This is an optimization exercise on Yosys and OpenROAD, whose aim is small area, a short achievable clock period and few clock cycles, not a production implementation.
At most, simulation tests tie the RTL to the original design; equivalence was not proved.
Some runs may be left out. An edit can pass the tests and still lose a function that they never use.
For runs 2 and 5, only the layout was checked, not whether the RTL still works.

[run.sh]
#!/bin/bash
# synth_recipe.tcl (not shown) runs the flow's synth.tcl, then flattens the netlist and writes it again
# the make line also repeats each setting of config.mk as NAME=value (left out here)
make -C /OpenROAD-flow-scripts/flow DESIGN_CONFIG=/design/flow/config.mk WORK_HOME=/design/flow/orfs CLKGATE_MAP_FILE= SYNTH_SCRIPT=/design/flow/synth_recipe.tcl finish
[config.mk]
export PLATFORM = sky130hd
export DESIGN_NAME = crc_ip
export DESIGN_NICKNAME = crc_ip
export VERILOG_FILES = /design/flow/design.v
export SDC_FILE = /design/flow/constraint.sdc
export NUM_CORES = 4
export LEC_CHECK = 0
export CAP_MARGIN = 20
export CORE_MARGIN = 2
export CORE_UTILIZATION = 40
export SLEW_MARGIN = 20
[constraint.sdc]
create_clock -name core_clock -period 10.0 [get_ports {HCLK}]
set_input_delay 2.0000 -clock core_clock [delete_from_list [all_inputs] [get_ports {HCLK}]]
set_output_delay 2.0000 -clock core_clock [all_outputs]
set_load 0.01 [all_outputs]
[design.v]
module crc_ip
(
	output [31:0] HRDATA,
	output HREADYOUT,
	output HRESP,
	input [31:0] HWDATA,
	input [31:0] HADDR,
	input [ 2:0] HSIZE,
	input [ 1:0] HTRANS,
	input HWRITE,
	input HSElx,
	input HREADY,
	input HRESETn,
	input HCLK
);
wire [31:0] crc_poly_out;
wire [31:0] crc_out;
wire [31:0] crc_init_out;
wire [ 7:0] crc_idr_out;
wire buffer_full;
wire read_wait;
wire [31:0] bus_wr;
wire [ 1:0] crc_poly_size;
wire [ 1:0] bus_size;
wire [ 1:0] rev_in_type;
wire rev_out_type;
wire crc_init_en;
wire crc_idr_en;
wire crc_poly_en;
wire buffer_write_en;
wire reset_chain;
wire reset_pending;
host_interface HOST_INTERFACE
(
	.HRDATA          ( HRDATA          ),
	.HREADYOUT       ( HREADYOUT       ),
	.HRESP           ( HRESP           ),
	.bus_wr          ( bus_wr          ),
	.crc_poly_size   ( crc_poly_size   ),
	.bus_size        ( bus_size        ),
	.rev_in_type     ( rev_in_type     ),
	.rev_out_type    ( rev_out_type    ),
	.crc_init_en     ( crc_init_en     ),
	.crc_idr_en      ( crc_idr_en      ),
	.crc_poly_en     ( crc_poly_en     ),
	.buffer_write_en ( buffer_write_en ),
	.reset_chain     ( reset_chain     ),
	.reset_pending   ( reset_pending   ),
	.HWDATA          ( HWDATA          ),
	.HADDR           ( HADDR           ),
	.HSIZE           ( HSIZE           ),
	.HTRANS          ( HTRANS          ),
	.HWRITE          ( HWRITE          ),
	.HSElx           ( HSElx           ),
	.HREADY          ( HREADY          ),
	.HRESETn         ( HRESETn         ),
	.HCLK            ( HCLK            ),
	.crc_poly_out    ( crc_poly_out    ),
	.crc_out         ( crc_out         ),
	.crc_init_out    ( crc_init_out    ),
	.crc_idr_out     ( crc_idr_out     ),
	.buffer_full     ( buffer_full     ),
	.read_wait       ( read_wait       )
);
crc_unit CRC_UNIT
(
	.crc_poly_out    ( crc_poly_out    ),
	.crc_out         ( crc_out         ),
	.crc_init_out    ( crc_init_out    ),
	.crc_idr_out     ( crc_idr_out     ),
	.buffer_full     ( buffer_full     ),
	.read_wait       ( read_wait       ),
	.bus_wr          ( bus_wr          ),
	.crc_poly_size   ( crc_poly_size   ),
	.bus_size        ( bus_size        ),
	.rev_in_type     ( rev_in_type     ),
	.rev_out_type    ( rev_out_type    ),
	.crc_init_en     ( crc_init_en     ),
	.crc_idr_en      ( crc_idr_en      ),
	.crc_poly_en     ( crc_poly_en     ),
	.buffer_write_en ( buffer_write_en ),
	.reset_chain     ( reset_chain     ),
	.reset_pending   ( reset_pending   ),
	.clk             ( HCLK            ),
	.rst_n           ( HRESETn         )
);
endmodule
module host_interface
(
	output [31:0] HRDATA,
	output HREADYOUT,
	output HRESP,
	output [31:0] bus_wr,
	output [ 1:0] crc_poly_size,
	output [ 1:0] bus_size,
	output [ 1:0] rev_in_type,
	output rev_out_type,
	output crc_init_en,
	output crc_idr_en,
	output crc_poly_en,
	output buffer_write_en,
	output reset_chain,
	input [31:0] HWDATA,
	input [31:0] HADDR,
	input [ 2:0] HSIZE,
	input [ 1:0] HTRANS,
	input HWRITE,
	input HSElx,
	input HREADY,
	input HRESETn,
	input HCLK,
	input [31:0] crc_poly_out,
	input [31:0] crc_out,
	input [31:0] crc_init_out,
	input [ 7:0] crc_idr_out,
	input buffer_full,
	input reset_pending,
	input read_wait
);
localparam RESET_CRC_CR = 6'h00;
localparam CRC_DR   = 3'h0;
localparam CRC_IDR  = 3'h1;
localparam CRC_CR   = 3'h2;
localparam CRC_INIT = 3'h4;
localparam CRC_POL  = 3'h5;
localparam IDLE    = 2'b00;
localparam BUSY    = 2'b01;
localparam NON_SEQ = 2'b10;
localparam SEQ     = 2'b11;
localparam OK    = 1'b0;
localparam ERROR = 1'b1;
reg [2:0] haddr_pp;
reg [2:0] hsize_pp;
reg [1:0] htrans_pp;
reg hwrite_pp;
reg hselx_pp;
reg [4:0] crc_cr_ff;
wire [31:0] crc_cr_rd;
wire crc_dr_sel;
wire crc_init_sel;
wire crc_idr_sel;
wire crc_poly_sel;
wire crc_cr_sel;
wire ahb_enable;
wire write_en;
wire read_en;
wire crc_cr_en;
wire sample_bus;
wire buffer_read_en;
always @(posedge HCLK)
	begin
		if(!HRESETn)
			begin
				hselx_pp <= 1'b0;
			end
		else
			if(sample_bus)
				begin
					haddr_pp  <= HADDR[4:2];
					hsize_pp  <= HSIZE;
					htrans_pp <= HTRANS;
					hwrite_pp <= HWRITE;
					hselx_pp  <= HSElx;
				end
	end
assign ahb_enable = (htrans_pp == NON_SEQ);
assign write_en = hselx_pp &&  hwrite_pp && ahb_enable;
assign read_en  = hselx_pp && !hwrite_pp && ahb_enable;
assign crc_dr_sel   = (haddr_pp == CRC_DR  );
assign crc_init_sel = (haddr_pp == CRC_INIT);
assign crc_idr_sel  = (haddr_pp == CRC_IDR );
assign crc_poly_sel = (haddr_pp == CRC_POL );
assign crc_cr_sel   = (haddr_pp == CRC_CR  );
assign buffer_write_en = crc_dr_sel   && write_en;
assign crc_init_en     = crc_init_sel && write_en;
assign crc_idr_en      = crc_idr_sel  && write_en;
assign crc_poly_en     = crc_poly_sel && write_en;
assign crc_cr_en       = crc_cr_sel   && write_en;
assign buffer_read_en = crc_dr_sel && read_en;
assign bus_size = hsize_pp;
assign bus_wr = HWDATA;
assign HREADYOUT = !((buffer_write_en && buffer_full   ) ||
                     (buffer_read_en  && read_wait     ) ||
                     (crc_init_en     && reset_pending ) );
assign sample_bus = HREADYOUT && HREADY;
assign HRESP = OK;
assign crc_cr_rd = {24'h0, crc_cr_ff[4:0], 3'h0};
assign HRDATA = ({32{crc_dr_sel  }} & crc_out             ) |
                ({32{crc_init_sel}} & crc_init_out        ) |
                ({32{crc_idr_sel }} & {24'h0, crc_idr_out}) |
                ({32{crc_poly_sel}} & crc_poly_out        ) |
                ({32{crc_cr_sel  }} & crc_cr_rd           ) ;
always @(posedge HCLK)
	begin
		if(!HRESETn)
			crc_cr_ff <= RESET_CRC_CR;
		else
			if(crc_cr_en)
				crc_cr_ff <= {HWDATA[7], HWDATA[6:5], HWDATA[4:3]};
	end
assign reset_chain   = (crc_cr_en && HWDATA[0]);
assign crc_poly_size = crc_cr_ff[1:0];
assign rev_in_type   = crc_cr_ff[3:2];
assign rev_out_type  = crc_cr_ff[4];
endmodule
module crc_unit
(
 output [31:0] crc_poly_out,
 output [31:0] crc_out,
 output [31:0] crc_init_out,
 output [7:0] crc_idr_out,
 output buffer_full,
 output read_wait,
 output reset_pending,
 input [31:0] bus_wr,
 input [ 1:0] crc_poly_size,
 input [ 1:0] bus_size,
 input [ 1:0] rev_in_type,
 input rev_out_type,
 input crc_init_en,
 input crc_idr_en,
 input crc_poly_en,
 input buffer_write_en,
 input reset_chain,
 input clk,
 input rst_n
);
wire [ 1:0] size_in;
wire [ 1:0] byte_sel;
wire clear_crc_init;
wire set_crc_init;
wire bypass_byte0;
wire bypass_size;
wire crc_out_en;
wire byte_en;
wire buffer_en;
assign buffer_en = buffer_write_en && !buffer_full;
crc_datapath DATAPATH
(
 .crc_out            ( crc_out        ),
 .size_out           ( size_in        ),
 .crc_idr_out        ( crc_idr_out    ),
 .crc_poly_out       ( crc_poly_out   ),
 .crc_init_out       ( crc_init_out   ),
 .bus_wr             ( bus_wr         ), 
 .rev_in_type        ( rev_in_type    ),
 .rev_out_type       ( rev_out_type   ),
 .buffer_en          ( buffer_en      ),
 .byte_en            ( byte_en        ),
 .crc_init_en        ( crc_init_en    ),
 .crc_out_en         ( crc_out_en     ),
 .crc_idr_en         ( crc_idr_en     ),
 .crc_poly_en        ( crc_poly_en    ),
 .buffer_rst         ( clear_crc_init ),
 .bypass_byte0       ( bypass_byte0   ),
 .bypass_size        ( bypass_size    ),
 .byte_sel           ( byte_sel       ),
 .size_in            ( bus_size       ),
 .clear_crc_init_sel ( clear_crc_init ),
 .set_crc_init_sel   ( set_crc_init   ),
 .crc_poly_size      ( crc_poly_size  ),
 .clk                ( clk            ),
 .rst_n              ( rst_n          )
);
crc_control_unit CONTROL_UNIT
(
 .byte_en            ( byte_en          ),
 .crc_out_en         ( crc_out_en       ),
 .byte_sel           ( byte_sel         ),
 .bypass_byte0       ( bypass_byte0     ),
 .buffer_full        ( buffer_full      ),
 .read_wait          ( read_wait        ),
 .bypass_size        ( bypass_size      ),
 .set_crc_init_sel   ( set_crc_init     ),
 .clear_crc_init_sel ( clear_crc_init   ),
 .size_in            ( size_in          ),
 .write              ( buffer_write_en  ),
 .reset_chain        ( reset_chain      ),
 .reset_pending      ( reset_pending    ),
 .clk                ( clk              ),
 .rst_n              ( rst_n            )
);
endmodule
module crc_datapath
(
 output [31:0] crc_out,
 output [ 1:0] size_out,
 output [ 7:0] crc_idr_out,
 output [31:0] crc_poly_out,
 output [31:0] crc_init_out,
 input [31:0] bus_wr,  
 input [ 1:0] rev_in_type,  
 input rev_out_type,
 input buffer_en,
 input byte_en,
 input crc_init_en,
 input crc_out_en,
 input crc_idr_en,
 input crc_poly_en,
 input buffer_rst,
 input bypass_byte0,
 input bypass_size,
 input [1:0] byte_sel,
 input [1:0] size_in,
 input clear_crc_init_sel,
 input set_crc_init_sel,
 input [1:0] crc_poly_size,
 input clk,
 input rst_n
);
localparam RESET_BUFFER       = 32'hffffffff;
localparam RESET_BYTE         = 32'hffffffff;
localparam RESET_BF_SIZE      = 2'b10;
localparam RESET_SIZE         = 2'b10;
localparam RESET_CRC_INIT_SEL = 1'b0;
localparam RESET_CRC_INIT     = 32'hffffffff;
localparam RESET_CRC_OUT      = 32'h0;
localparam RESET_CRC_IDR      = 8'h0;
localparam RESET_CRC_POLY     = 32'h04c11db7;
localparam BYTE_0 = 2'b00; 
localparam BYTE_1 = 2'b01; 
localparam BYTE_2 = 2'b10; 
localparam BYTE_3 = 2'b11; 
localparam POLY_SIZE_32 = 2'b00;
localparam POLY_SIZE_16 = 2'b01;
localparam POLY_SIZE_8  = 2'b10;
localparam POLY_SIZE_7  = 2'b11;
reg [31:0] buffer_ff;
reg [31:0] byte_ff;
reg [31:0] crc_init_ff;
reg [31:0] crc_out_ff;
reg [31:0] crc_poly_ff;
reg [ 7:0] crc_idr_ff;
reg [ 1:0] bf_size_ff;
reg [ 1:0] size_ff;
reg crc_init_sel_ff;
reg [7:0] crc_data_in;
reg crc_poly_size_7; 
reg crc_poly_size_8; 
reg crc_poly_size_16;
reg crc_poly_size_32;
wire [31:0] bus_reversed;
wire [31:0] crc_init_mux;
wire [31:0] crc_unit_out;
wire [31:0] crc_poly_size_in;
wire [31:0] crc_out_rev;
wire [ 7:0] byte0_in;
wire [ 7:0] byte1_in;
wire [ 7:0] byte2_in;
wire [ 7:0] byte3_in;
wire [ 7:0] byte0_mux_out;
bit_reversal 
#(
 .DATA_SIZE ( 32 )
)REV_IN
(
 .data_out ( bus_reversed    ),
 .data_in  ( bus_wr          ),
 .rev_type ( rev_in_type     )
);
always @(posedge clk)
 begin
  if(!rst_n)
   begin
    buffer_ff  <= RESET_BUFFER; 
    byte_ff    <= RESET_BYTE; 
   end 
  else
   begin
    if(buffer_en)
     buffer_ff <= bus_reversed;
    if(byte_en)
     byte_ff <= buffer_ff;
   end
 end
always @(posedge clk)
 begin
  if(!rst_n)
   begin
    bf_size_ff <= RESET_BF_SIZE;
    size_ff    <= RESET_SIZE;
   end 
  else
   begin
    if(buffer_en)
     bf_size_ff <= size_in;
    else
     if(buffer_rst)
      bf_size_ff <= RESET_BF_SIZE;
    if(byte_en)
     size_ff <= bf_size_ff;
   end
 end
assign size_out = (bypass_size) ? bf_size_ff : size_ff;
assign byte0_in = byte_ff[ 7: 0];
assign byte1_in = byte_ff[15: 8];
assign byte2_in = byte_ff[23:16];
assign byte3_in = byte_ff[31:24];
assign byte0_mux_out = (bypass_byte0) ? buffer_ff[7:0] : byte0_in;
always @(*)
 begin
  crc_data_in = 32'h0;
  case(byte_sel)
   BYTE_0: crc_data_in = byte0_mux_out;
   BYTE_1: crc_data_in = byte1_in;
   BYTE_2: crc_data_in = byte2_in;
   BYTE_3: crc_data_in = byte3_in;
   default:crc_data_in = 32'h0;
  endcase
 end
always @(posedge clk)
 begin
  if(!rst_n)
   crc_init_sel_ff <= RESET_CRC_INIT_SEL;
  else
   begin
    if(clear_crc_init_sel)
     crc_init_sel_ff <= 1'b0;
    else
     if(set_crc_init_sel)
      crc_init_sel_ff <= 1'b1;
   end
 end
assign crc_init_out = crc_init_ff;
always @(posedge clk)
 begin
  if(!rst_n)
   crc_init_ff <= RESET_CRC_INIT;
  else
   if(crc_init_en) 
    crc_init_ff <= bus_wr;
	 else
	   if(buffer_rst)
			 crc_init_ff <= RESET_CRC_INIT;
 end
always @(posedge clk)
 begin
  if(!rst_n)
   crc_out_ff <= RESET_CRC_OUT;
  else
   if(crc_out_en) 
    crc_out_ff <= crc_unit_out;
 end
assign crc_idr_out = crc_idr_ff;
always @(posedge clk)
 begin
  if(!rst_n)
   crc_idr_ff <= RESET_CRC_IDR;
  else
   if(crc_idr_en) 
    crc_idr_ff <= bus_wr[7:0];
 end
assign crc_poly_out = crc_poly_ff;
always @(posedge clk)
 begin
  if(!rst_n)
   crc_poly_ff <= RESET_CRC_POLY;
  else
   if(crc_poly_en) 
    crc_poly_ff <= bus_wr;
 end
assign crc_init_mux = (crc_init_sel_ff) ? crc_out_ff : crc_init_ff;
always @(*)
 begin
  crc_poly_size_7  = 1'b0;
  crc_poly_size_8  = 1'b0;
  crc_poly_size_16 = 1'b0;
  crc_poly_size_32 = 1'b0;
  case(crc_poly_size)
   POLY_SIZE_7 : crc_poly_size_7  = 1'b1;
   POLY_SIZE_8 : crc_poly_size_8  = 1'b1;
   POLY_SIZE_16: crc_poly_size_16 = 1'b1;
   POLY_SIZE_32: crc_poly_size_32 = 1'b1;
  endcase
 end
assign crc_poly_size_in = {crc_poly_size_32, 15'h0, crc_poly_size_16, 7'h0, crc_poly_size_8, crc_poly_size_7, 6'h0};
crc_parallel
#(
 .CRC_SIZE   ( 32 ),
 .FRAME_SIZE ( 8  )
)CRC_UNIT
(
 .crc_out       ( crc_unit_out     ),
 .data_in       ( crc_data_in      ),
 .crc_init      ( crc_init_mux     ),
 .crc_poly      ( crc_poly_ff      ),
 .crc_poly_size ( crc_poly_size_in )
);
generate
 genvar i;
 for(i = 0; i < 32; i = i + 1)
  assign crc_out_rev[i] = crc_out_ff[31 - i];
endgenerate
assign crc_out = (rev_out_type) ? crc_out_rev : crc_out_ff;
endmodule
module crc_control_unit
(
 output reg [1:0] byte_sel,
 output bypass_byte0,
 output buffer_full,
 output read_wait,
 output bypass_size,
 output set_crc_init_sel,
 output clear_crc_init_sel,
 output crc_out_en,
 output byte_en,
 output reset_pending,
 input [1:0] size_in,
 input write,
 input reset_chain,
 input clk,
 input rst_n
);
localparam EMPTY   = 2'b00;
localparam WRITE_1 = 2'b01;
localparam WRITE_2 = 2'b10;
localparam BYPASS  = 2'b11;
localparam IDLE   = 3'b100;
localparam BYTE_0 = 3'b000;
localparam BYTE_1 = 3'b001;
localparam BYTE_2 = 3'b010;
localparam BYTE_3 = 3'b011;
localparam NO_RESET = 3'b000;
localparam RESET    = 3'b001;
localparam WAIT     = 3'b010;
localparam WRITE    = 3'b011;
localparam RESET_2  = 3'b100;
localparam BYTE      = 2'b00;
localparam HALF_WORD = 2'b01;
localparam WORD      = 2'b10;
reg [1:0] state_full;
reg [2:0] state_byte;
reg [2:0] state_reset;
reg [1:0] next_state_full;
reg [2:0] next_state_byte;
reg [2:0] next_state_reset;
wire last_byte;
wire has_data;
always @(posedge clk)
 begin
  if(!rst_n)
   state_full <= EMPTY;
  else
   state_full <= next_state_full;
 end
assign last_byte = (size_in == BYTE      && state_byte == BYTE_0) ||
                   (size_in == HALF_WORD && state_byte == BYTE_1) ||
                   (size_in == WORD      && state_byte == BYTE_3) ;
always @(*)
 begin
  next_state_full = state_full;
  case(state_full)
   EMPTY  : next_state_full = (write) ? WRITE_1 : EMPTY;
   WRITE_1: 
    begin
     if(last_byte)
      begin
       if(!write)
        next_state_full = EMPTY;
      end
     else
      begin
       if(write)
        next_state_full = WRITE_2;
      end
    end
   WRITE_2:
    begin
     if(last_byte)
      next_state_full = (write) ? BYPASS : WRITE_1;
    end
   BYPASS :
    begin
     if(last_byte && !write)
      next_state_full = WRITE_1;
    end
  endcase
 end
assign buffer_full = (state_full == WRITE_2 && !last_byte) ||
                     (state_full == BYPASS  && !last_byte);
assign read_wait = (state_byte != IDLE);
assign bypass_byte0 = (state_full != BYPASS); 
assign has_data = (state_full == WRITE_2) ||
                  (state_full == BYPASS ) ;
always @(posedge clk)
 begin
  if(!rst_n)
   state_byte <= IDLE;
  else
   state_byte <= next_state_byte;
 end
always @(*)
 begin
  next_state_byte = state_byte;
  case(state_byte)
   IDLE: next_state_byte = (write) ? BYTE_0 : IDLE;
   BYTE_0:
    begin
     if(size_in == BYTE)
      begin
       if(!write && !has_data)
        next_state_byte = IDLE;
      end
     else
      begin
       next_state_byte = BYTE_1;
      end
    end
   BYTE_1:
    begin
     if(size_in == HALF_WORD)
      begin
       if(has_data || (write && !buffer_full))
        next_state_byte = BYTE_0;
       else
        next_state_byte = IDLE;
      end
     else
      begin
       next_state_byte = BYTE_2;
      end
    end
   BYTE_2:
    begin
     next_state_byte = BYTE_3;
    end
   BYTE_3:
    begin
     if(has_data || (write && !buffer_full))
      next_state_byte = BYTE_0;
     else
      next_state_byte = IDLE;
    end
  endcase
 end
always @(*)
 begin
  byte_sel = 2'b00;
  case(state_byte)
   BYTE_0: byte_sel = BYTE_0;
   BYTE_1: byte_sel = BYTE_1;
   BYTE_2: byte_sel = BYTE_2;
   BYTE_3: byte_sel = BYTE_3;
  endcase
 end
assign bypass_size = !( (state_full != BYPASS && state_byte != BYTE_0) ||
                        (state_full == BYPASS)
                      );
assign crc_out_en = (state_byte != IDLE);
assign byte_en = (state_byte == BYTE_0 && (size_in == HALF_WORD || size_in == WORD) && state_full != BYPASS) ||
                 (last_byte && has_data);
always @(posedge clk)
 begin
  if(!rst_n)
   state_reset <= NO_RESET;
  else
   state_reset <= next_state_reset;
 end
always @(*)
 begin
  next_state_reset = state_reset;
  case(state_reset)
   NO_RESET:
    begin
     if((reset_chain && !has_data && state_byte != IDLE && !last_byte) || (reset_chain && has_data && last_byte))
      next_state_reset = RESET;
     if(reset_chain  && has_data && !last_byte)
      next_state_reset = WAIT;
    end
   RESET:
    begin
     if(last_byte)
      next_state_reset = NO_RESET;
     else
      next_state_reset = (write) ? WRITE : RESET;
    end
   WAIT:
    begin
     if(last_byte)
      next_state_reset = (write) ? WRITE : RESET;
     else
      next_state_reset = WAIT;
    end
   WRITE:
    begin
     if(reset_chain)
      next_state_reset = (last_byte) ? RESET : RESET_2;
     else
      next_state_reset = (last_byte) ? NO_RESET : WRITE;
    end
   RESET_2:
    begin
     if(last_byte)
      next_state_reset = (write) ? WRITE : RESET;
     else
      next_state_reset = RESET_2;
    end
  endcase
 end
assign set_crc_init_sel = (state_byte == BYTE_0);
assign clear_crc_init_sel = (state_reset == NO_RESET && last_byte && reset_chain) ||
                            (state_byte  == IDLE     && reset_chain             ) ||
                            (state_reset == RESET    && last_byte               ) ||
                            (state_reset == WRITE    && last_byte               ) ||
                            (state_reset == RESET_2  && last_byte               ) ;
assign reset_pending = (state_reset != NO_RESET);
endmodule
module crc_parallel
#(
	parameter CRC_SIZE      = 8,          
	parameter FRAME_SIZE    = 8           
)(
	output [CRC_SIZE   - 1 : 0] crc_out,
	input  [FRAME_SIZE - 1 : 0] data_in,
	input  [CRC_SIZE   - 1 : 0] crc_init,
	input  [CRC_SIZE   - 1 : 0] crc_poly,
	input  [CRC_SIZE   - 1 : 0] crc_poly_size
);
localparam ENABLE  = {CRC_SIZE{1'b1}};
localparam DISABLE = {CRC_SIZE{1'b0}};
wire [CRC_SIZE - 1 : 0] crc_comb_out[0 : FRAME_SIZE];
wire [CRC_SIZE - 1 : 0] poly_sel    [1 : CRC_SIZE - 1];
wire [CRC_SIZE - 1 : 0] sel_out     [0 : CRC_SIZE - 1];
wire [CRC_SIZE - 1 : 0] crc_init_sel[0 : CRC_SIZE - 1];
wire [CRC_SIZE - 1 : 0] poly_mux;
wire [CRC_SIZE - 1 : 0] crc_poly_size_reversed;
wire [CRC_SIZE - 1 : 0] crc_init_justified;
assign poly_mux[0] = crc_poly[0];
generate
  genvar k;
	for(k = 1; k < CRC_SIZE; k = k + 1)
		begin
			assign poly_sel[CRC_SIZE - k] = crc_poly_size >> (k - 1);
			assign poly_mux[k] = |(crc_poly & poly_sel[k]);
		end
endgenerate
generate
	genvar l;
	for(l = 0; l < CRC_SIZE; l = l + 1)
		begin
			assign crc_poly_size_reversed[l] = crc_poly_size[CRC_SIZE - 1 - l];
			assign sel_out[l] = crc_poly_size_reversed << l;
			assign crc_out[l] = |(sel_out[l] & crc_comb_out[FRAME_SIZE]);
		end
endgenerate
generate
	genvar m;
	for(m = CRC_SIZE - 1; m >= 0; m = m - 1)
		begin
			assign crc_init_sel[m] = crc_poly_size >> (CRC_SIZE - 1 - m);
			assign crc_init_justified[m] = |(crc_init & crc_init_sel[m]);
		end
endgenerate
assign crc_comb_out[0] = crc_init_justified;
generate
	genvar i;
	for(i = 0; i < FRAME_SIZE; i = i + 1)
		begin
			crc_comb 
			#(
				.CRC_SIZE      ( CRC_SIZE      ),
				.MASK          ( ENABLE        )
			) CRC_COMB
			(
				.crc_out       ( crc_comb_out[i + 1]           ),
				.data_in       ( data_in[FRAME_SIZE - 1 - i]   ),
				.crc_in        ( crc_comb_out[i]               ),
				.crc_poly      ( poly_mux                      ),
				.crc_poly_size ( crc_poly_size[CRC_SIZE - 2:0] )
			);
		end
endgenerate
endmodule
module crc_comb
#(
	parameter CRC_SIZE      = 8,          
 	parameter MASK          = 8'hff       
)(
	output [CRC_SIZE - 1 : 0] crc_out,    
	input                    data_in,     
	input [CRC_SIZE - 1 : 0] crc_in,      
	input [CRC_SIZE - 1 : 0] crc_poly,    
  input [CRC_SIZE - 2 : 0] crc_poly_size
);
wire [CRC_SIZE - 2 : 0] MASK_REVERSED;
wire [CRC_SIZE - 1 : 0] feedback;
wire [CRC_SIZE - 2 : 0] crc_in_masked;
wire [CRC_SIZE - 2 : 0] crc_poly_size_reversed;
generate
  genvar i;
  for(i = 0; i < CRC_SIZE - 1; i = i + 1)
    begin
			assign crc_poly_size_reversed[i] = crc_poly_size[CRC_SIZE - 2 - i];
   		assign MASK_REVERSED[i] = MASK[CRC_SIZE - 2 - i]; 
		end
endgenerate
assign feedback = crc_poly & {CRC_SIZE{crc_in[CRC_SIZE - 1] ^ data_in}};
assign crc_in_masked = crc_in[CRC_SIZE - 2 : 0] & (~(crc_poly_size_reversed[CRC_SIZE - 2 : 0] & MASK_REVERSED)); 
assign crc_out = {crc_in_masked ^ feedback[CRC_SIZE - 1 : 1], feedback[0]}; 
endmodule
module bit_reversal
#(
	parameter DATA_SIZE = 32
)
(
	output [DATA_SIZE - 1 : 0] data_out,
	input  [DATA_SIZE - 1 : 0] data_in,
	input  [1 : 0] rev_type
);
localparam NO_REVERSE = 2'b00; 
localparam BYTE       = 2'b01;
localparam HALF_WORD  = 2'b10;
localparam WORD       = 2'b11;
localparam TYPES = 4;
wire [DATA_SIZE - 1 : 0] data_reversed[0 : 3];
assign data_reversed[NO_REVERSE] = data_in;  
generate
	genvar i, rtype;
	for(rtype = 1 ; rtype < TYPES; rtype = rtype + 1)
		for(i = 0; i < DATA_SIZE; i = i + 1)
			begin
				if(i < ((DATA_SIZE/4) * (2 ** (rtype - 1))))
					assign data_reversed[rtype][i] = data_in[((DATA_SIZE/4) * (2 ** (rtype - 1)))*((i/((DATA_SIZE/4) * (2 ** (rtype - 1)))) + 1) - 1 - i];
				else
					assign data_reversed[rtype][i] = data_in[((DATA_SIZE/4) * (2 ** (rtype - 1)))*((i/((DATA_SIZE/4) * (2 ** (rtype - 1)))) + 1) - 1 - (i%(((DATA_SIZE/4) * (2 ** (rtype - 1)))*(i/((DATA_SIZE/4) * (2 ** (rtype - 1))))))];
			end
endgenerate
assign data_out = data_reversed[rev_type];
endmodule
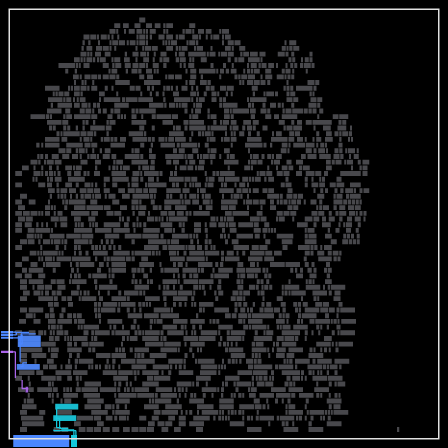
Figure 1: run 1, I/O nets highlighted.
- blue: `HADDR` (bits 32; direction input; edge 29 bottom, 3 left; end cells 3; wire 46.9 µm)
- purple: `HREADY` (bits 1; direction input; edge left; end cells 1; wire 21.7 µm)
- cyan: `HSIZE` (bits 3; direction input; edge bottom; end cells 2; wire 46.2 µm)
port bufs: 76
Ports: 108

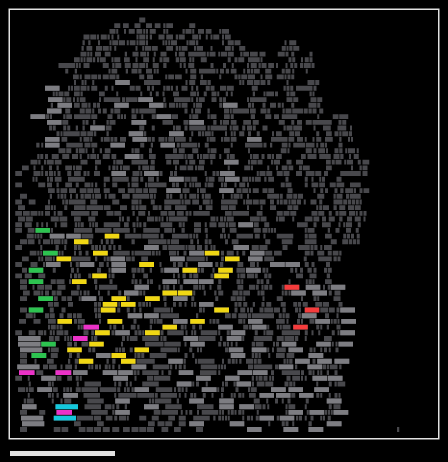
Figure 2: run 1, where the registers sit.
Bar = 50 µm. Other sequential cells in the stronger grey, the rest of the logic in the fainter grey.
- yellow: `CRC_UNIT.DATAPATH.crc_init_ff` (placed flops 32)
- green: `CRC_UNIT.DATAPATH.crc_idr_ff` (placed flops 8)
- red: `CRC_UNIT.CONTROL_UNIT.state_byte` (placed flops 3)
- magenta: `HOST_INTERFACE.crc_cr_ff` (placed flops 5; where lower left)
- cyan: `HOST_INTERFACE.hsize_pp` (placed flops 2)
- not coloured: 145
sequential share of cell area: 0.225
final core utilization: 0.447
register area: 3990 µm²

==> run_results.csv, run 1 <==
group,metric,value,unit
synth,netlist.area_leader.share,0.232,
final_layout,seq_cell_count,195,
grt,antenna_found_initial,1,
run,maxCapViolations,0,
timing,slew_viol_final,0,
detailed_routing,vias_per_cell,6.10,
final_layout,drive_gt1_frac,0.105,
final_layout,final_cell_mix,"nand2_1, nor2_1, dfxtp_1, xnor2_1, a21oi_1",
synth,synth_most_common_cell,"nand2_1",
critical_path,r2r_slack,2.35,ns
cts,cts-root-to-sink-buffers,2,
timing,period_share,0.765,
status,status,"no timing/DRC/antenna violations",
critical_path,crit_path_start_kind,"flop",
place,place.gp.congestion,0.943,
cts,cts_root_buf,"clkbuf_16",
synth,async_flop_share,0,
cts,clk_pin_slew,0.09,ns
place,postPlaceCellArea,17100,µm²
cts,cts.repair.resized,0,
cts,cts.sinks,195,
timing,slew_headroom,0.266,
final_layout,final_cells,2582,
final_layout,num-nonclk-buffers,121,
detailed_routing,drt_first_pass_iters,6,
final_layout,buf_share,0.0620,
hold_path,hold_class,"reg2reg",
grt,grt_pass1_wl,89200,µm
timing,worstMarginPinSlew,1.09,ns
final_layout,clock_buffers,19,
synth,synth.avg_cell_area,7.71,µm²
critical_path,ff2ff_path_depth,18,
cts,numCtsBuffers,17,
final_layout,multi_input_cells,1696,
critical_path,worstSetupEndpointType,"flop",
synth,synth-seq-area-share,0.247,
critical_path,slowest_stage,"o31a_1",
synth,synth-main-ff-cell,"dfxtp_1",
critical_path,worstSetupPathType,"reg2reg",
final_layout,final_nets,2123,
Testbench counts for the RTL of run 1, summed over its fixed seeds: cycles 26,042.
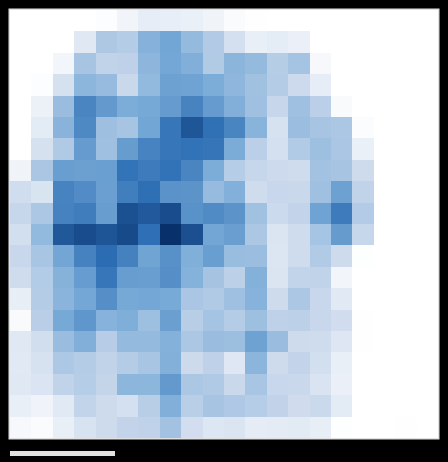
Figure 3: run 1, wire density map.
Bar = 50 µm. 20 x 20 tiles, from white (low) to dark blue (high), scaled to the fullest tile. Values are wire area over tile area, all layers added.
- mean over tiles: 0.24
- emptiest ninth of the die: upper right
- fullest tile: 0.85
- nearly empty tiles: 25%
- tiles over half the peak: 20%
- densest ninth of the die: middle left
DRT Wirelength: 58400 µm
drt wl/cell: 22.6 µm
DR vias: 15.8k
GRT Util Overall: 0.277

==> run 1: layer usage <==
metal  vias to the layer above  track usage  wire length [µm]
li1                       7181            -                 -
met1                      7508        0.366             23700
met2                       902        0.444             26500
met3                       167       0.0488              5740
met4                         2        0.114              2430
met5                         -       0.0131                69
==> run 1: flip-flops by register name, summed over array words and instances (netlist names) <==
register and flops:
CRC_UNIT.DATAPATH.bf_size_ff 2, HOST_INTERFACE.crc_cr_ff 5, HOST_INTERFACE.haddr_pp 3, CRC_UNIT.DATAPATH.crc_poly_ff 32, CRC_UNIT.DATAPATH.crc_idr_ff 8, CRC_UNIT.DATAPATH.buffer_ff 32, CRC_UNIT.DATAPATH.crc_init_ff 32, CRC_UNIT.CONTROL_UNIT.state_byte 3
CRC_UNIT.CONTROL_UNIT.state_full 2, CRC_UNIT.CONTROL_UNIT.state_reset 3, CRC_UNIT.DATAPATH.crc_init_sel_ff 1, CRC_UNIT.DATAPATH.crc_out_ff 32, CRC_UNIT.DATAPATH.size_ff 2, HOST_INTERFACE.hwrite_pp 1, CRC_UNIT.DATAPATH.byte_ff 32, HOST_INTERFACE.hsize_pp 2
HOST_INTERFACE.hselx_pp 1, HOST_INTERFACE.htrans_pp 2
==> run 1: kinds of logic (layout without fill, tap and decap cells) <==
kind of cell / after synthesis / after routing / synth area share
xor gates and xnor gates: 220 / 220 / 0.135
and+or+nand+nor: 893 / 893 / 0.238
AOI/OAI and AO/OA: 391 / 391 / 0.163
other: 1 / 1 / 0.000233
buffers and inverters: 198 / 166 / 0.0518
DFF: 195 / 195 / 0.247
adders and majority gates: 5 / 5 / 0.00388
muxes: 186 / 186 / 0.160
==> run 1: worst max-delay path, delay by kind of cell (launching register included) <==
family | cells | cell delay [ns]
flops | 1 | 0.82
mux | 2 | 0.70
simple gates | 2 | 0.78
xor+xnor | 1 | 0.22
compound gates | 11 | 4.22
buf+inv | 2 | 0.75
Figure 4. The metal 3 layer (run 1).
Bar = 50 µm.
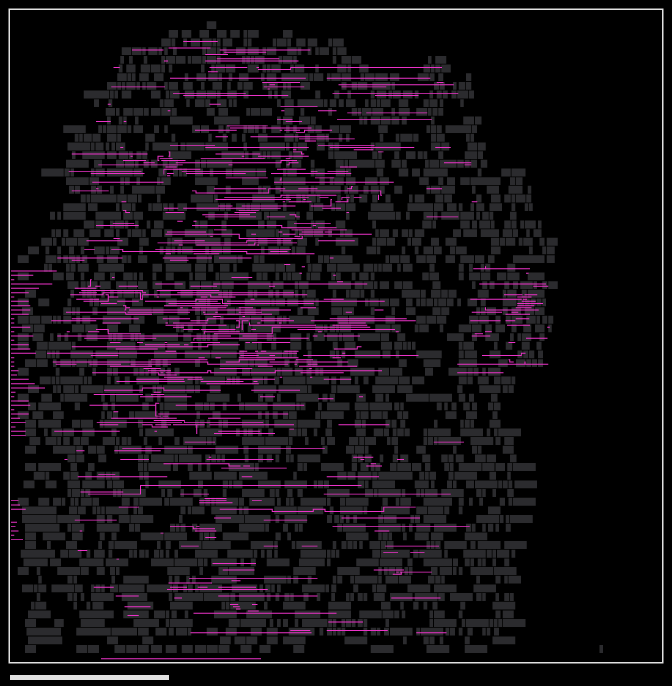

## Run 2: files that changed since run 1, shown whole
==> design.v <==
module crc_ip
(
	output [31:0] HRDATA,
	output HREADYOUT,
	output HRESP,
	input [31:0] HWDATA,
	input [31:0] HADDR,
	input [ 2:0] HSIZE,
	input [ 1:0] HTRANS,
	input HWRITE,
	input HSElx,
	input HREADY,
	input HRESETn,
	input HCLK
);
localparam K  = 16;       
localparam KB = K / 8;    
localparam [2:0] A_DR   = 3'd0;
localparam [2:0] A_IDR  = 3'd1;
localparam [2:0] A_CR   = 3'd2;
localparam [2:0] A_INIT = 3'd4;
localparam [2:0] A_POL  = 3'd5;
reg       dp_valid;
reg       dp_write;
reg [2:0] dp_addr;
reg [1:0] dp_size;
always @(posedge HCLK)
	if (!HRESETn)
		dp_valid <= 1'b0;
	else if (HREADY) begin
		dp_valid <= HSElx && (HTRANS == 2'b10);
		dp_write <= HWRITE;
		dp_addr  <= HADDR[4:2];
		dp_size  <= HSIZE[1:0];
	end
reg  [4:0]  cr;           
reg  [7:0]  idr;
reg  [31:0] init_r;
reg  [31:0] pol_r;
reg  [31:0] res_r;        
reg         chain;        
reg  [31:0] dreg;         
reg  [2:0]  drem;         
reg  [K-1:1] q_r;         
wire dvalid = (drem != 3'd0);
wire [2:0] mbytes = (drem > KB) ? KB[2:0] : drem;
wire last_chunk = (drem <= KB);
wire wr     = dp_valid &&  dp_write;
wire sel_dr = (dp_addr == A_DR);
wire dr_ok  = !dvalid || last_chunk;
assign HREADYOUT = !(dp_valid && sel_dr && (dp_write ? !dr_ok : dvalid));
assign HRESP = 1'b0;
wire wr_dr   = wr && sel_dr && dr_ok;
wire wr_idr  = wr && (dp_addr == A_IDR);
wire wr_cr   = wr && (dp_addr == A_CR);
wire wr_init = wr && (dp_addr == A_INIT);
wire wr_pol  = wr && (dp_addr == A_POL);
function [31:0] rev_in;
	input [31:0] w;
	input [1:0]  t;
	integer i;
	begin
		for (i = 0; i < 32; i = i + 1)
			case (t)
				2'd0: rev_in[i] = w[i];
				2'd1: rev_in[i] = w[(i / 8) * 8 + 7 - (i % 8)];
				2'd2: rev_in[i] = w[(i / 16) * 16 + 15 - (i % 16)];
				default: rev_in[i] = w[31 - i];
			endcase
	end
endfunction
wire [31:0] din   = rev_in(HWDATA, cr[3:2]);
wire [31:0] mleft = {din[7:0], din[15:8], din[23:16], din[31:24]};
reg [5:0] sh;             
always @(*)
	case (cr[1:0])
		2'd0: sh = 6'd0;
		2'd1: sh = 6'd16;
		2'd2: sh = 6'd24;
		default: sh = 6'd25;
	endcase
wire [31:0] pp  = pol_r << sh;
wire [31:0] c0  = chain ? res_r : init_r;
wire [31:0] c0a = c0 << sh;
wire [31:0] x   = c0a ^ dreg;
reg [K-1:0] bv;
always @(*) begin
	bv = x[31 -: K];
	if (K > 8  && mbytes == 3'd1) bv = x[31:24];
	if (K > 16 && mbytes == 3'd2) bv = x[31:16];
end
wire [K-1:0] b;
genvar gi, gj;
generate
	for (gi = 0; gi < K; gi = gi + 1) begin : g_b
		assign b[gi] = bv[K - 1 - gi];
	end
endgenerate
wire [K-1:0] q = {q_r, 1'b1};
wire [K-1:0] f;
generate
	for (gi = 0; gi < K; gi = gi + 1) begin : g_f
		wire [gi:0] t;
		for (gj = 0; gj <= gi; gj = gj + 1) begin : g_t
			assign t[gj] = q[gj] & b[gi - gj];
		end
		assign f[gi] = ^t;
	end
endgenerate
reg [31:0] keep;
always @(*) begin
	keep = 32'h0;
	if (K > 8  && mbytes == 3'd1) keep = c0a << 8;
	if (K > 16 && mbytes == 3'd2) keep = c0a << 16;
	if (K == 8) keep = c0a << 8;
end
wire [31:0] cn;
generate
	for (gj = 0; gj < 32; gj = gj + 1) begin : g_c
		localparam integer LO = (K - 1 - gj > 0) ? K - 1 - gj : 0;
		wire [K-1:0] t;
		for (gi = 0; gi < K; gi = gi + 1) begin : g_t
			if (gi >= LO)
				assign t[gi] = f[gi] & pp[gj - (K - 1 - gi)];
			else
				assign t[gi] = 1'b0;
		end
		assign cn[gj] = (^t) ^ keep[gj];
	end
endgenerate
wire [31:0] res_next = cn >> sh;
function [K-1:0] recip;
	input [31:0] p;
	reg [32:0] a;
	reg [K-1:0] r;
	reg [31:0] tv;
	integer j, m, i, k;
	begin
		a[0] = 1'b1;
		for (j = 1; j <= 32; j = j + 1)
			a[j] = p[32 - j];
		r = {K{1'b0}};
		r[0] = 1'b1;
		for (m = 1; m < K; m = m * 2)
			for (i = m; i < 2 * m && i < K; i = i + 1) begin
				tv = 32'h0;
				for (k = 0; k <= i / 2; k = k + 1)
					tv[k] = r[k] & a[i - 2 * k];
				r[i] = ^tv;
			end
		recip = r;
	end
endfunction
wire [K-1:0] q_next = recip(pp);
always @(posedge HCLK)
	q_r <= q_next[K-1:1];
always @(posedge HCLK)
	if (!HRESETn) begin
		cr     <= 5'h00;
		idr    <= 8'h00;
		init_r <= 32'hffffffff;
		pol_r  <= 32'h04c11db7;
		res_r  <= 32'h0;
		chain  <= 1'b0;
		drem   <= 3'd0;
	end else begin
		if (wr_cr)
			cr <= HWDATA[7:3];
		if (wr_idr)
			idr <= HWDATA[7:0];
		if (wr_pol)
			pol_r <= HWDATA;
		if (wr_init)
			init_r <= HWDATA;
		else if (wr_cr && HWDATA[0])
			init_r <= 32'hffffffff;
		if (dvalid) begin
			res_r <= res_next;
			chain <= 1'b1;
		end
		if (wr_cr && HWDATA[0])
			chain <= 1'b0;
		if (wr_dr)
			drem <= (dp_size == 2'd0) ? 3'd1 : (dp_size == 2'd1) ? 3'd2 : 3'd4;
		else if (dvalid)
			drem <= drem - mbytes;
	end
generate
	if (K == 32) begin : g_d32
		always @(posedge HCLK)
			dreg <= mleft;
	end else begin : g_dk
		always @(posedge HCLK)
			if (wr_dr)
				dreg <= mleft;
			else if (dvalid)
				dreg <= dreg << K;
	end
endgenerate
wire [31:0] res_rev;
generate
	for (gi = 0; gi < 32; gi = gi + 1) begin : g_rev
		assign res_rev[gi] = res_r[31 - gi];
	end
endgenerate
reg [31:0] rdata;
always @(*)
	case (dp_addr)
		A_DR:    rdata = cr[4] ? res_rev : res_r;
		A_IDR:   rdata = {24'h0, idr};
		A_CR:    rdata = {24'h0, cr, 3'b000};
		A_INIT:  rdata = init_r;
		A_POL:   rdata = pol_r;
		default: rdata = 32'h0;
	endcase
assign HRDATA = rdata;
endmodule
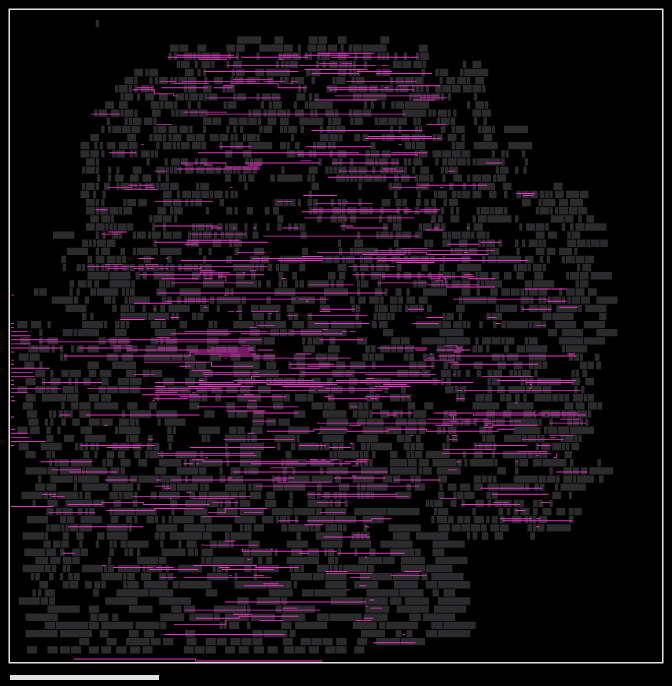
Figure 5: run 2, the metal 3 layer.
Bar = 50 µm.
- longest straight run: 75.9 µm
- wire length on this layer: 6410 µm
- share of all routed wire: 9.1%
met3 usage: 0.0508
DR vias: 17.2k

==> run 2 against run 1 <==
Against the previous run: synthesized cell count up 11%; largest cell class unchanged; still clean; global-route usage increased by 1.9 points; first-iteration DRC count grew 15%; non-clock buffer count up 2; setup slack gained 0.59 ns; critical path depth shrank 2; highest routed layer is now met4; via count is 9.0% higher; synthesized area grew 14%; hold slack better by 0.026 ns; critical endpoint is now res_r[0].
==> run_results.csv, run 2 <==
group,metric,value,unit
status,status,"no timing/DRC/antenna violations",
die,ios,108,
detailed_routing,wire_per_inst,24.4,µm
grt,antenna_found_initial,0,
timing,slew_viol_final,0,
final_layout,drive_gt1_frac,0.113,
final_layout,final_cell_mix,"nand2_1, xnor2_1, nor2_1, dfxtp_1, a21oi_1",
place,place.gp.congestion,0.967,
synth,async_flop_share,0,
timing,period_share,0.706,
cts,clk_pin_slew,0.08,ns
critical_path,worstSetupEndpointType,"flop",
cts,cts.repair.resized,0,
synth,netlist.area_leader.share,0.162,
cts,cts-root-to-sink-buffers,2,
cts,cts.sinks,167,
synth,synth_cells,2327,
synth,synth_most_common_cell,"nand2_1",
critical_path,slowest_stage,"xor2_1",
synth,syn_area,18300,µm²
critical_path,worstSetupPathType,"reg2reg",
grt,grt_usage,0.296,
critical_path,ff2ff_path_depth,16,
synth,synth-seq-area-share,0.203,
timing,slew_headroom,0.235,
cts,cts_root_buf,"clkbuf_16",
detailed_routing,drt_first_pass_iters,8,
run,maxCapViolations,0,
timing,worstMarginPinSlew,1.14,ns
place,postPlaceCellArea,19400,µm²
synth,synth.avg_cell_area,7.88,µm²
place,port_buffers,76,
hold_path,hold_class,"reg2reg",
detailed_routing,vias_per_cell,5.95,
critical_path,crit_path_start_kind,"flop",
detailed_routing,drt-total-wl,70400,µm
final_layout,final_nets,2353,
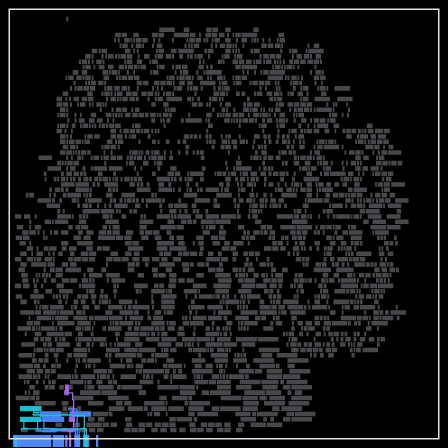
Figure 6: run 2, I/O nets highlighted.
- purple: `HREADY` (bits 1; direction input; edge bottom; end cells 3; wire 40.3 µm)
- blue: `HADDR` (bits 32; direction input; edge bottom; end cells 3; wire 91.6 µm)
- cyan: `HSIZE` (bits 3; direction input; edge bottom; end cells 2; wire 93.7 µm)

[run 2: changes by cell type after synthesis, sizes merged, moves of 30 or more]
| cell | previous run | this run |
|---|---|---|
| xnor2 | 185 | 345 |
| nand2 | 453 | 563 |
| xor2 | 18 | 87 |
| mux2 | 25 | 88 |
| nand3 | 113 | 53 |
| dfxtp | 187 | 129 |
| mux2i | 110 | 69 |
| nor3 | 66 | 34 |
| edfxtp | 8 | 38 |
| o21ai | 101 | 71 |
[run 2: final timing paths]
path,to,start,slack [ns]
worst max-delay path,res_r[0],chain,2.94
worst min-delay path,pol_r[24],pol_r[24],0.48
worst max register to register,res_r[0],chain,2.94
worst min register to register,pol_r[24],pol_r[24],0.48
[run 2: per-layer routing]
metal	up-vias	part of all wire	track usage
li1	7782	-	-
met3	138	0.091	0.0508
met1	8362	0.42	0.403
met4	0	0.036	0.106
met2	901	0.45	0.469
met5	-	0	0
[run 2: through the flow]
step	cells	setup slack [ns]	util	hold slack [ns]
after global placement	2854	3.12	0.428	0.470
after detailed placement	2854	3.06	0.428	0.468
after floorplan	2327	5.33	-	0.443
after global routing	2886	2.67	0.441	0.497
final	2886	2.94	0.441	0.484
after CTS	2886	3.06	0.441	0.479
[run 2: layout make-up]
class                   count  area (µm²)
clock buffers              18         429
clock inverters            14         170
fillers                  4590       25300
inverters                  17        63.8
multi-input cells        1947       13700
flip-flops and latches    167        3730
well taps                 600         751
repair buffers            123        1110
[run 2: cell families after synthesis]
logic type / count (synthesis) / synth area share
buffers and inverters: 213 / 0.0510
muxes: 205 / 0.151
adders and majority gates: 6 / 0.00409
DFF: 167 / 0.203
other: 2 / 0.000410
AOI/OAI and AO/OA: 340 / 0.120
and+or+nand+nor: 920 / 0.210
xor gates and xnor gates: 474 / 0.261
[run 2: critical path: cells and delay by family, from the launching register on]
family	cells	cell delay, ns
buffers and inverters	1	0.44
multiplexers	2	0.88
flip-flops	1	0.85
AO/OA/AOI/OAI	4	0.89
XOR/XNOR	6	3.34
AND/OR/NAND/NOR	3	0.53
Figure 7. Where the registers sit (run 2).
Bar = 50 µm. Other sequential cells in the stronger grey, the rest of the logic in the fainter grey.
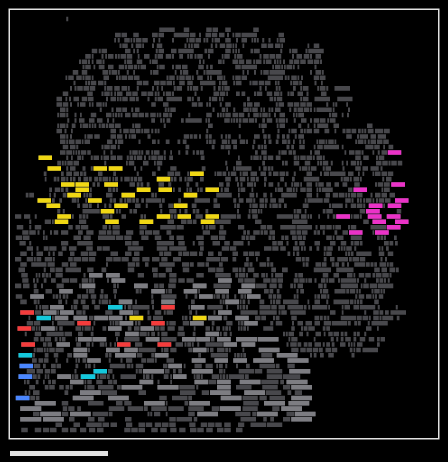

==> inputs of run 3 (changes only) <==
--- a/design.v
+++ b/design.v
@@ -15,3 +15,3 @@
 );
-localparam K  = 16;       
+localparam K  = 32;       
 localparam KB = K / 8;    
--- a/config.mk
+++ b/config.mk
@@ -10,2 +10,3 @@
 export CORE_UTILIZATION = 40
+export SETUP_SLACK_MARGIN = 5
 export SLEW_MARGIN = 20
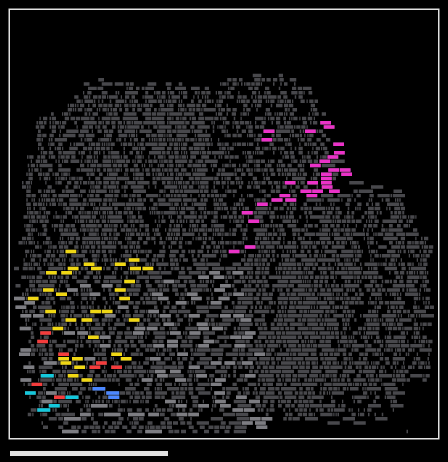
Figure 8: run 3, where the registers sit.
Bar = 100 µm. Other sequential cells in the stronger grey, the rest of the logic in the fainter grey.
- red: `idr` (placed flops 8; where lower left)
- magenta: `q_r` (placed flops 31)
- cyan: `cr` (placed flops 5; where lower left)
- blue: `drem` (placed flops 3)
- yellow: `res_r` (placed flops 32)
- not coloured: 104
register area: 3750 µm²
sequential share of cell area: 0.103
final core utilization: 0.513

==> run 3 against run 2 <==
Against the previous run: still clean on timing, DRC and antenna; setup slack gained 1.4 ns; critical path depth grew 2; highest routed layer is now met5.
==> run_results.csv, run 3 <==
group,metric,value,unit
timing,period_share,0.562,
grt,grt_pass1_wl,191000,µm
critical_path,cp-startpoint,"chain",
hold_path,hold_class,"reg2reg",
synth,netlist.area_leader.share,0.214,
critical_path,worstSetupEndpointType,"flop",
synth,syn_area,28600,µm²
critical_path,ff2ff_path_depth,18,
hold_path,holdPathEnd,"pol_r[21]",
timing,fmax,178,MHz
place,post-place-ws,2.44,ns
final_layout,final_cell_mix,"nand2_1, xnor2_1, nor2_1, buf_4, xor2_1",
grt,antenna_found_initial,7,
final_layout,final_nets,4067,
cts,cts.sinks,183,
status,status,"no timing/DRC/antenna violations",
critical_path,rr_startpoint,"chain",
detailed_routing,wire_per_inst,27.1,µm
synth,async_flop_share,0,
cts,cts_root_buf,"clkbuf_16",
grt,grt_pass1_vias,27380,
synth,synth-main-ff-cell,"dfxtp_1",
place,numPlacedInstances,4586,
timing,slew_headroom,0.162,
timing,slew_viol_final,0,
critical_path,crit_path_end,"res_r[5]",
synth,synth-seq-area-share,0.130,
grt,grt_usage,0.348,
run,maxCapViolations,0,
critical_path,worstSetupPathType,"reg2reg",
final_layout,final_cells,4955,
synth,synth_edf_count,6,
critical_path,crit_path_start_kind,"flop",
timing,fin_crit,5.62,ns
timing,worstMarginPinSlew,1.25,ns
final_layout,drive_gt1_frac,0.240,
synth,synth.avg_cell_area,7.55,µm²
cts,numCtsBuffers,17,
final_layout,fillCellCount,6514,
critical_path,r2r_slack,4.38,ns
cts,cts-root-to-sink-buffers,2,
synth,ys_top_cells_by_area,"xnor2_1, nand2_1, dfxtp_1",
place,port_buffers,76,
detailed_routing,drt_first_pass_iters,8,
timing,finalWorstSetupSlack,4.38,ns
die,ios,108,
place,postPlaceCellArea,30000,µm²
detailed_routing,vias_per_cell,6.04,
critical_path,r2r_end,"res_r[5]",
final_layout,layout_commonest_cell,"nand2_1",
die,design.die.area,73600,µm²
hold_path,min_from,"pol_r[21]",
critical_path,crit_arrival,5.96,ns
synth,synth_cells,3789,
Testbench counts for the RTL of run 3, summed over its fixed seeds: cycles 8,445.
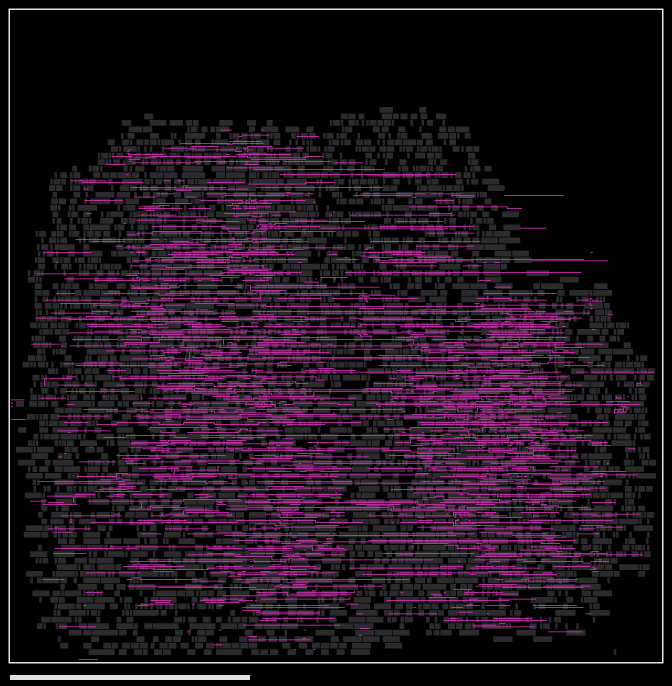
Figure 9: run 3, the metal 3 layer.
Bar = 100 µm.
- share of all routed wire: 15%
- main direction: horizontal
met3 usage: 0.113
DR vias: 30.0k
DRT Wirelength: 134000 µm

## run 3: cell count changes after synthesis, sizes merged, moves of 59 or more
cell,before,now
buf,56,138
clkbuf,140,199
nand2,563,971
nor2,171,374
xnor2,345,712
xnor3,38,135
xor2,87,228
## run 3: repair_timing
action                                  4_1_cts  5_1_grt
endpoints found under the setup margin       52       42
buffers inserted                            211       97
hold buffers                                  0        0
gates resized for setup                     388      176
pin swaps                                   146      110
cloned                                       21        4
hold endpoints to repair                      0        0
## run 3: worst max-delay path, stage by stage (launching register included)
cell	delay (ns)
dfxtp_4	0.41
buf_4	0.17
mux2i_4	0.20
buf_4	0.16
mux4_2	0.61
xnor2_4	0.22
buf_12	0.15
nor2_4	0.09
xnor3_1	0.44
xnor3_1	0.22
xnor3_4	0.52
a222oi_1	0.61
xor2_1	0.33
xnor3_1	0.50
xnor2_2	0.17
xnor2_2	0.28
nand2_1	0.10
o21ai_1	0.16
a31oi_1	0.11
## run 3: stage by stage
step | hold slack, ns
after floorplan | 0.443
after detailed placement | 0.465
after global placement | 0.462
final | 0.483
after CTS | 0.476
after global routing | 0.494
## run 3: logic make-up (layout without fill, tap and decap cells)
family,Yosys count,after routing,synth area share
AND/OR/NAND/NOR,1562,1565,0.221
XOR/XNOR,1079,1090,0.403
AO/OA/AOI/OAI,407,408,0.0942
buffers and inverters,360,555,0.0562
multiplexers,192,193,0.0924
flip-flops,183,183,0.130
adder cells (fa/ha/maj),5,5,0.00219
other,1,6,0.000131
## run 3: per-layer routing
layer | track usage | share of wire | wire length [µm] | vias up
met1 | 0.443 | 0.36 | 48800 | 14167
met3 | 0.113 | 0.15 | 20100 | 645
met2 | 0.500 | 0.40 | 54000 | 2351
li1 | - | - | - | 12787
met5 | 0 | 0.000089 | 12 | -
met4 | 0.234 | 0.085 | 11400 | 2
## run 3: layout make-up
class                      count  area [µm²]  area share
multi-input combinational   3262       25700       0.705
timing repair buffer         501        5120       0.140
sequential                   183        3750       0.103
tap                          950        1190      0.0326
clock buffer                  18         450      0.0123
clock inverter                13         154     0.00422
inverter                      23        90.1     0.00247
antenna                        5        12.5    0.000343
Figure 10. The whole layout, all layers (run 3).
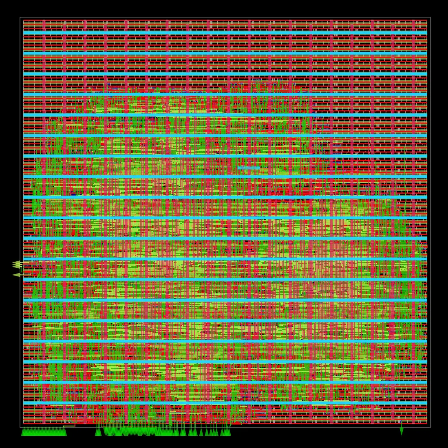

==> inputs of run 4 (changes only) <==
--- a/config.mk
+++ b/config.mk
@@ -10,3 +10,2 @@
 export CORE_UTILIZATION = 40
-export SETUP_SLACK_MARGIN = 5
 export SLEW_MARGIN = 20
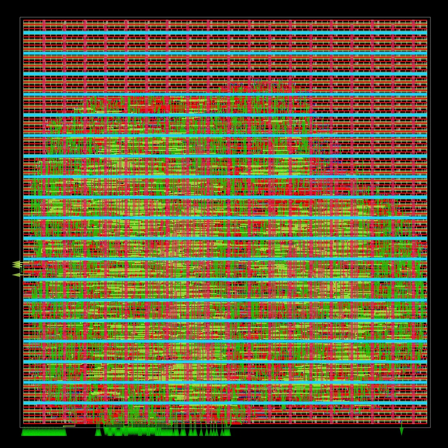
Figure 11: run 4, the whole layout, all layers.
die height: 271 µm
die width: 271 µm

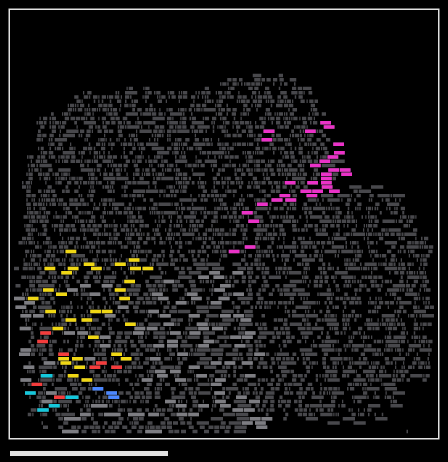
Figure 12: run 4, where the registers sit.
Bar = 100 µm. Other sequential cells in the stronger grey, the rest of the logic in the fainter grey.
- magenta: `q_r` (placed flops 31)
- red: `idr` (placed flops 8; where lower left)
- cyan: `cr` (placed flops 5; where lower left)
- yellow: `res_r` (placed flops 32)
- blue: `drem` (placed flops 3)
- not coloured: 104
final core utilization: 0.430
register area: 3730 µm²
sequential share of cell area: 0.122

==> run 4 against run 3 <==
Against the previous run: still clean; non-clock buffer count decreased by 317; sequential share of layout area increased by 1.9 points; fmax decreased by 28%; synthesized area unchanged; count of clock-buffer cells in the layout unchanged; setup slack got worse by 2.2 ns; sequential cell count unchanged; core utilization decreased by 8.3 points; synthesized cell count unchanged; critical path depth increased by 1; critical path type unchanged; largest cell class unchanged.
==> run_results.csv, run 4 <==
group,metric,value,unit
status,status,"no timing/DRC/antenna violations",
timing,slew_headroom,0.194,
detailed_routing,wl_met1,45800,µm
final_layout,drive_gt1_frac,0.0914,
grt,grt_pass1_vias,25319,
synth,post_synth_fa_ha_maj_area_fraction,0.00219,
cts,cts.sinks,183,
cts,cts-root-to-sink-buffers,2,
critical_path,crit_path_start_kind,"flop",
detailed_routing,drt_first_pass_iters,6,
cts,cts.repair.resized,0,
cts,ctsHoldBuffers,0,
run,maxCapViolations,0,
timing,worstMarginPinSlew,1.21,ns
synth,synth_cells,3789,
detailed_routing,dr_wl_met2,49200,µm
place,place.gp.congestion,0.977,
critical_path,worstSetupEndpointType,"flop",
timing,slew_viol_final,0,
synth,ys_top_cells_by_area,"xnor2_1, nand2_1, dfxtp_1",
die,design.die.area,73600,µm²
final_layout,layout_commonest_cell,"nand2_1",
final_layout,final_nets,3734,
synth,synth_edf_count,6,
synth,synth.avg_cell_area,7.55,µm²
synth,synth-simple-area-share,0.221,
grt,antenna_found_initial,1,
cts,clk_pin_slew,0.08,ns
critical_path,crit_arrival,8.15,ns
synth,netlist.area_leader.share,0.214,
synth,synth_most_common_cell,"nand2_1",
synth,synth_xor_area_frac,0.403,
timing,period_share,0.781,
synth,syn_area,28600,µm²
detailed_routing,vias_per_cell,5.89,
detailed_routing,drt-total-wl,117000,µm
final_layout,antenna_cells,0,
synth,synthMuxAreaShare,0.0924,
final_layout,final_cell_mix,"nand2_1, xnor2_1, nor2_1, xor2_1, dfxtp_1",
die,ios,108,
synth,synth_compound_area_frac,0.0942,
timing,fmax,128,MHz
synth,synth_top_family_by_area,"XOR/XNOR gates",
cts,cts_root_buf,"clkbuf_16",
timing,fin_crit,7.81,ns
hold_path,hold_class,"reg2reg",
detailed_routing,dr.max_layer_used,"met4",
==> run 4: critical path: stages, from the launching register on <==
cell and delay [ns]:
dfxtp_2 0.78, buf_4 0.31, mux2_1 0.39, mux4_2 0.60, xor2_1 0.72, buf_4 0.31, a21o_1 0.55, nand2_1 0.14
xnor2_1 0.32, xnor3_1 0.48, xnor3_1 1.05, buf_4 0.44, nand2_1 0.11, xor2_1 0.15, xnor3_1 0.42, xnor2_1 0.15
xnor2_1 0.35, nand2_1 0.10, o21ai_1 0.16, a31oi_1 0.11
==> run 4: kinds of logic after synthesis <==
| group | count (synthesis) |
|---|---|
| fa+ha+maj | 5 |
| buf+inv | 360 |
| flops | 183 |
| simple gates | 1562 |
| mux | 192 |
| other cells | 1 |
| compound gates | 407 |
| xor+xnor | 1079 |
==> run 4: worst paths after layout <==
path,endpoint,cells past startpoint,slack [ns],startpoint
max reg2reg,res_r[5],19,2.19,chain
min reg2reg,pol_r[21],2,0.48,pol_r[21]
min,pol_r[21],2,0.48,pol_r[21]
max,res_r[5],19,2.19,chain
==> run 4: final cells by class <==
class / instances / area (µm²)
Multi-Input combinational cell: 3246 / 23400
Fill cell: 7234 / 40600
Inverter: 23 / 86.3
Clock inverter: 13 / 154
Sequential cell: 183 / 3730
Tap cell: 950 / 1190
Timing Repair Buffer: 184 / 1570
Clock buffer: 18 / 450
==> run 4: metrics by stage <==
step | cell area (µm²) | setup WS, ns | std cells | hold WS, ns
finish | 30600 | 2.19 | 4617 | 0.483
detailed placement | 30000 | 2.44 | 4586 | 0.465
global route | 30600 | 2.06 | 4617 | 0.494
global placement | 30000 | 2.48 | 4586 | 0.462
floorplan | 28600 | 5.20 | 3789 | 0.443
CTS | 30600 | 2.43 | 4617 | 0.476
==> run 4: per-layer routing <==
metal,track usage,up-vias
met5,0,-
met3,0.0655,407
met2,0.462,1853
li1,-,12065
met4,0.178,0
met1,0.414,12866
Figure 13. I/O nets highlighted (run 4).
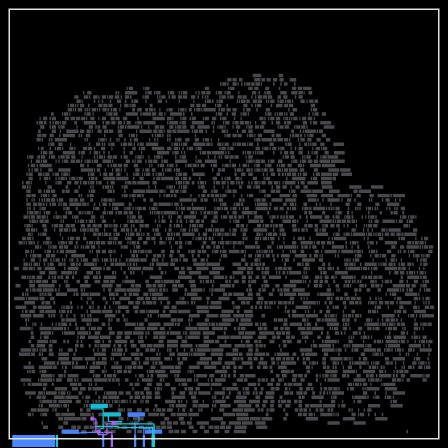

## Run 5: files that changed since run 4, shown whole
==> design.v <==
module crc_ip
(
	output [31:0] HRDATA,
	output HREADYOUT,
	output HRESP,
	input [31:0] HWDATA,
	input [31:0] HADDR,
	input [ 2:0] HSIZE,
	input [ 1:0] HTRANS,
	input HWRITE,
	input HSElx,
	input HREADY,
	input HRESETn,
	input HCLK
);
localparam [2:0] A_DR   = 3'd0;
localparam [2:0] A_IDR  = 3'd1;
localparam [2:0] A_CR   = 3'd2;
localparam [2:0] A_INIT = 3'd4;
localparam [2:0] A_POL  = 3'd5;
reg       dp_valid;
reg       dp_write;
reg [1:0] dp_size;
reg       s_dr, s_idr, s_cr, s_init, s_pol;    
always @(posedge HCLK)
	if (!HRESETn)
		dp_valid <= 1'b0;
	else if (HREADY) begin
		dp_valid <= HSElx && (HTRANS == 2'b10);
		dp_write <= HWRITE;
		dp_size  <= HSIZE[1:0];
		s_dr     <= (HADDR[4:2] == A_DR);
		s_idr    <= (HADDR[4:2] == A_IDR);
		s_cr     <= (HADDR[4:2] == A_CR);
		s_init   <= (HADDR[4:2] == A_INIT);
		s_pol    <= (HADDR[4:2] == A_POL);
	end
reg  [4:0]  cr;           
reg  [7:0]  idr;
reg  [31:0] init_r;
reg  [31:0] pol_r;
reg  [31:0] res_a;        
reg  [1:0]  nr;           
reg         chain;        
reg         dvalid;       
reg  [31:0] dreg;         
reg  [1:0]  dsz;          
reg         dfast;        
reg         d32, d16, d8; 
reg  [31:1] q_r;          
wire wr = dp_valid && dp_write;
reg qhold;                
assign HREADYOUT = !(dp_valid && s_dr && (dp_write ? qhold : dvalid));
assign HRESP = 1'b0;
wire wr_dr   = wr && s_dr && !qhold;
wire wr_idr  = wr && s_idr;
wire wr_cr   = wr && s_cr;
wire wr_init = wr && s_init;
wire wr_pol  = wr && s_pol;
function [5:0] shf;       
	input [1:0] ps;
	case (ps)
		2'd0: shf = 6'd0;
		2'd1: shf = 6'd16;
		2'd2: shf = 6'd24;
		default: shf = 6'd25;
	endcase
endfunction
wire [5:0] sh  = shf(cr[1:0]);
wire [5:0] shr = shf(nr);
wire [31:0] res_n = res_a >> shr;                      
wire [31:0] pp    = pol_r << sh;                       
wire [31:0] c0s   = (chain ? res_n : init_r) << sh;    
wire        fast_now = chain && (nr == cr[1:0]);
function [31:0] rev_in;
	input [31:0] w;
	input [1:0]  t;
	integer i;
	begin
		for (i = 0; i < 32; i = i + 1)
			case (t)
				2'd0: rev_in[i] = w[i];
				2'd1: rev_in[i] = w[(i / 8) * 8 + 7 - (i % 8)];
				2'd2: rev_in[i] = w[(i / 16) * 16 + 15 - (i % 16)];
				default: rev_in[i] = w[31 - i];
			endcase
	end
endfunction
wire [31:0] din   = rev_in(HWDATA, cr[3:2]);
wire [31:0] mleft = {din[7:0], din[15:8], din[23:16], din[31:24]};
wire        fast_next = dvalid || fast_now;
wire [31:0] xleft = mleft ^ (fast_next ? 32'h0 : c0s);
reg  [31:0] xr;
always @(*)
	case (dp_size)
		2'd0:    xr = {24'h0, xleft[31:24]};
		2'd1:    xr = {16'h0, xleft[31:16]};
		default: xr = xleft;
	endcase
always @(posedge HCLK) begin
	dreg  <= xr;
	dsz   <= dp_size;
	dfast <= fast_next;
	d32   <= fast_next && (dp_size != 2'd0) && (dp_size != 2'd1);
	d16   <= fast_next && (dp_size == 2'd1);
	d8    <= fast_next && (dp_size == 2'd0);
end
wire [31:0] bv;
genvar gi, gj;
generate
	for (gi = 0; gi < 32; gi = gi + 1) begin : g_bv
		wire s = (d32 & res_a[gi])
		       | ((gi < 16) ? (d16 & res_a[(gi + 16) % 32]) : 1'b0)
		       | ((gi < 8)  ? (d8  & res_a[(gi + 24) % 32]) : 1'b0);
		assign bv[gi] = dreg[gi] ^ s;
	end
endgenerate
wire [31:0] b;
generate
	for (gi = 0; gi < 32; gi = gi + 1) begin : g_b
		assign b[gi] = bv[31 - gi];
	end
endgenerate
wire [31:0] q = {q_r, 1'b1};
wire [31:0] f;
generate
	for (gi = 0; gi < 32; gi = gi + 1) begin : g_f
		wire [gi:0] t;
		for (gj = 0; gj <= gi; gj = gj + 1) begin : g_t
			assign t[gj] = q[gj] & b[gi - gj];
		end
		assign f[gi] = ^t;
	end
endgenerate
wire [31:0] c0k = dfast ? res_a : c0s;
reg  [31:0] keep;
always @(*)
	case (dsz)
		2'd0:    keep = c0k << 8;
		2'd1:    keep = c0k << 16;
		default: keep = 32'h0;
	endcase
wire [31:0] cn;
generate
	for (gj = 0; gj < 32; gj = gj + 1) begin : g_c
		wire [gj+1:0] t;
		for (gi = 31 - gj; gi < 32; gi = gi + 1) begin : g_t
			assign t[gi - (31 - gj)] = f[gi] & pp[gj - 31 + gi];
		end
		assign t[gj + 1] = keep[gj];
		assign cn[gj] = ^t;
	end
endgenerate
function [15:0] recip_lo;
	input [31:0] p;
	reg [32:0] a;
	reg [15:0] r;
	reg [15:0] tv;
	integer j, m, i, k;
	begin
		a[0] = 1'b1;
		for (j = 1; j <= 32; j = j + 1)
			a[j] = p[32 - j];
		r = 16'h0;
		r[0] = 1'b1;
		for (m = 1; m < 16; m = m * 2)
			for (i = m; i < 2 * m; i = i + 1) begin
				tv = 16'h0;
				for (k = 0; k <= i / 2; k = k + 1)
					tv[k] = r[k] & a[i - 2 * k];
				r[i] = ^tv;
			end
		recip_lo = r;
	end
endfunction
function [31:16] recip_hi;
	input [31:0] p;
	input [15:0] r;
	reg [32:0] a;
	reg [15:0] tv;
	integer j, i, k;
	begin
		a[0] = 1'b1;
		for (j = 1; j <= 32; j = j + 1)
			a[j] = p[32 - j];
		for (i = 16; i < 32; i = i + 1) begin
			tv = 16'h0;
			for (k = 0; k <= i / 2; k = k + 1)
				tv[k] = r[k] & a[i - 2 * k];
			recip_hi[i] = ^tv;
		end
	end
endfunction
wire [15:0] q_lo_next = recip_lo(pp);
wire [31:16] q_hi_next = recip_hi(pp, {q_r[15:1], 1'b1});
always @(posedge HCLK) begin
	q_r[15:1]  <= q_lo_next[15:1];
	q_r[31:16] <= q_hi_next;
end
always @(posedge HCLK)
	if (!HRESETn) begin
		cr     <= 5'h00;
		idr    <= 8'h00;
		init_r <= 32'hffffffff;
		pol_r  <= 32'h04c11db7;
		res_a  <= 32'h0;
		nr     <= 2'd0;
		chain  <= 1'b0;
		dvalid <= 1'b0;
		qhold  <= 1'b0;
	end else begin
		qhold  <= wr_cr || wr_pol;
		if (wr_cr)
			cr <= HWDATA[7:3];
		if (wr_idr)
			idr <= HWDATA[7:0];
		if (wr_pol)
			pol_r <= HWDATA;
		if (wr_init)
			init_r <= HWDATA;
		else if (wr_cr && HWDATA[0])
			init_r <= 32'hffffffff;
		if (dvalid) begin
			res_a <= cn;
			nr    <= cr[1:0];
			chain <= 1'b1;
		end
		if (wr_cr && HWDATA[0])
			chain <= 1'b0;
		dvalid <= wr_dr;
	end
wire [31:0] res_rev;
generate
	for (gi = 0; gi < 32; gi = gi + 1) begin : g_rev
		assign res_rev[gi] = res_n[31 - gi];
	end
endgenerate
assign HRDATA = ({32{s_dr & ~cr[4]}} & res_n)
              | ({32{s_dr &  cr[4]}} & res_rev)
              | ({32{s_idr}}  & {24'h0, idr})
              | ({32{s_cr}}   & {24'h0, cr, 3'b000})
              | ({32{s_init}} & init_r)
              | ({32{s_pol}}  & pol_r);
endmodule
==> config.mk <==
export PLATFORM = sky130hd
export DESIGN_NAME = crc_ip
export DESIGN_NICKNAME = crc_ip
export VERILOG_FILES = /design/flow/design.v
export SDC_FILE = /design/flow/constraint.sdc
export NUM_CORES = 4
export LEC_CHECK = 0
export CAP_MARGIN = 20
export CORE_MARGIN = 2
export CORE_UTILIZATION = 40
export SETUP_SLACK_MARGIN = 5
export SLEW_MARGIN = 20
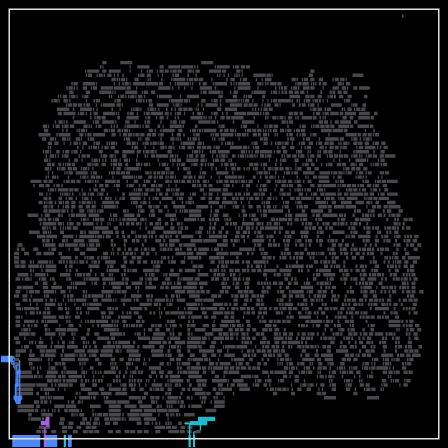
Figure 14: run 5, I/O nets highlighted.
- blue: `HADDR` (bits 32; direction input; edge 29 bottom, 3 left; end cells 5; wire 107 µm)
- purple: `HREADY` (bits 1; direction input; edge bottom; end cells 3; wire 16.4 µm)
- cyan: `HSIZE` (bits 3; direction input; edge bottom; end cells 2; wire 26.8 µm)

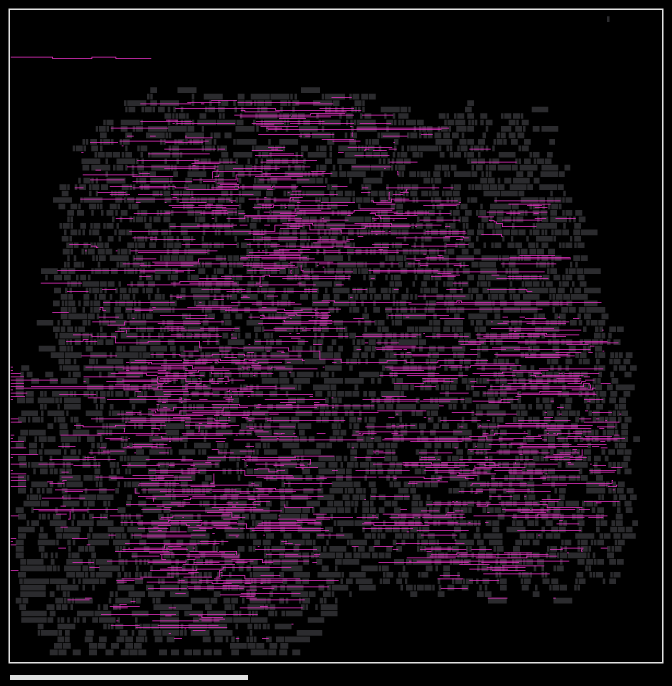
Figure 15: run 5, the metal 3 layer.
Bar = 100 µm.
- main direction: horizontal
- wire length on this layer: 15600 µm
met3 usage: 0.0673
DR vias: 29.1k
DRT Wirelength: 125000 µm

==> run 5 against run 4 <==
Against the previous run: register-to-register slack better by 2.9 ns; fmax rose by 54%; core utilization grew 0.27 points; sequential share of layout area is 0.33 points higher; design area increased by 2.9%; synthesized cell count grew 5.8%; critical path type is now reg2out; highest routed layer unchanged.
==> run_results.csv, run 5 <==
group,metric,value,unit
final_layout,fillCellCount,7436,
critical_path,crit_path_start_kind,"flop",
synth,synth-seq-area-share,0.134,
run,maxCapViolations,0,
final_layout,final_nets,3917,
detailed_routing,dr_wl_met3,15600,µm
critical_path,crit_cells,5,
place,port_buffers,76,
grt,grt_pass1_vias,26920,
timing,fmax,197,MHz
synth,synth-main-ff-cell,"dfxtp_1",
detailed_routing,drt_first_pass_iters,8,
hold_path,holdPathStages,1,
grt,grt_util_met1,0.434,
grt,grt_usage,0.326,
synth,netlist.area_leader.share,0.238,
detailed_routing,dr_wl_met2,52100,µm
timing,worstMarginPinSlew,1.12,ns
final_layout,drive_gt1_frac,0.0727,
synth,ys_top_cells_by_area,"xnor2_1, dfxtp_1, nand2_1",
hold_path,hold_class,"reg2reg",
critical_path,ff2ff_path_depth,16,
status,status,"no timing/DRC/antenna violations",
final_layout,final_cell_mix,"nand2_1, xnor2_1, o21ai_0, nor2_1, xor2_1",
synth,async_flop_share,0,
timing,period_share,0.507,
timing,fin_crit,5.07,ns
cts,cts_root_buf,"clkbuf_16",
cts,cts.sinks,192,
critical_path,slowest_stage,"clkdlybuf4s50_1",
synth,synth_cells,4009,
final_layout,layout_commonest_cell,"nand2_1",
cts,numCtsBuffers,17,
grt,antenna_found_initial,4,
detailed_routing,dr.max_layer_used,"met4",
critical_path,worstSetupEndpointType,"output port",
critical_path,worstSetupPathType,"reg2out",
grt,grt_pass1_wl,183000,µm
die,ios,108,
detailed_routing,wire_per_inst,26.0,µm
[run 5: changes by cell type after synthesis, sizes merged, moves of 26 or more]
| cell | previous run | this run |
|---|---|---|
| buf | 138 | 84 |
| clkbuf | 199 | 303 |
| mux2 | 64 | 4 |
| nand2 | 971 | 853 |
| nor2 | 374 | 348 |
| nor3 | 67 | 15 |
| o211ai | 37 | 11 |
| o21ai | 79 | 422 |
| xnor2 | 712 | 807 |
| xnor3 | 135 | 103 |
| xor2 | 228 | 276 |
[run 5: worst paths after layout]
check / start / to / slack, ns
setup / recovery: cr[4] / HRDATA[20] / 4.93
hold / removal: qhold / dvalid / 0.42
setup reg to reg: d32 / res_a[19] / 5.10
hold reg to reg: qhold / dvalid / 0.42
[run 5: metrics by stage]
stage / std cells / utilization / cell area [µm²] / setup slack (ns)
2_1_floorplan: 4009 / - / 29300 / 5.54
3_3_place_gp: 4774 / 0.421 / 30600 / 4.59
3_5_place_dp: 4774 / 0.421 / 30600 / 4.54
4_1_cts: 4808 / 0.431 / 31300 / 5.02
5_1_grt: 4810 / 0.432 / 31400 / 5.00
6_report: 4815 / 0.432 / 31400 / 4.93
[run 5: timing repair]
item	in CTS	in global routing
pin swaps	0	2
setup endpoints to repair	50	23
resized for setup	16	14
hold buffers	0	0
buffers inserted	2	1
[run 5: cells by family after synthesis]
| kind of cell | synth area share |
|---|---|
| other | 0.000128 |
| XOR/XNOR | 0.412 |
| adder cells (fa/ha/maj) | 0.00214 |
| flip-flops | 0.134 |
| AO/OA/AOI/OAI | 0.142 |
| buffers and inverters | 0.0595 |
| multiplexers | 0.0664 |
| AND/OR/NAND/NOR | 0.184 |
[run 5: area by class of cell]
| type | count | area [µm²] | share of cell area |
|---|---|---|---|
| clock buffers | 17 | 425 | 0.0135 |
| repair buffers | 197 | 1720 | 0.0547 |
| diodes | 5 | 12.5 | 0.000398 |
| clock inverters | 15 | 226 | 0.00720 |
| well taps | 959 | 1200 | 0.0382 |
| inverters | 43 | 161 | 0.00513 |
| multi-input cells | 3387 | 23800 | 0.755 |
| flip-flops and latches | 192 | 3940 | 0.125 |
Figure 16. The whole layout, all layers (run 5).
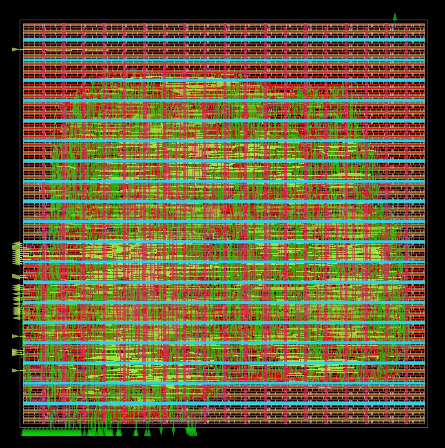

==> inputs of run 6 (changes only) <==
--- a/design.v
+++ b/design.v
@@ -43,2 +43,3 @@
 reg  [1:0]  nr;           
+reg         res_z;        
 reg         chain;        
@@ -51,6 +52,7 @@
 wire wr = dp_valid && dp_write;
-reg qhold;                
-assign HREADYOUT = !(dp_valid && s_dr && (dp_write ? qhold : dvalid));
+reg qload;                
+reg qiter;                
+assign HREADYOUT = !(dp_valid && s_dr && (dp_write ? qload : dvalid));
 assign HRESP = 1'b0;
-wire wr_dr   = wr && s_dr && !qhold;
+wire wr_dr   = wr && s_dr && !qload;
 wire wr_idr  = wr && s_idr;
@@ -100,8 +102,8 @@
 always @(posedge HCLK) begin
-	dreg  <= xr;
+	dreg  <= qload ? {1'b1, pp[31:1]} : xr;
 	dsz   <= dp_size;
 	dfast <= fast_next;
-	d32   <= fast_next && (dp_size != 2'd0) && (dp_size != 2'd1);
-	d16   <= fast_next && (dp_size == 2'd1);
-	d8    <= fast_next && (dp_size == 2'd0);
+	d32   <= fast_next && !qload && (dp_size != 2'd0) && (dp_size != 2'd1);
+	d16   <= fast_next && !qload && (dp_size == 2'd1);
+	d8    <= fast_next && !qload && (dp_size == 2'd0);
 end
@@ -175,26 +177,17 @@
 endfunction
-function [31:16] recip_hi;
-	input [31:0] p;
-	input [15:0] r;
-	reg [32:0] a;
-	reg [15:0] tv;
-	integer j, i, k;
-	begin
-		a[0] = 1'b1;
-		for (j = 1; j <= 32; j = j + 1)
-			a[j] = p[32 - j];
-		for (i = 16; i < 32; i = i + 1) begin
-			tv = 16'h0;
-			for (k = 0; k <= i / 2; k = k + 1)
-				tv[k] = r[k] & a[i - 2 * k];
-			recip_hi[i] = ^tv;
-		end
-	end
-endfunction
 wire [15:0] q_lo_next = recip_lo(pp);
-wire [31:16] q_hi_next = recip_hi(pp, {q_r[15:1], 1'b1});
-always @(posedge HCLK) begin
-	q_r[15:1]  <= q_lo_next[15:1];
-	q_r[31:16] <= q_hi_next;
-end
+wire [31:1] q_spread;
+generate
+	for (gi = 1; gi < 32; gi = gi + 1) begin : g_sp
+		if (gi % 2 == 0)
+			assign q_spread[gi] = q_lo_next[gi / 2];
+		else
+			assign q_spread[gi] = 1'b0;
+	end
+endgenerate
+always @(posedge HCLK)
+	if (qload)
+		q_r <= q_spread;
+	else if (qiter)
+		q_r <= f[31:1];
 always @(posedge HCLK)
@@ -205,9 +198,10 @@
 		pol_r  <= 32'h04c11db7;
-		res_a  <= 32'h0;
-		nr     <= 2'd0;
+		res_z  <= 1'b1;
 		chain  <= 1'b0;
 		dvalid <= 1'b0;
-		qhold  <= 1'b0;
+		qload  <= 1'b1;
+		qiter  <= 1'b0;
 	end else begin
-		qhold  <= wr_cr || wr_pol;
+		qload  <= wr_cr || wr_pol;
+		qiter  <= qload;
 		if (wr_cr)
@@ -223,4 +217,3 @@
 		if (dvalid) begin
-			res_a <= cn;
-			nr    <= cr[1:0];
+			res_z <= 1'b0;
 			chain <= 1'b1;
@@ -231,2 +224,7 @@
 	end
+always @(posedge HCLK)
+	if (dvalid) begin
+		res_a <= cn;
+		nr    <= cr[1:0];
+	end
 wire [31:0] res_rev;
@@ -237,4 +235,4 @@
 endgenerate
-assign HRDATA = ({32{s_dr & ~cr[4]}} & res_n)
-              | ({32{s_dr &  cr[4]}} & res_rev)
+assign HRDATA = ({32{s_dr & ~res_z & ~cr[4]}} & res_n)
+              | ({32{s_dr & ~res_z &  cr[4]}} & res_rev)
               | ({32{s_idr}}  & {24'h0, idr})
--- a/config.mk
+++ b/config.mk
@@ -9,3 +9,3 @@
 export CORE_MARGIN = 2
-export CORE_UTILIZATION = 40
+export CORE_UTILIZATION = 65
 export SETUP_SLACK_MARGIN = 5
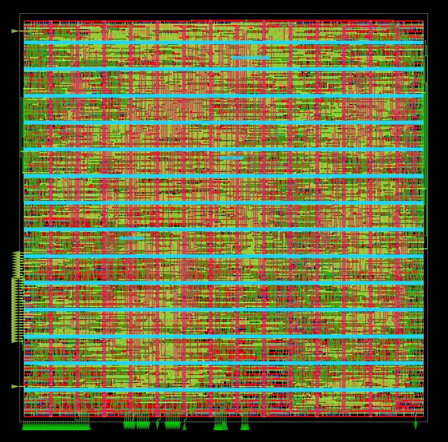
Figure 17: run 6, the whole layout, all layers.
die height: 208 µm
post-route non-filler standard cell count: 4085
design area: 28700 µm²
final core utilization: 0.702

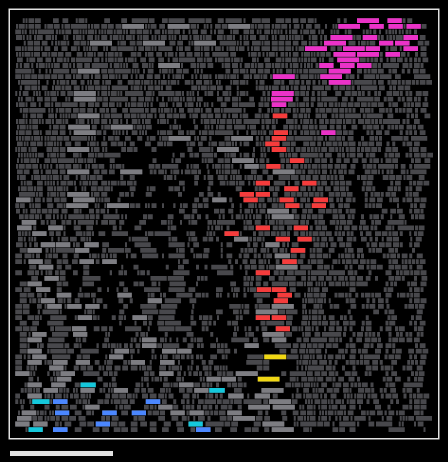
Figure 18: run 6, where the registers sit.
Bar = 50 µm. Other sequential cells in the stronger grey, the rest of the logic in the fainter grey.
- red: `dreg` (placed flops 32)
- blue: `idr` (placed flops 8; where lower left)
- cyan: `cr` (placed flops 5; where lower left)
- yellow: `nr` (placed flops 2)
- magenta: `q_r` (placed flops 31; where upper right)
- not coloured: 116
sequential share of cell area: 0.155
register area: 4460 µm²

==> run 6 against run 5 <==
Against the previous run: synthesized area down 7.7%; register-to-register slack worse by 0.02 ns; routed wire length down 4.0%; clock skew down 0.0094 ns; synthesized cell count down 8.5%; first-iteration DRC count up 25%; global-route usage up 22 points; setup slack better by 0.14 ns; via count up 0.36%; hold slack better by 0.084 ns; critical path depth up 9.
==> run_results.csv, run 6 <==
group,metric,value,unit
critical_path,r2r_end,"res_a[30]",
synth,async_flop_share,0,
hold_path,holdPathStages,2,
critical_path,crit_arrival,5.16,ns
grt,grt_pass1_vias,28007,
place,port_buffers,76,
final_layout,final_nets,3615,
timing,slew_headroom,0.203,
timing,worstMarginPinSlew,1.16,ns
cts,cts_root_buf,"clkbuf_16",
critical_path,crit_path_start_kind,"flop",
timing,whs,0.504,ns
detailed_routing,vias_per_cell,7.15,
timing,slew_viol_final,0,
hold_path,hold_class,"reg2reg",
grt,grt_pass1_wl,177000,µm
critical_path,cp-startpoint,"res_a[30]",
critical_path,slowest_stage,"edfxtp_1",
synth,ys_top_cells_by_area,"xnor2_1, nand2_1, dfxtp_1",
die,die_x,208,µm
timing,finalWorstSetupSlack,5.08,ns
critical_path,crit_path_end,"res_a[30]",
die,ios,108,
cts,cts-root-to-sink-buffers,2,
critical_path,cp_num_buf_inv,2,
synth,synth_cells,3668,
critical_path,rr_startpoint,"res_a[30]",
place,place.gp.congestion,1.06,
synth,synth-main-ff-cell,"dfxtp_1",
cts,numCtsBuffers,17,
cts,clk_pin_slew,0.09,ns
grt,antenna_found_initial,6,
synth,synth-seq-area-share,0.165,
detailed_routing,wire_per_inst,29.4,µm
timing,fmax,203,MHz
place,post-place-ws,4.75,ns
synth,synth_edf_count,57,
run,maxCapViolations,0,
detailed_routing,drt-total-wl,120000,µm
critical_path,worstSetupPathType,"reg2reg",
detailed_routing,vias,29199,
status,status,"no timing/DRC/antenna violations",
final_layout,final_cell_mix,"nand2_1, xnor2_1, o21ai_0, xor2_1, nor2_1",
place,postPlaceCellArea,27900,µm²
critical_path,r2r_slack,5.08,ns
synth,synth_most_common_cell,"nand2_1",
grt,grt_usage,0.543,
final_layout,drive_gt1_frac,0.0690,
critical_path,worstPathCellList,"and3b_2 -> buf_4 -> o21ai_0 -> xnor2_1 -> xnor2_1 -> xnor2_1 -> xnor2_1 -> xnor3_1 -> buf_4 -> nand2_1 -> xnor2_1 -> xnor2_2 -> xnor3_1 -> xnor3_1",
place,numPlacedInstances,4039,
Testbench counts for the RTL of run 6, summed over its fixed seeds: cycles 8,445.
-- run 6: logic make-up after synthesis --
logic type / Yosys count / synth area share
muxes: 86 / 0.0533
other: 1 / 0.000139
and+or+nand+nor: 1158 / 0.177
AOI/OAI and AO/OA: 781 / 0.173
adders and majority gates: 5 / 0.00232
DFF: 194 / 0.165
xor gates and xnor gates: 1060 / 0.374
buffers and inverters: 383 / 0.0559
-- run 6: how the worst min path moves through the flow --
| stage | from | end | slack [ns] |
|---|---|---|---|
| after detailed placement | init_r[30] | init_r[30] | 0.48 |
| final | pol_r[16] | pol_r[16] | 0.50 |
| after global placement | init_r[27] | init_r[27] | 0.47 |
| after floorplan | dp_size[0] | dsz[0] | 0.37 |
| after CTS | pol_r[25] | pol_r[25] | 0.49 |
| after global routing | pol_r[16] | pol_r[16] | 0.52 |
-- run 6: timing repair --
item | CTS | global route
setup buffers | 0 | 10
hold buffers | 0 | 0
endpoints found under the hold margin | 0 | 0
resized for setup | 7 | 7
pin swaps | 0 | 1
setup endpoints to repair | 17 | 20
-- run 6: final cells by class --
class,count,area (µm²)
multi-input cells,3091,21100
fillers,3305,12200
flip-flops and latches,194,4460
repair buffers,202,1730
well taps,532,666
clock buffers,17,425
clock inverters,15,215
inverters,30,113
diodes,4,10.0
-- run 6: worst register-to-register path, stage by stage, from the launching register on --
cell	delay, ns
edfxtp_1	0.88
and3b_2	0.45
buf_4	0.32
o21ai_0	0.15
xnor2_1	0.21
xnor2_1	0.15
xnor2_1	0.11
xnor2_1	0.31
xnor3_1	0.28
buf_4	0.47
nand2_1	0.16
xnor2_1	0.29
xnor2_2	0.15
xnor3_1	0.33
xnor3_1	0.41
-- run 6: per-layer routing --
metal / vias up / part of all wire / GRT usage
li1: 11919 / - / -
met1: 13400 / 0.33 / 0.651
met2: 2972 / 0.40 / 0.777
met3: 902 / 0.18 / 0.227
met4: 6 / 0.095 / 0.400
met5: - / 0.00031 / 0
Figure 19. I/O nets highlighted (run 6).
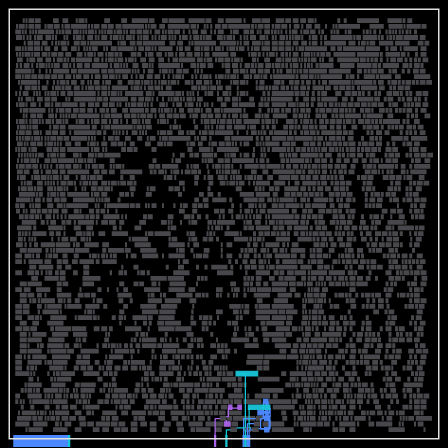

==> inputs of run 7 (changes only) <==
--- a/config.mk
+++ b/config.mk
@@ -9,3 +9,3 @@
 export CORE_MARGIN = 2
-export CORE_UTILIZATION = 65
+export CORE_UTILIZATION = 40
 export SETUP_SLACK_MARGIN = 5
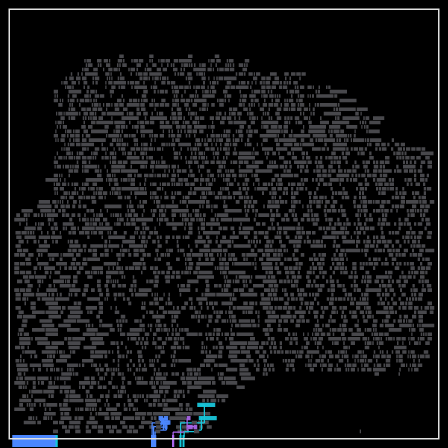
Figure 20: run 7, I/O nets highlighted.
- blue: `HADDR` (bits 32; direction input; edge bottom; end cells 5; wire 71.3 µm)
- cyan: `HSIZE` (bits 3; direction input; edge bottom; end cells 2; wire 53.0 µm)
- purple: `HREADY` (bits 1; direction input; edge bottom; end cells 3; wire 22.9 µm)

==> run 7 against run 6 <==
Against the previous run: still clean; synthesized cell count did not move; sequential share of layout area fell by 0.21 points; routed wire length fell by 3.9%; core utilization fell by 27 points; register-to-register slack got worse by 0.12 ns; highest routed layer unchanged.
==> run_results.csv, run 7 <==
group,metric,value,unit
grt,grt_pass1_vias,24509,
final_layout,drive_gt1_frac,0.0695,
synth,ys_top_cells_by_area,"xnor2_1, nand2_1, dfxtp_1",
critical_path,crit_arrival,5.28,ns
timing,fmax,198,MHz
critical_path,cp-startpoint,"res_a[19]",
place,port_buffers,76,
timing,hold_viol,0,
grt,grt_usage,0.323,
synth,synth_nets,3747,
detailed_routing,wire_per_inst,26.2,µm
timing,worstMarginPinSlew,1.08,ns
critical_path,ff2ff_path_depth,13,
timing,fin_crit,5.04,ns
cts,cts.sinks,194,
synth,synth_cells,3668,
detailed_routing,vias_per_cell,6.14,
detailed_routing,drt_first_pass_iters,6,
final_layout,antenna_cells,0,
critical_path,worstSetupPathType,"reg2reg",
timing,slew_headroom,0.275,
cts,cts_root_buf,"clkbuf_16",
die,die_x,264,µm
synth,synth.avg_cell_area,7.36,µm²
timing,slew_viol_final,0,
final_layout,final_nets,3605,
place,numPlacedInstances,4373,
final_layout,layout_commonest_cell,"nand2_1",
synth,netlist.area_leader.share,0.241,
hold_path,hold_class,"reg2reg",
critical_path,r2r_slack,4.96,ns
critical_path,crit_path_start_kind,"flop",
die,ios,108,
critical_path,r2r_end,"res_a[27]",
grt,grt_pass1_wl,168000,µm
critical_path,crit_path_end,"res_a[27]",
cts,clk_pin_slew,0.09,ns
final_layout,final_cell_mix,"nand2_1, xnor2_1, o21ai_0, xor2_1, nor2_1",
final_layout,fillCellCount,6968,
cts,cts-root-to-sink-buffers,2,
synth,synth-main-ff-cell,"dfxtp_1",
cts,numCtsBuffers,17,
synth,synth_most_common_cell,"nand2_1",
run,maxCapViolations,0,
grt,antenna_found_initial,1,
status,status,"no timing/DRC/antenna violations",
synth,async_flop_share,0,
synth,syn_area,27000,µm²
critical_path,worstSetupEndpointType,"flop",
timing,whs,0.502,ns
place,place.gp.congestion,1.04,
critical_path,rr_startpoint,"res_a[19]",
final_layout,final_cells,4412,
synth,synth-seq-area-share,0.165,
timing,period_share,0.504,
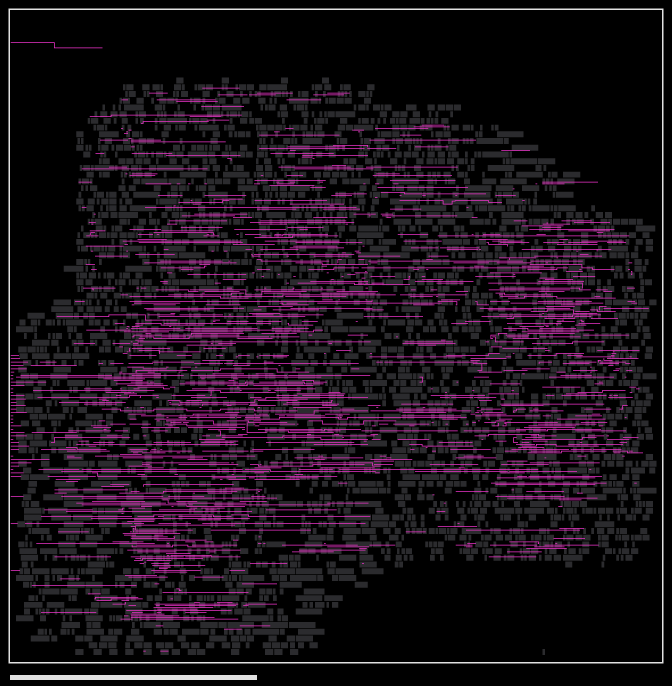
Figure 21: run 7, the metal 3 layer.
Bar = 100 µm.
- share of all routed wire: 12%
- longest straight run: 98.0 µm
DRT Wirelength: 116000 µm
met3 usage: 0.0705
DR vias: 27.1k

## run 7: cell counts after synthesis
Identical to the previous run, type by type.
## run 7: worst min-delay path by stage
stage	from	slack [ns]	to	depth (start not counted)
after detailed placement	pol_r[24]	0.48	pol_r[24]	2
final	pol_r[20]	0.50	pol_r[20]	2
after CTS	pol_r[24]	0.49	pol_r[24]	2
after global routing	pol_r[18]	0.53	pol_r[18]	2
after floorplan	dp_size[0]	0.37	dsz[0]	0
after global placement	pol_r[24]	0.47	pol_r[24]	2
## run 7: stage by stage
stage	utilization	cell area, µm²	worst slack, ns
after CTS	0.432	29000	5.01
after global routing	0.434	29100	5.01
after detailed placement	0.423	28300	4.68
after floorplan	-	27000	5.20
final	0.434	29100	4.96
after global placement	0.423	28300	4.67
## run 7: critical path, cell delays in order (launching register included)
cell and delay (ns):
edfxtp_1 0.79, and3b_2 0.63, o21ai_0 0.19, xor2_1 0.21
xnor2_1 0.20, xnor2_1 0.12, xnor2_1 0.45, xnor3_1 0.31
buf_4 0.42, nand2_1 0.13, xnor2_1 0.20, xnor2_1 0.14
xnor3_1 0.42, xnor2_1 0.46
## run 7: cell families after synthesis
group	share of synthesized area
AO/OA/AOI/OAI	0.173
XOR/XNOR	0.374
adder cells (fa/ha/maj)	0.00232
buffers and inverters	0.0559
flip-flops	0.165
multiplexers	0.0533
other	0.000139
AND/OR/NAND/NOR	0.177
## run 7: area by class of cell
cell class / count / area [µm²] / area share
clock buffer: 17 / 425 / 0.0146
clock inverter: 15 / 198 / 0.00679
tap: 873 / 1090 / 0.0375
multi-input combinational: 3091 / 21200 / 0.727
sequential: 194 / 4470 / 0.153
inverter: 30 / 113 / 0.00387
timing repair buffer: 192 / 1660 / 0.0571
## run 7: per-layer routing
layer / track usage / wire [µm] / share of wire
met1: 0.430 / 45100 / 0.39
met2: 0.474 / 47800 / 0.41
met3: 0.0705 / 14300 / 0.12
met4: 0.202 / 8350 / 0.072
met5: 0 / 16 / 0.00014
## run 7: timing repair
action,CTS,global route
cloned,0,0
buffers inserted,0,7
hold buffers,0,0
resized for setup,11,10
endpoints found under the setup margin,45,12
Figure 22. Where the registers sit (run 7).
Bar = 100 µm. Other sequential cells in the stronger grey, the rest of the logic in the fainter grey.
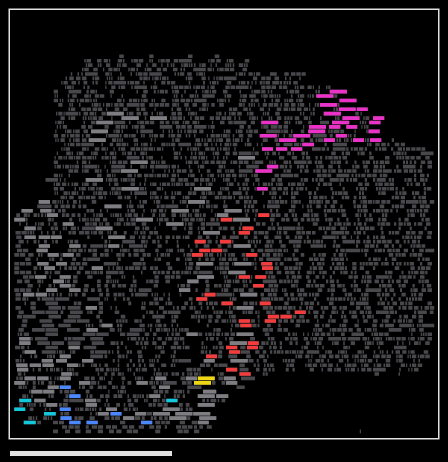

==> inputs of run 8 (changes only) <==
--- a/design.v
+++ b/design.v
@@ -24,2 +24,5 @@
 reg       s_dr, s_idr, s_cr, s_init, s_pol;    
+reg       r_drn, r_drr;   
+wire      resz_next;      
+wire      rev_next;       
 always @(posedge HCLK)
@@ -36,2 +39,4 @@
 		s_pol    <= (HADDR[4:2] == A_POL);
+		r_drn    <= (HADDR[4:2] == A_DR) && !resz_next && !rev_next;
+		r_drr    <= (HADDR[4:2] == A_DR) && !resz_next &&  rev_next;
 	end
@@ -61,2 +66,4 @@
 wire wr_pol  = wr && s_pol;
+assign resz_next = res_z && !dvalid && !wr_dr;
+assign rev_next  = wr_cr ? HWDATA[7] : cr[4];
 function [5:0] shf;       
@@ -235,4 +242,4 @@
 endgenerate
-assign HRDATA = ({32{s_dr & ~res_z & ~cr[4]}} & res_n)
-              | ({32{s_dr & ~res_z &  cr[4]}} & res_rev)
+assign HRDATA = ({32{r_drn}} & res_n)
+              | ({32{r_drr}} & res_rev)
               | ({32{s_idr}}  & {24'h0, idr})
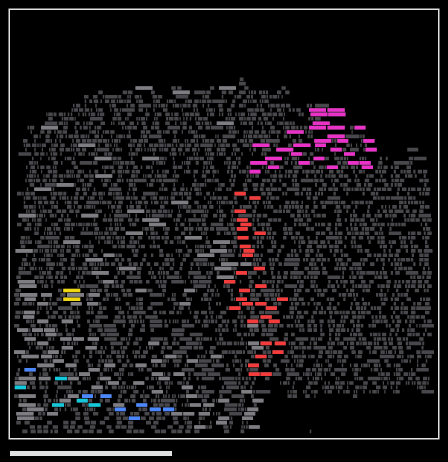
Figure 23: run 8, where the registers sit.
Bar = 100 µm. Other sequential cells in the stronger grey, the rest of the logic in the fainter grey.
- red: `dreg` (placed flops 32)
- magenta: `q_r` (placed flops 31)
- cyan: `cr` (placed flops 5; where lower left)
- yellow: `nr` (placed flops 2)
- blue: `idr` (placed flops 8; where lower left)
- not coloured: 118
final core utilization: 0.436
register area: 4520 µm²
sequential share of cell area: 0.154

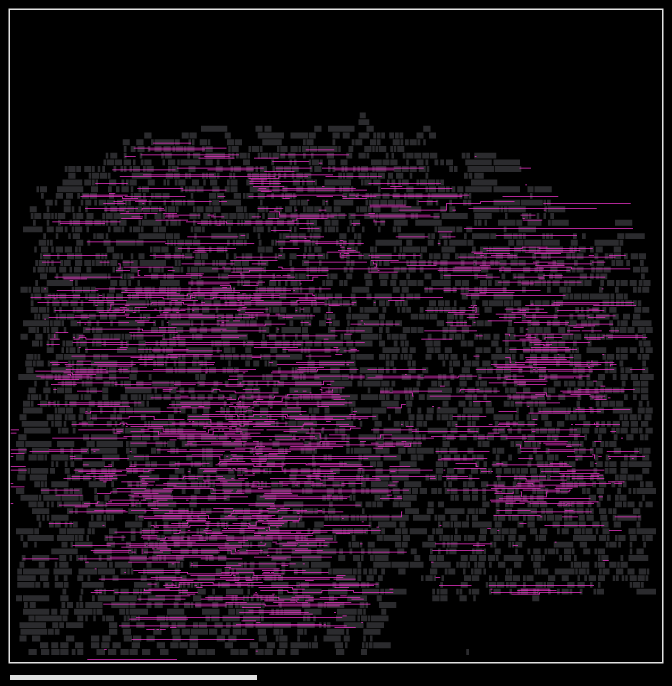
Figure 24: run 8, the metal 3 layer.
Bar = 100 µm.
- main direction: horizontal
- share of all routed wire: 13%
- longest straight run: 106 µm
- nets with wire on the layer: 409
- wire length on this layer: 15800 µm
met3 usage: 0.0843
DR vias: 27.2k

==> run 8 against run 7 <==
Against the previous run: sequential share of layout area grew 0.12 points; first-iteration DRC count increased by 4.8%; sequential cell count grew 2; critical path depth shrank 7; setup slack improved by 0.069 ns.
==> run_results.csv, run 8 <==
group,metric,value,unit
grt,antenna_found_initial,4,
synth,synth-main-ff-cell,"dfxtp_1",
run,maxCapViolations,0,
critical_path,worstSetupEndpointType,"output port",
critical_path,crit_path_start_kind,"flop",
hold_path,holdPathStages,2,
status,status,"no timing/DRC/antenna violations",
hold_path,min_from,"res_z",
synth,synth_most_common_cell,"xnor2_1",
cts,cts.sinks,196,
detailed_routing,drt-total-wl,118000,µm
hold_path,hold_class,"reg2reg",
detailed_routing,drt_first_pass_iters,10,
synth,ys_top_cells_by_area,"xnor2_1, nand2_1, dfxtp_1",
critical_path,worstPathCellList,"buf_6 -> nor2_1 -> and2_2 -> a222oi_1 -> o21ai_1 -> clkdlybuf4s50_1",
place,place.gp.congestion,1.02,
cts,cts-root-to-sink-buffers,2,
critical_path,worstSetupPathType,"reg2out",
synth,synth_top_area_cell,"xnor2_1",
place,port_buffers,76,
die,die_x,264,µm
critical_path,rr_startpoint,"res_a[30]",
synth,synth.avg_cell_area,7.45,µm²
hold_path,holdPathEnd,"res_z",
timing,fmax,201,MHz
synth,syn_area,27100,µm²
critical_path,r2r_slack,5.04,ns
cts,cts_root_buf,"clkbuf_16",
grt,grt_pass1_wl,171000,µm
synth,netlist.area_leader.share,0.238,
cts,clk_pin_slew,0.10,ns
timing,period_share,0.498,
synth,synth_cells,3640,
critical_path,crit_cells,6,
final_layout,drive_gt1_frac,0.0765,
timing,worstMarginPinSlew,1.12,ns
critical_path,slowest_stage,"a222oi_1",
critical_path,ff2ff_path_depth,13,
critical_path,slowest_delay,0.55,ns
final_layout,layout_commonest_cell,"nand2_1",
die,design.die.area,69900,µm²
synth,async_flop_share,0,
critical_path,cp_num_buf_inv,2,
critical_path,r2r_end,"res_a[23]",
synth,synth_nets,3719,
timing,hold_viol,0,
critical_path,crit_family,"buffers and inverters",
timing,slew_viol_final,0,
final_layout,final_cell_mix,"nand2_1, xnor2_1, o21ai_0, xor2_1, nor2_1",
Testbench counts for the RTL of run 8, summed over its fixed seeds: cycles 8,445.
[run 8: cells by family after synthesis]
group | Yosys count | synth area share
DFF | 196 | 0.166
other | 1 | 0.000138
and+or+nand+nor | 1152 | 0.178
adders and majority gates | 5 | 0.00231
buffers and inverters | 375 | 0.0580
AOI/OAI and AO/OA | 765 | 0.168
muxes | 87 | 0.0535
xor gates and xnor gates | 1059 | 0.374
[run 8: routing by layer]
metal	global-route usage	share of wire	wire (µm)	vias to the layer above
li1	-	-	-	11871
met1	0.423	0.37	44300	12728
met2	0.494	0.42	50000	2079
met3	0.0843	0.13	15800	502
met4	0.195	0.069	8190	2
met5	0.00416	0.00011	13	-
[run 8: cell type report]
class                      count  share of cell area
antenna                        2            0.000171
clock buffer                  17              0.0145
clock inverter                15             0.00722
inverter                      25             0.00321
multi-input combinational   3069               0.722
sequential                   196               0.154
tap                          873              0.0373
timing repair buffer         206              0.0610
[run 8: how the worst max path moves through the flow]
| stage | startpoint | endpoint | slack [ns] |
|---|---|---|---|
| floorplan | cr[0] | q_r[30] | 5.63 |
| global placement | d32 | res_a[18] | 4.70 |
| detailed placement | d32 | res_a[23] | 4.65 |
| CTS | res_a[30] | res_a[23] | 4.98 |
| global route | res_a[30] | res_a[23] | 4.98 |
| finish | nr[0] | HRDATA[21] | 5.02 |
[run 8: worst reg2reg max path, delay by kind of cell, from the launching register on]
family,cells,cell delay [ns]
xor+xnor,8,2.42
buf+inv,1,0.28
flops,1,0.95
simple gates,4,1.09
[run 8: metrics by stage]
step / setup slack [ns] / std cells / area [µm²] / utilization / hold slack (ns)
3_5_place_dp: 4.65 / 4352 / 28400 / 0.423 / 0.453
3_3_place_gp: 4.70 / 4352 / 28400 / 0.423 / 0.450
5_1_grt: 4.98 / 4401 / 29300 / 0.436 / 0.484
2_1_floorplan: 5.63 / 3640 / 27100 / - / 0.368
4_1_cts: 4.98 / 4385 / 29100 / 0.433 / 0.476
6_report: 5.02 / 4403 / 29300 / 0.436 / 0.475
[run 8: timing repair]
action,4_1_cts,5_1_grt
endpoints found under the setup margin,36,20
gates resized for setup,9,12
hold buffers,0,0
pin swaps,0,3
buffers inserted,1,16
Figure 25. The whole layout, all layers (run 8).
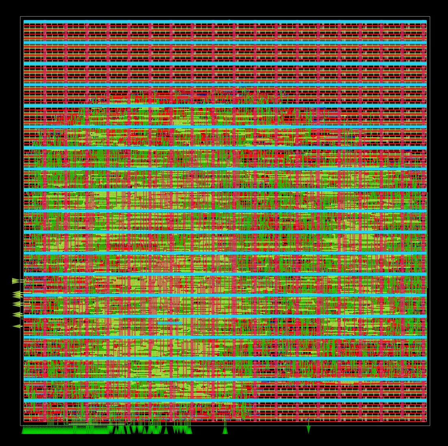

==> inputs of run 9 (changes only) <==
==> flow/run.sh (new file) <==
#!/bin/bash
# The standard layout (standard.sh), with plain buffers on the ports in
# place of the delay buffers the port buffering picks by default.
set -euo pipefail
export BUFFER_PORTS_ARGS="-buffer_cell sky130_fd_sc_hd__buf_1"
bash standard.sh > standard.log 2>&1
==> standard.sh (new file) <==
#!/bin/bash
# synth_recipe.tcl (not shown) runs the flow's synth.tcl, then flattens the netlist and writes it again
# the make line also repeats each setting of config.mk as NAME=value (left out here)
make -C /OpenROAD-flow-scripts/flow DESIGN_CONFIG=/design/flow/config.mk WORK_HOME=/design/flow/orfs CLKGATE_MAP_FILE= SYNTH_SCRIPT=/design/flow/synth_recipe.tcl "${@:-finish}"
removed: run.sh
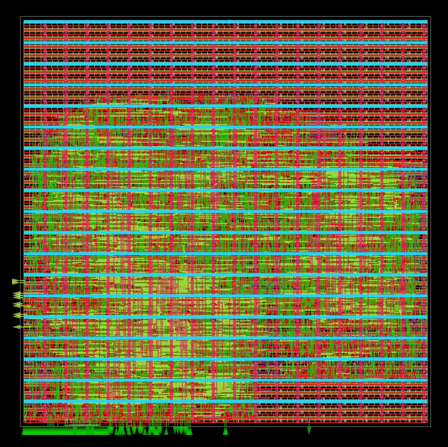
Figure 26: run 9, the whole layout, all layers.
DRT Wirelength: 118000 µm
die width: 264 µm
die area: 69900 µm²
design area: 28700 µm²
post-route non-filler standard cell count: 4400

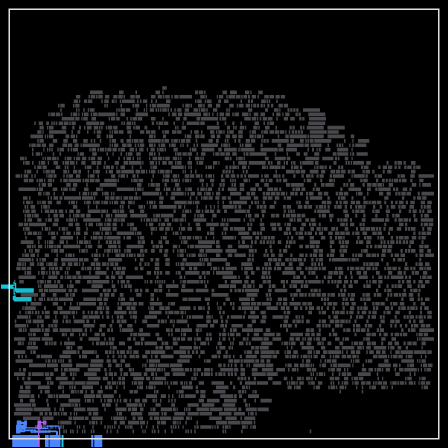
Figure 27: run 9, I/O nets highlighted.
- blue: `HADDR` (bits 32; direction input; edge bottom; end cells 5; wire 129 µm)
- cyan: `HSIZE` (bits 3; direction input; edge 2 left, 1 bottom; end cells 2; wire 23.2 µm)
- purple: `HREADY` (bits 1; direction input; edge bottom; end cells 3; wire 12.8 µm)

==> run 9 against run 8 <==
Against the previous run: register-to-register slack gained 0.06 ns; critical endpoint is now res_a[26]; count of clock-buffer cells in the layout is the same; setup slack gained 0.075 ns; hold slack lost 0.011 ns; design area shrank 1.9%; sequential cell count is the same; cell count is essentially flat; highest routed layer is now met4; synthesized cell count is the same.
==> run_results.csv, run 9 <==
group,metric,value,unit
timing,slew_viol_final,0,
cts,cts.sinks,196,
timing,worstMarginPinSlew,1.20,ns
grt,antenna_found_initial,3,
cts,cts_root_buf,"clkbuf_16",
critical_path,r2r_end,"res_a[26]",
cts,numCtsBuffers,17,
critical_path,rr_startpoint,"res_a[22]",
hold_path,holdPathStages,2,
final_layout,layout_commonest_cell,"nand2_1",
synth,synth.avg_cell_area,7.45,µm²
critical_path,crit_arrival,5.14,ns
synth,netlist.area_leader.share,0.238,
critical_path,worstSetupEndpointType,"flop",
critical_path,ff2ff_path_depth,13,
synth,synth_cells,3640,
final_layout,multi_input_area,21100,µm²
timing,fmax,204,MHz
critical_path,slowest_delay,0.86,ns
final_layout,final_nets,3590,
synth,syn_area,27100,µm²
cts,clk_pin_slew,0.10,ns
place,post-place-ws,4.82,ns
synth,synth_nets,3719,
run,maxCapViolations,0,
place,place.gp.congestion,1.01,
critical_path,crit_path_start_kind,"flop",
critical_path,worstSetupPathType,"reg2reg",
cts,ctsHoldBuffers,0,
timing,fin_crit,4.90,ns
status,status,"no timing/DRC/antenna violations",
detailed_routing,vias,27221,
synth,async_flop_share,0,
grt,grt_usage,0.327,
critical_path,slowest_stage,"edfxtp_1",
final_layout,final_cell_mix,"nand2_1, xnor2_1, o21ai_0, xor2_1, nor2_1",
synth,synth_top_area_cell,"xnor2_1",
die,ios,108,
grt,grt_pass1_vias,24697,
critical_path,r2r_slack,5.10,ns
detailed_routing,wire_per_inst,26.8,µm
timing,slew_headroom,0.203,
synth,synth_edf_count,59,
synth,synth-seq-area-share,0.166,
final_layout,fillCellCount,6903,
hold_path,min_from,"res_z",
critical_path,crit_path_frequent_cell,"xnor2_1",
## run 9: cell counts after synthesis
No cell type changed its count.
## run 9: timing repair
item	in CTS	in global routing
gates resized for setup	7	9
endpoints found under the hold margin	0	0
buffers inserted	0	12
setup endpoints to repair	9	22
## run 9: worst max-delay path, delay by kind of cell (launching register included)
family                    cells  cell delay, ns
AOI/OAI and AO/OA             1            0.18
xor gates and xnor gates      9            2.27
buffers and inverters         1            0.51
DFF                           1            0.86
and+or+nand+nor               2            0.78
## run 9: area by class of cell
cell class / instances / share of cell area
clock buffer: 17 / 0.0148
inverter: 25 / 0.00327
timing repair buffer: 202 / 0.0436
tap: 873 / 0.0380
multi-input combinational: 3069 / 0.736
antenna: 3 / 0.000261
clock inverter: 15 / 0.00693
sequential: 196 / 0.157
## run 9: cell families (layout without fill, tap and decap cells)
kind of cell | after synthesis | count (layout) | synth area share
AO/OA/AOI/OAI | 765 | 765 | 0.168
XOR/XNOR | 1059 | 1059 | 0.374
adder cells (fa/ha/maj) | 5 | 5 | 0.00231
buffers and inverters | 375 | 259 | 0.0580
flip-flops | 196 | 196 | 0.166
multiplexers | 87 | 87 | 0.0535
other | 1 | 4 | 0.000138
AND/OR/NAND/NOR | 1152 | 1152 | 0.178
## run 9: metal layers
layer / global-route usage / wire [µm] / share of wire
met1: 0.425 / 45200 / 0.38
met2: 0.484 / 49200 / 0.42
met3: 0.0860 / 15400 / 0.13
met4: 0.197 / 8030 / 0.068
met5: 0 / 0 / 0
## run 9: worst max-delay path by stage
stage / slack [ns] / endpoint / cells after the start
floorplan: 5.63 / q_r[30] / 17
finish: 5.10 / res_a[26] / 13
detailed placement: 4.82 / res_a[26] / 14
CTS: 5.02 / res_a[23] / 13
global route: 4.98 / res_a[30] / 13
global placement: 4.80 / res_a[26] / 14
## run 9: metrics by stage
| stage | hold slack, ns | instances | area, µm² | utilization |
|---|---|---|---|---|
| finish | 0.464 | 4400 | 28700 | 0.428 |
| global route | 0.481 | 4397 | 28700 | 0.427 |
| CTS | 0.467 | 4385 | 28600 | 0.425 |
| detailed placement | 0.446 | 4353 | 27900 | 0.416 |
| global placement | 0.434 | 4353 | 27900 | 0.416 |
| floorplan | 0.368 | 3640 | 27100 | - |

afterwards: timing with drivers on the ports:
Ports are ideal in the flow. The routed layouts listed here were re-timed in OpenROAD. Step 1 assumes that a clkbuf_16 drives the clock port and a buf_2 every other input. Step 2, shift: input delay + t, output delay - t, t = (earliest + latest rising clock arrival at the registers) / 2. This alone moves slack from input paths to output paths. Three values: no drivers, after step 1, after step 2; two values: the first two.
| run | shift t [ns] | slack for setup (ns) | worst setup path after step 2 | slew at the worst register clock pin (ns) | pins driven straight from the clock port |
|---|---|---|---|---|---|
| run 1 | 0.493 | 2.350 / 2.350 / 2.350 | register to register | 0.09 / 0.09 | 1 |
| run 2 | 0.496 | 2.940 / 2.940 / 2.940 | register to register | 0.08 / 0.08 | 1 |
| run 3 | 0.537 | 4.377 / 4.377 / 4.377 | register to register | 0.09 / 0.09 | 1 |
| run 4 | 0.540 | 2.186 / 2.186 / 2.186 | register to register | 0.09 / 0.09 | 1 |
| run 5 | 0.561 | 4.932 / 4.865 / 5.095 | register to register | 0.10 / 0.10 | 1 |
| run 6 | 0.555 | 5.076 / 5.057 / 5.076 | register to register | 0.10 / 0.10 | 1 |
| run 7 | 0.569 | 4.956 / 4.956 / 4.956 | register to register | 0.09 / 0.09 | 1 |
| run 8 | 0.567 | 5.025 / 4.968 / 5.043 | register to register | 0.10 / 0.10 | 1 |
| run 9 | 0.543 | 5.099 / 5.069 / 5.099 | register to register | 0.10 / 0.10 | 1 |
After both steps every run listed still meets setup and hold.
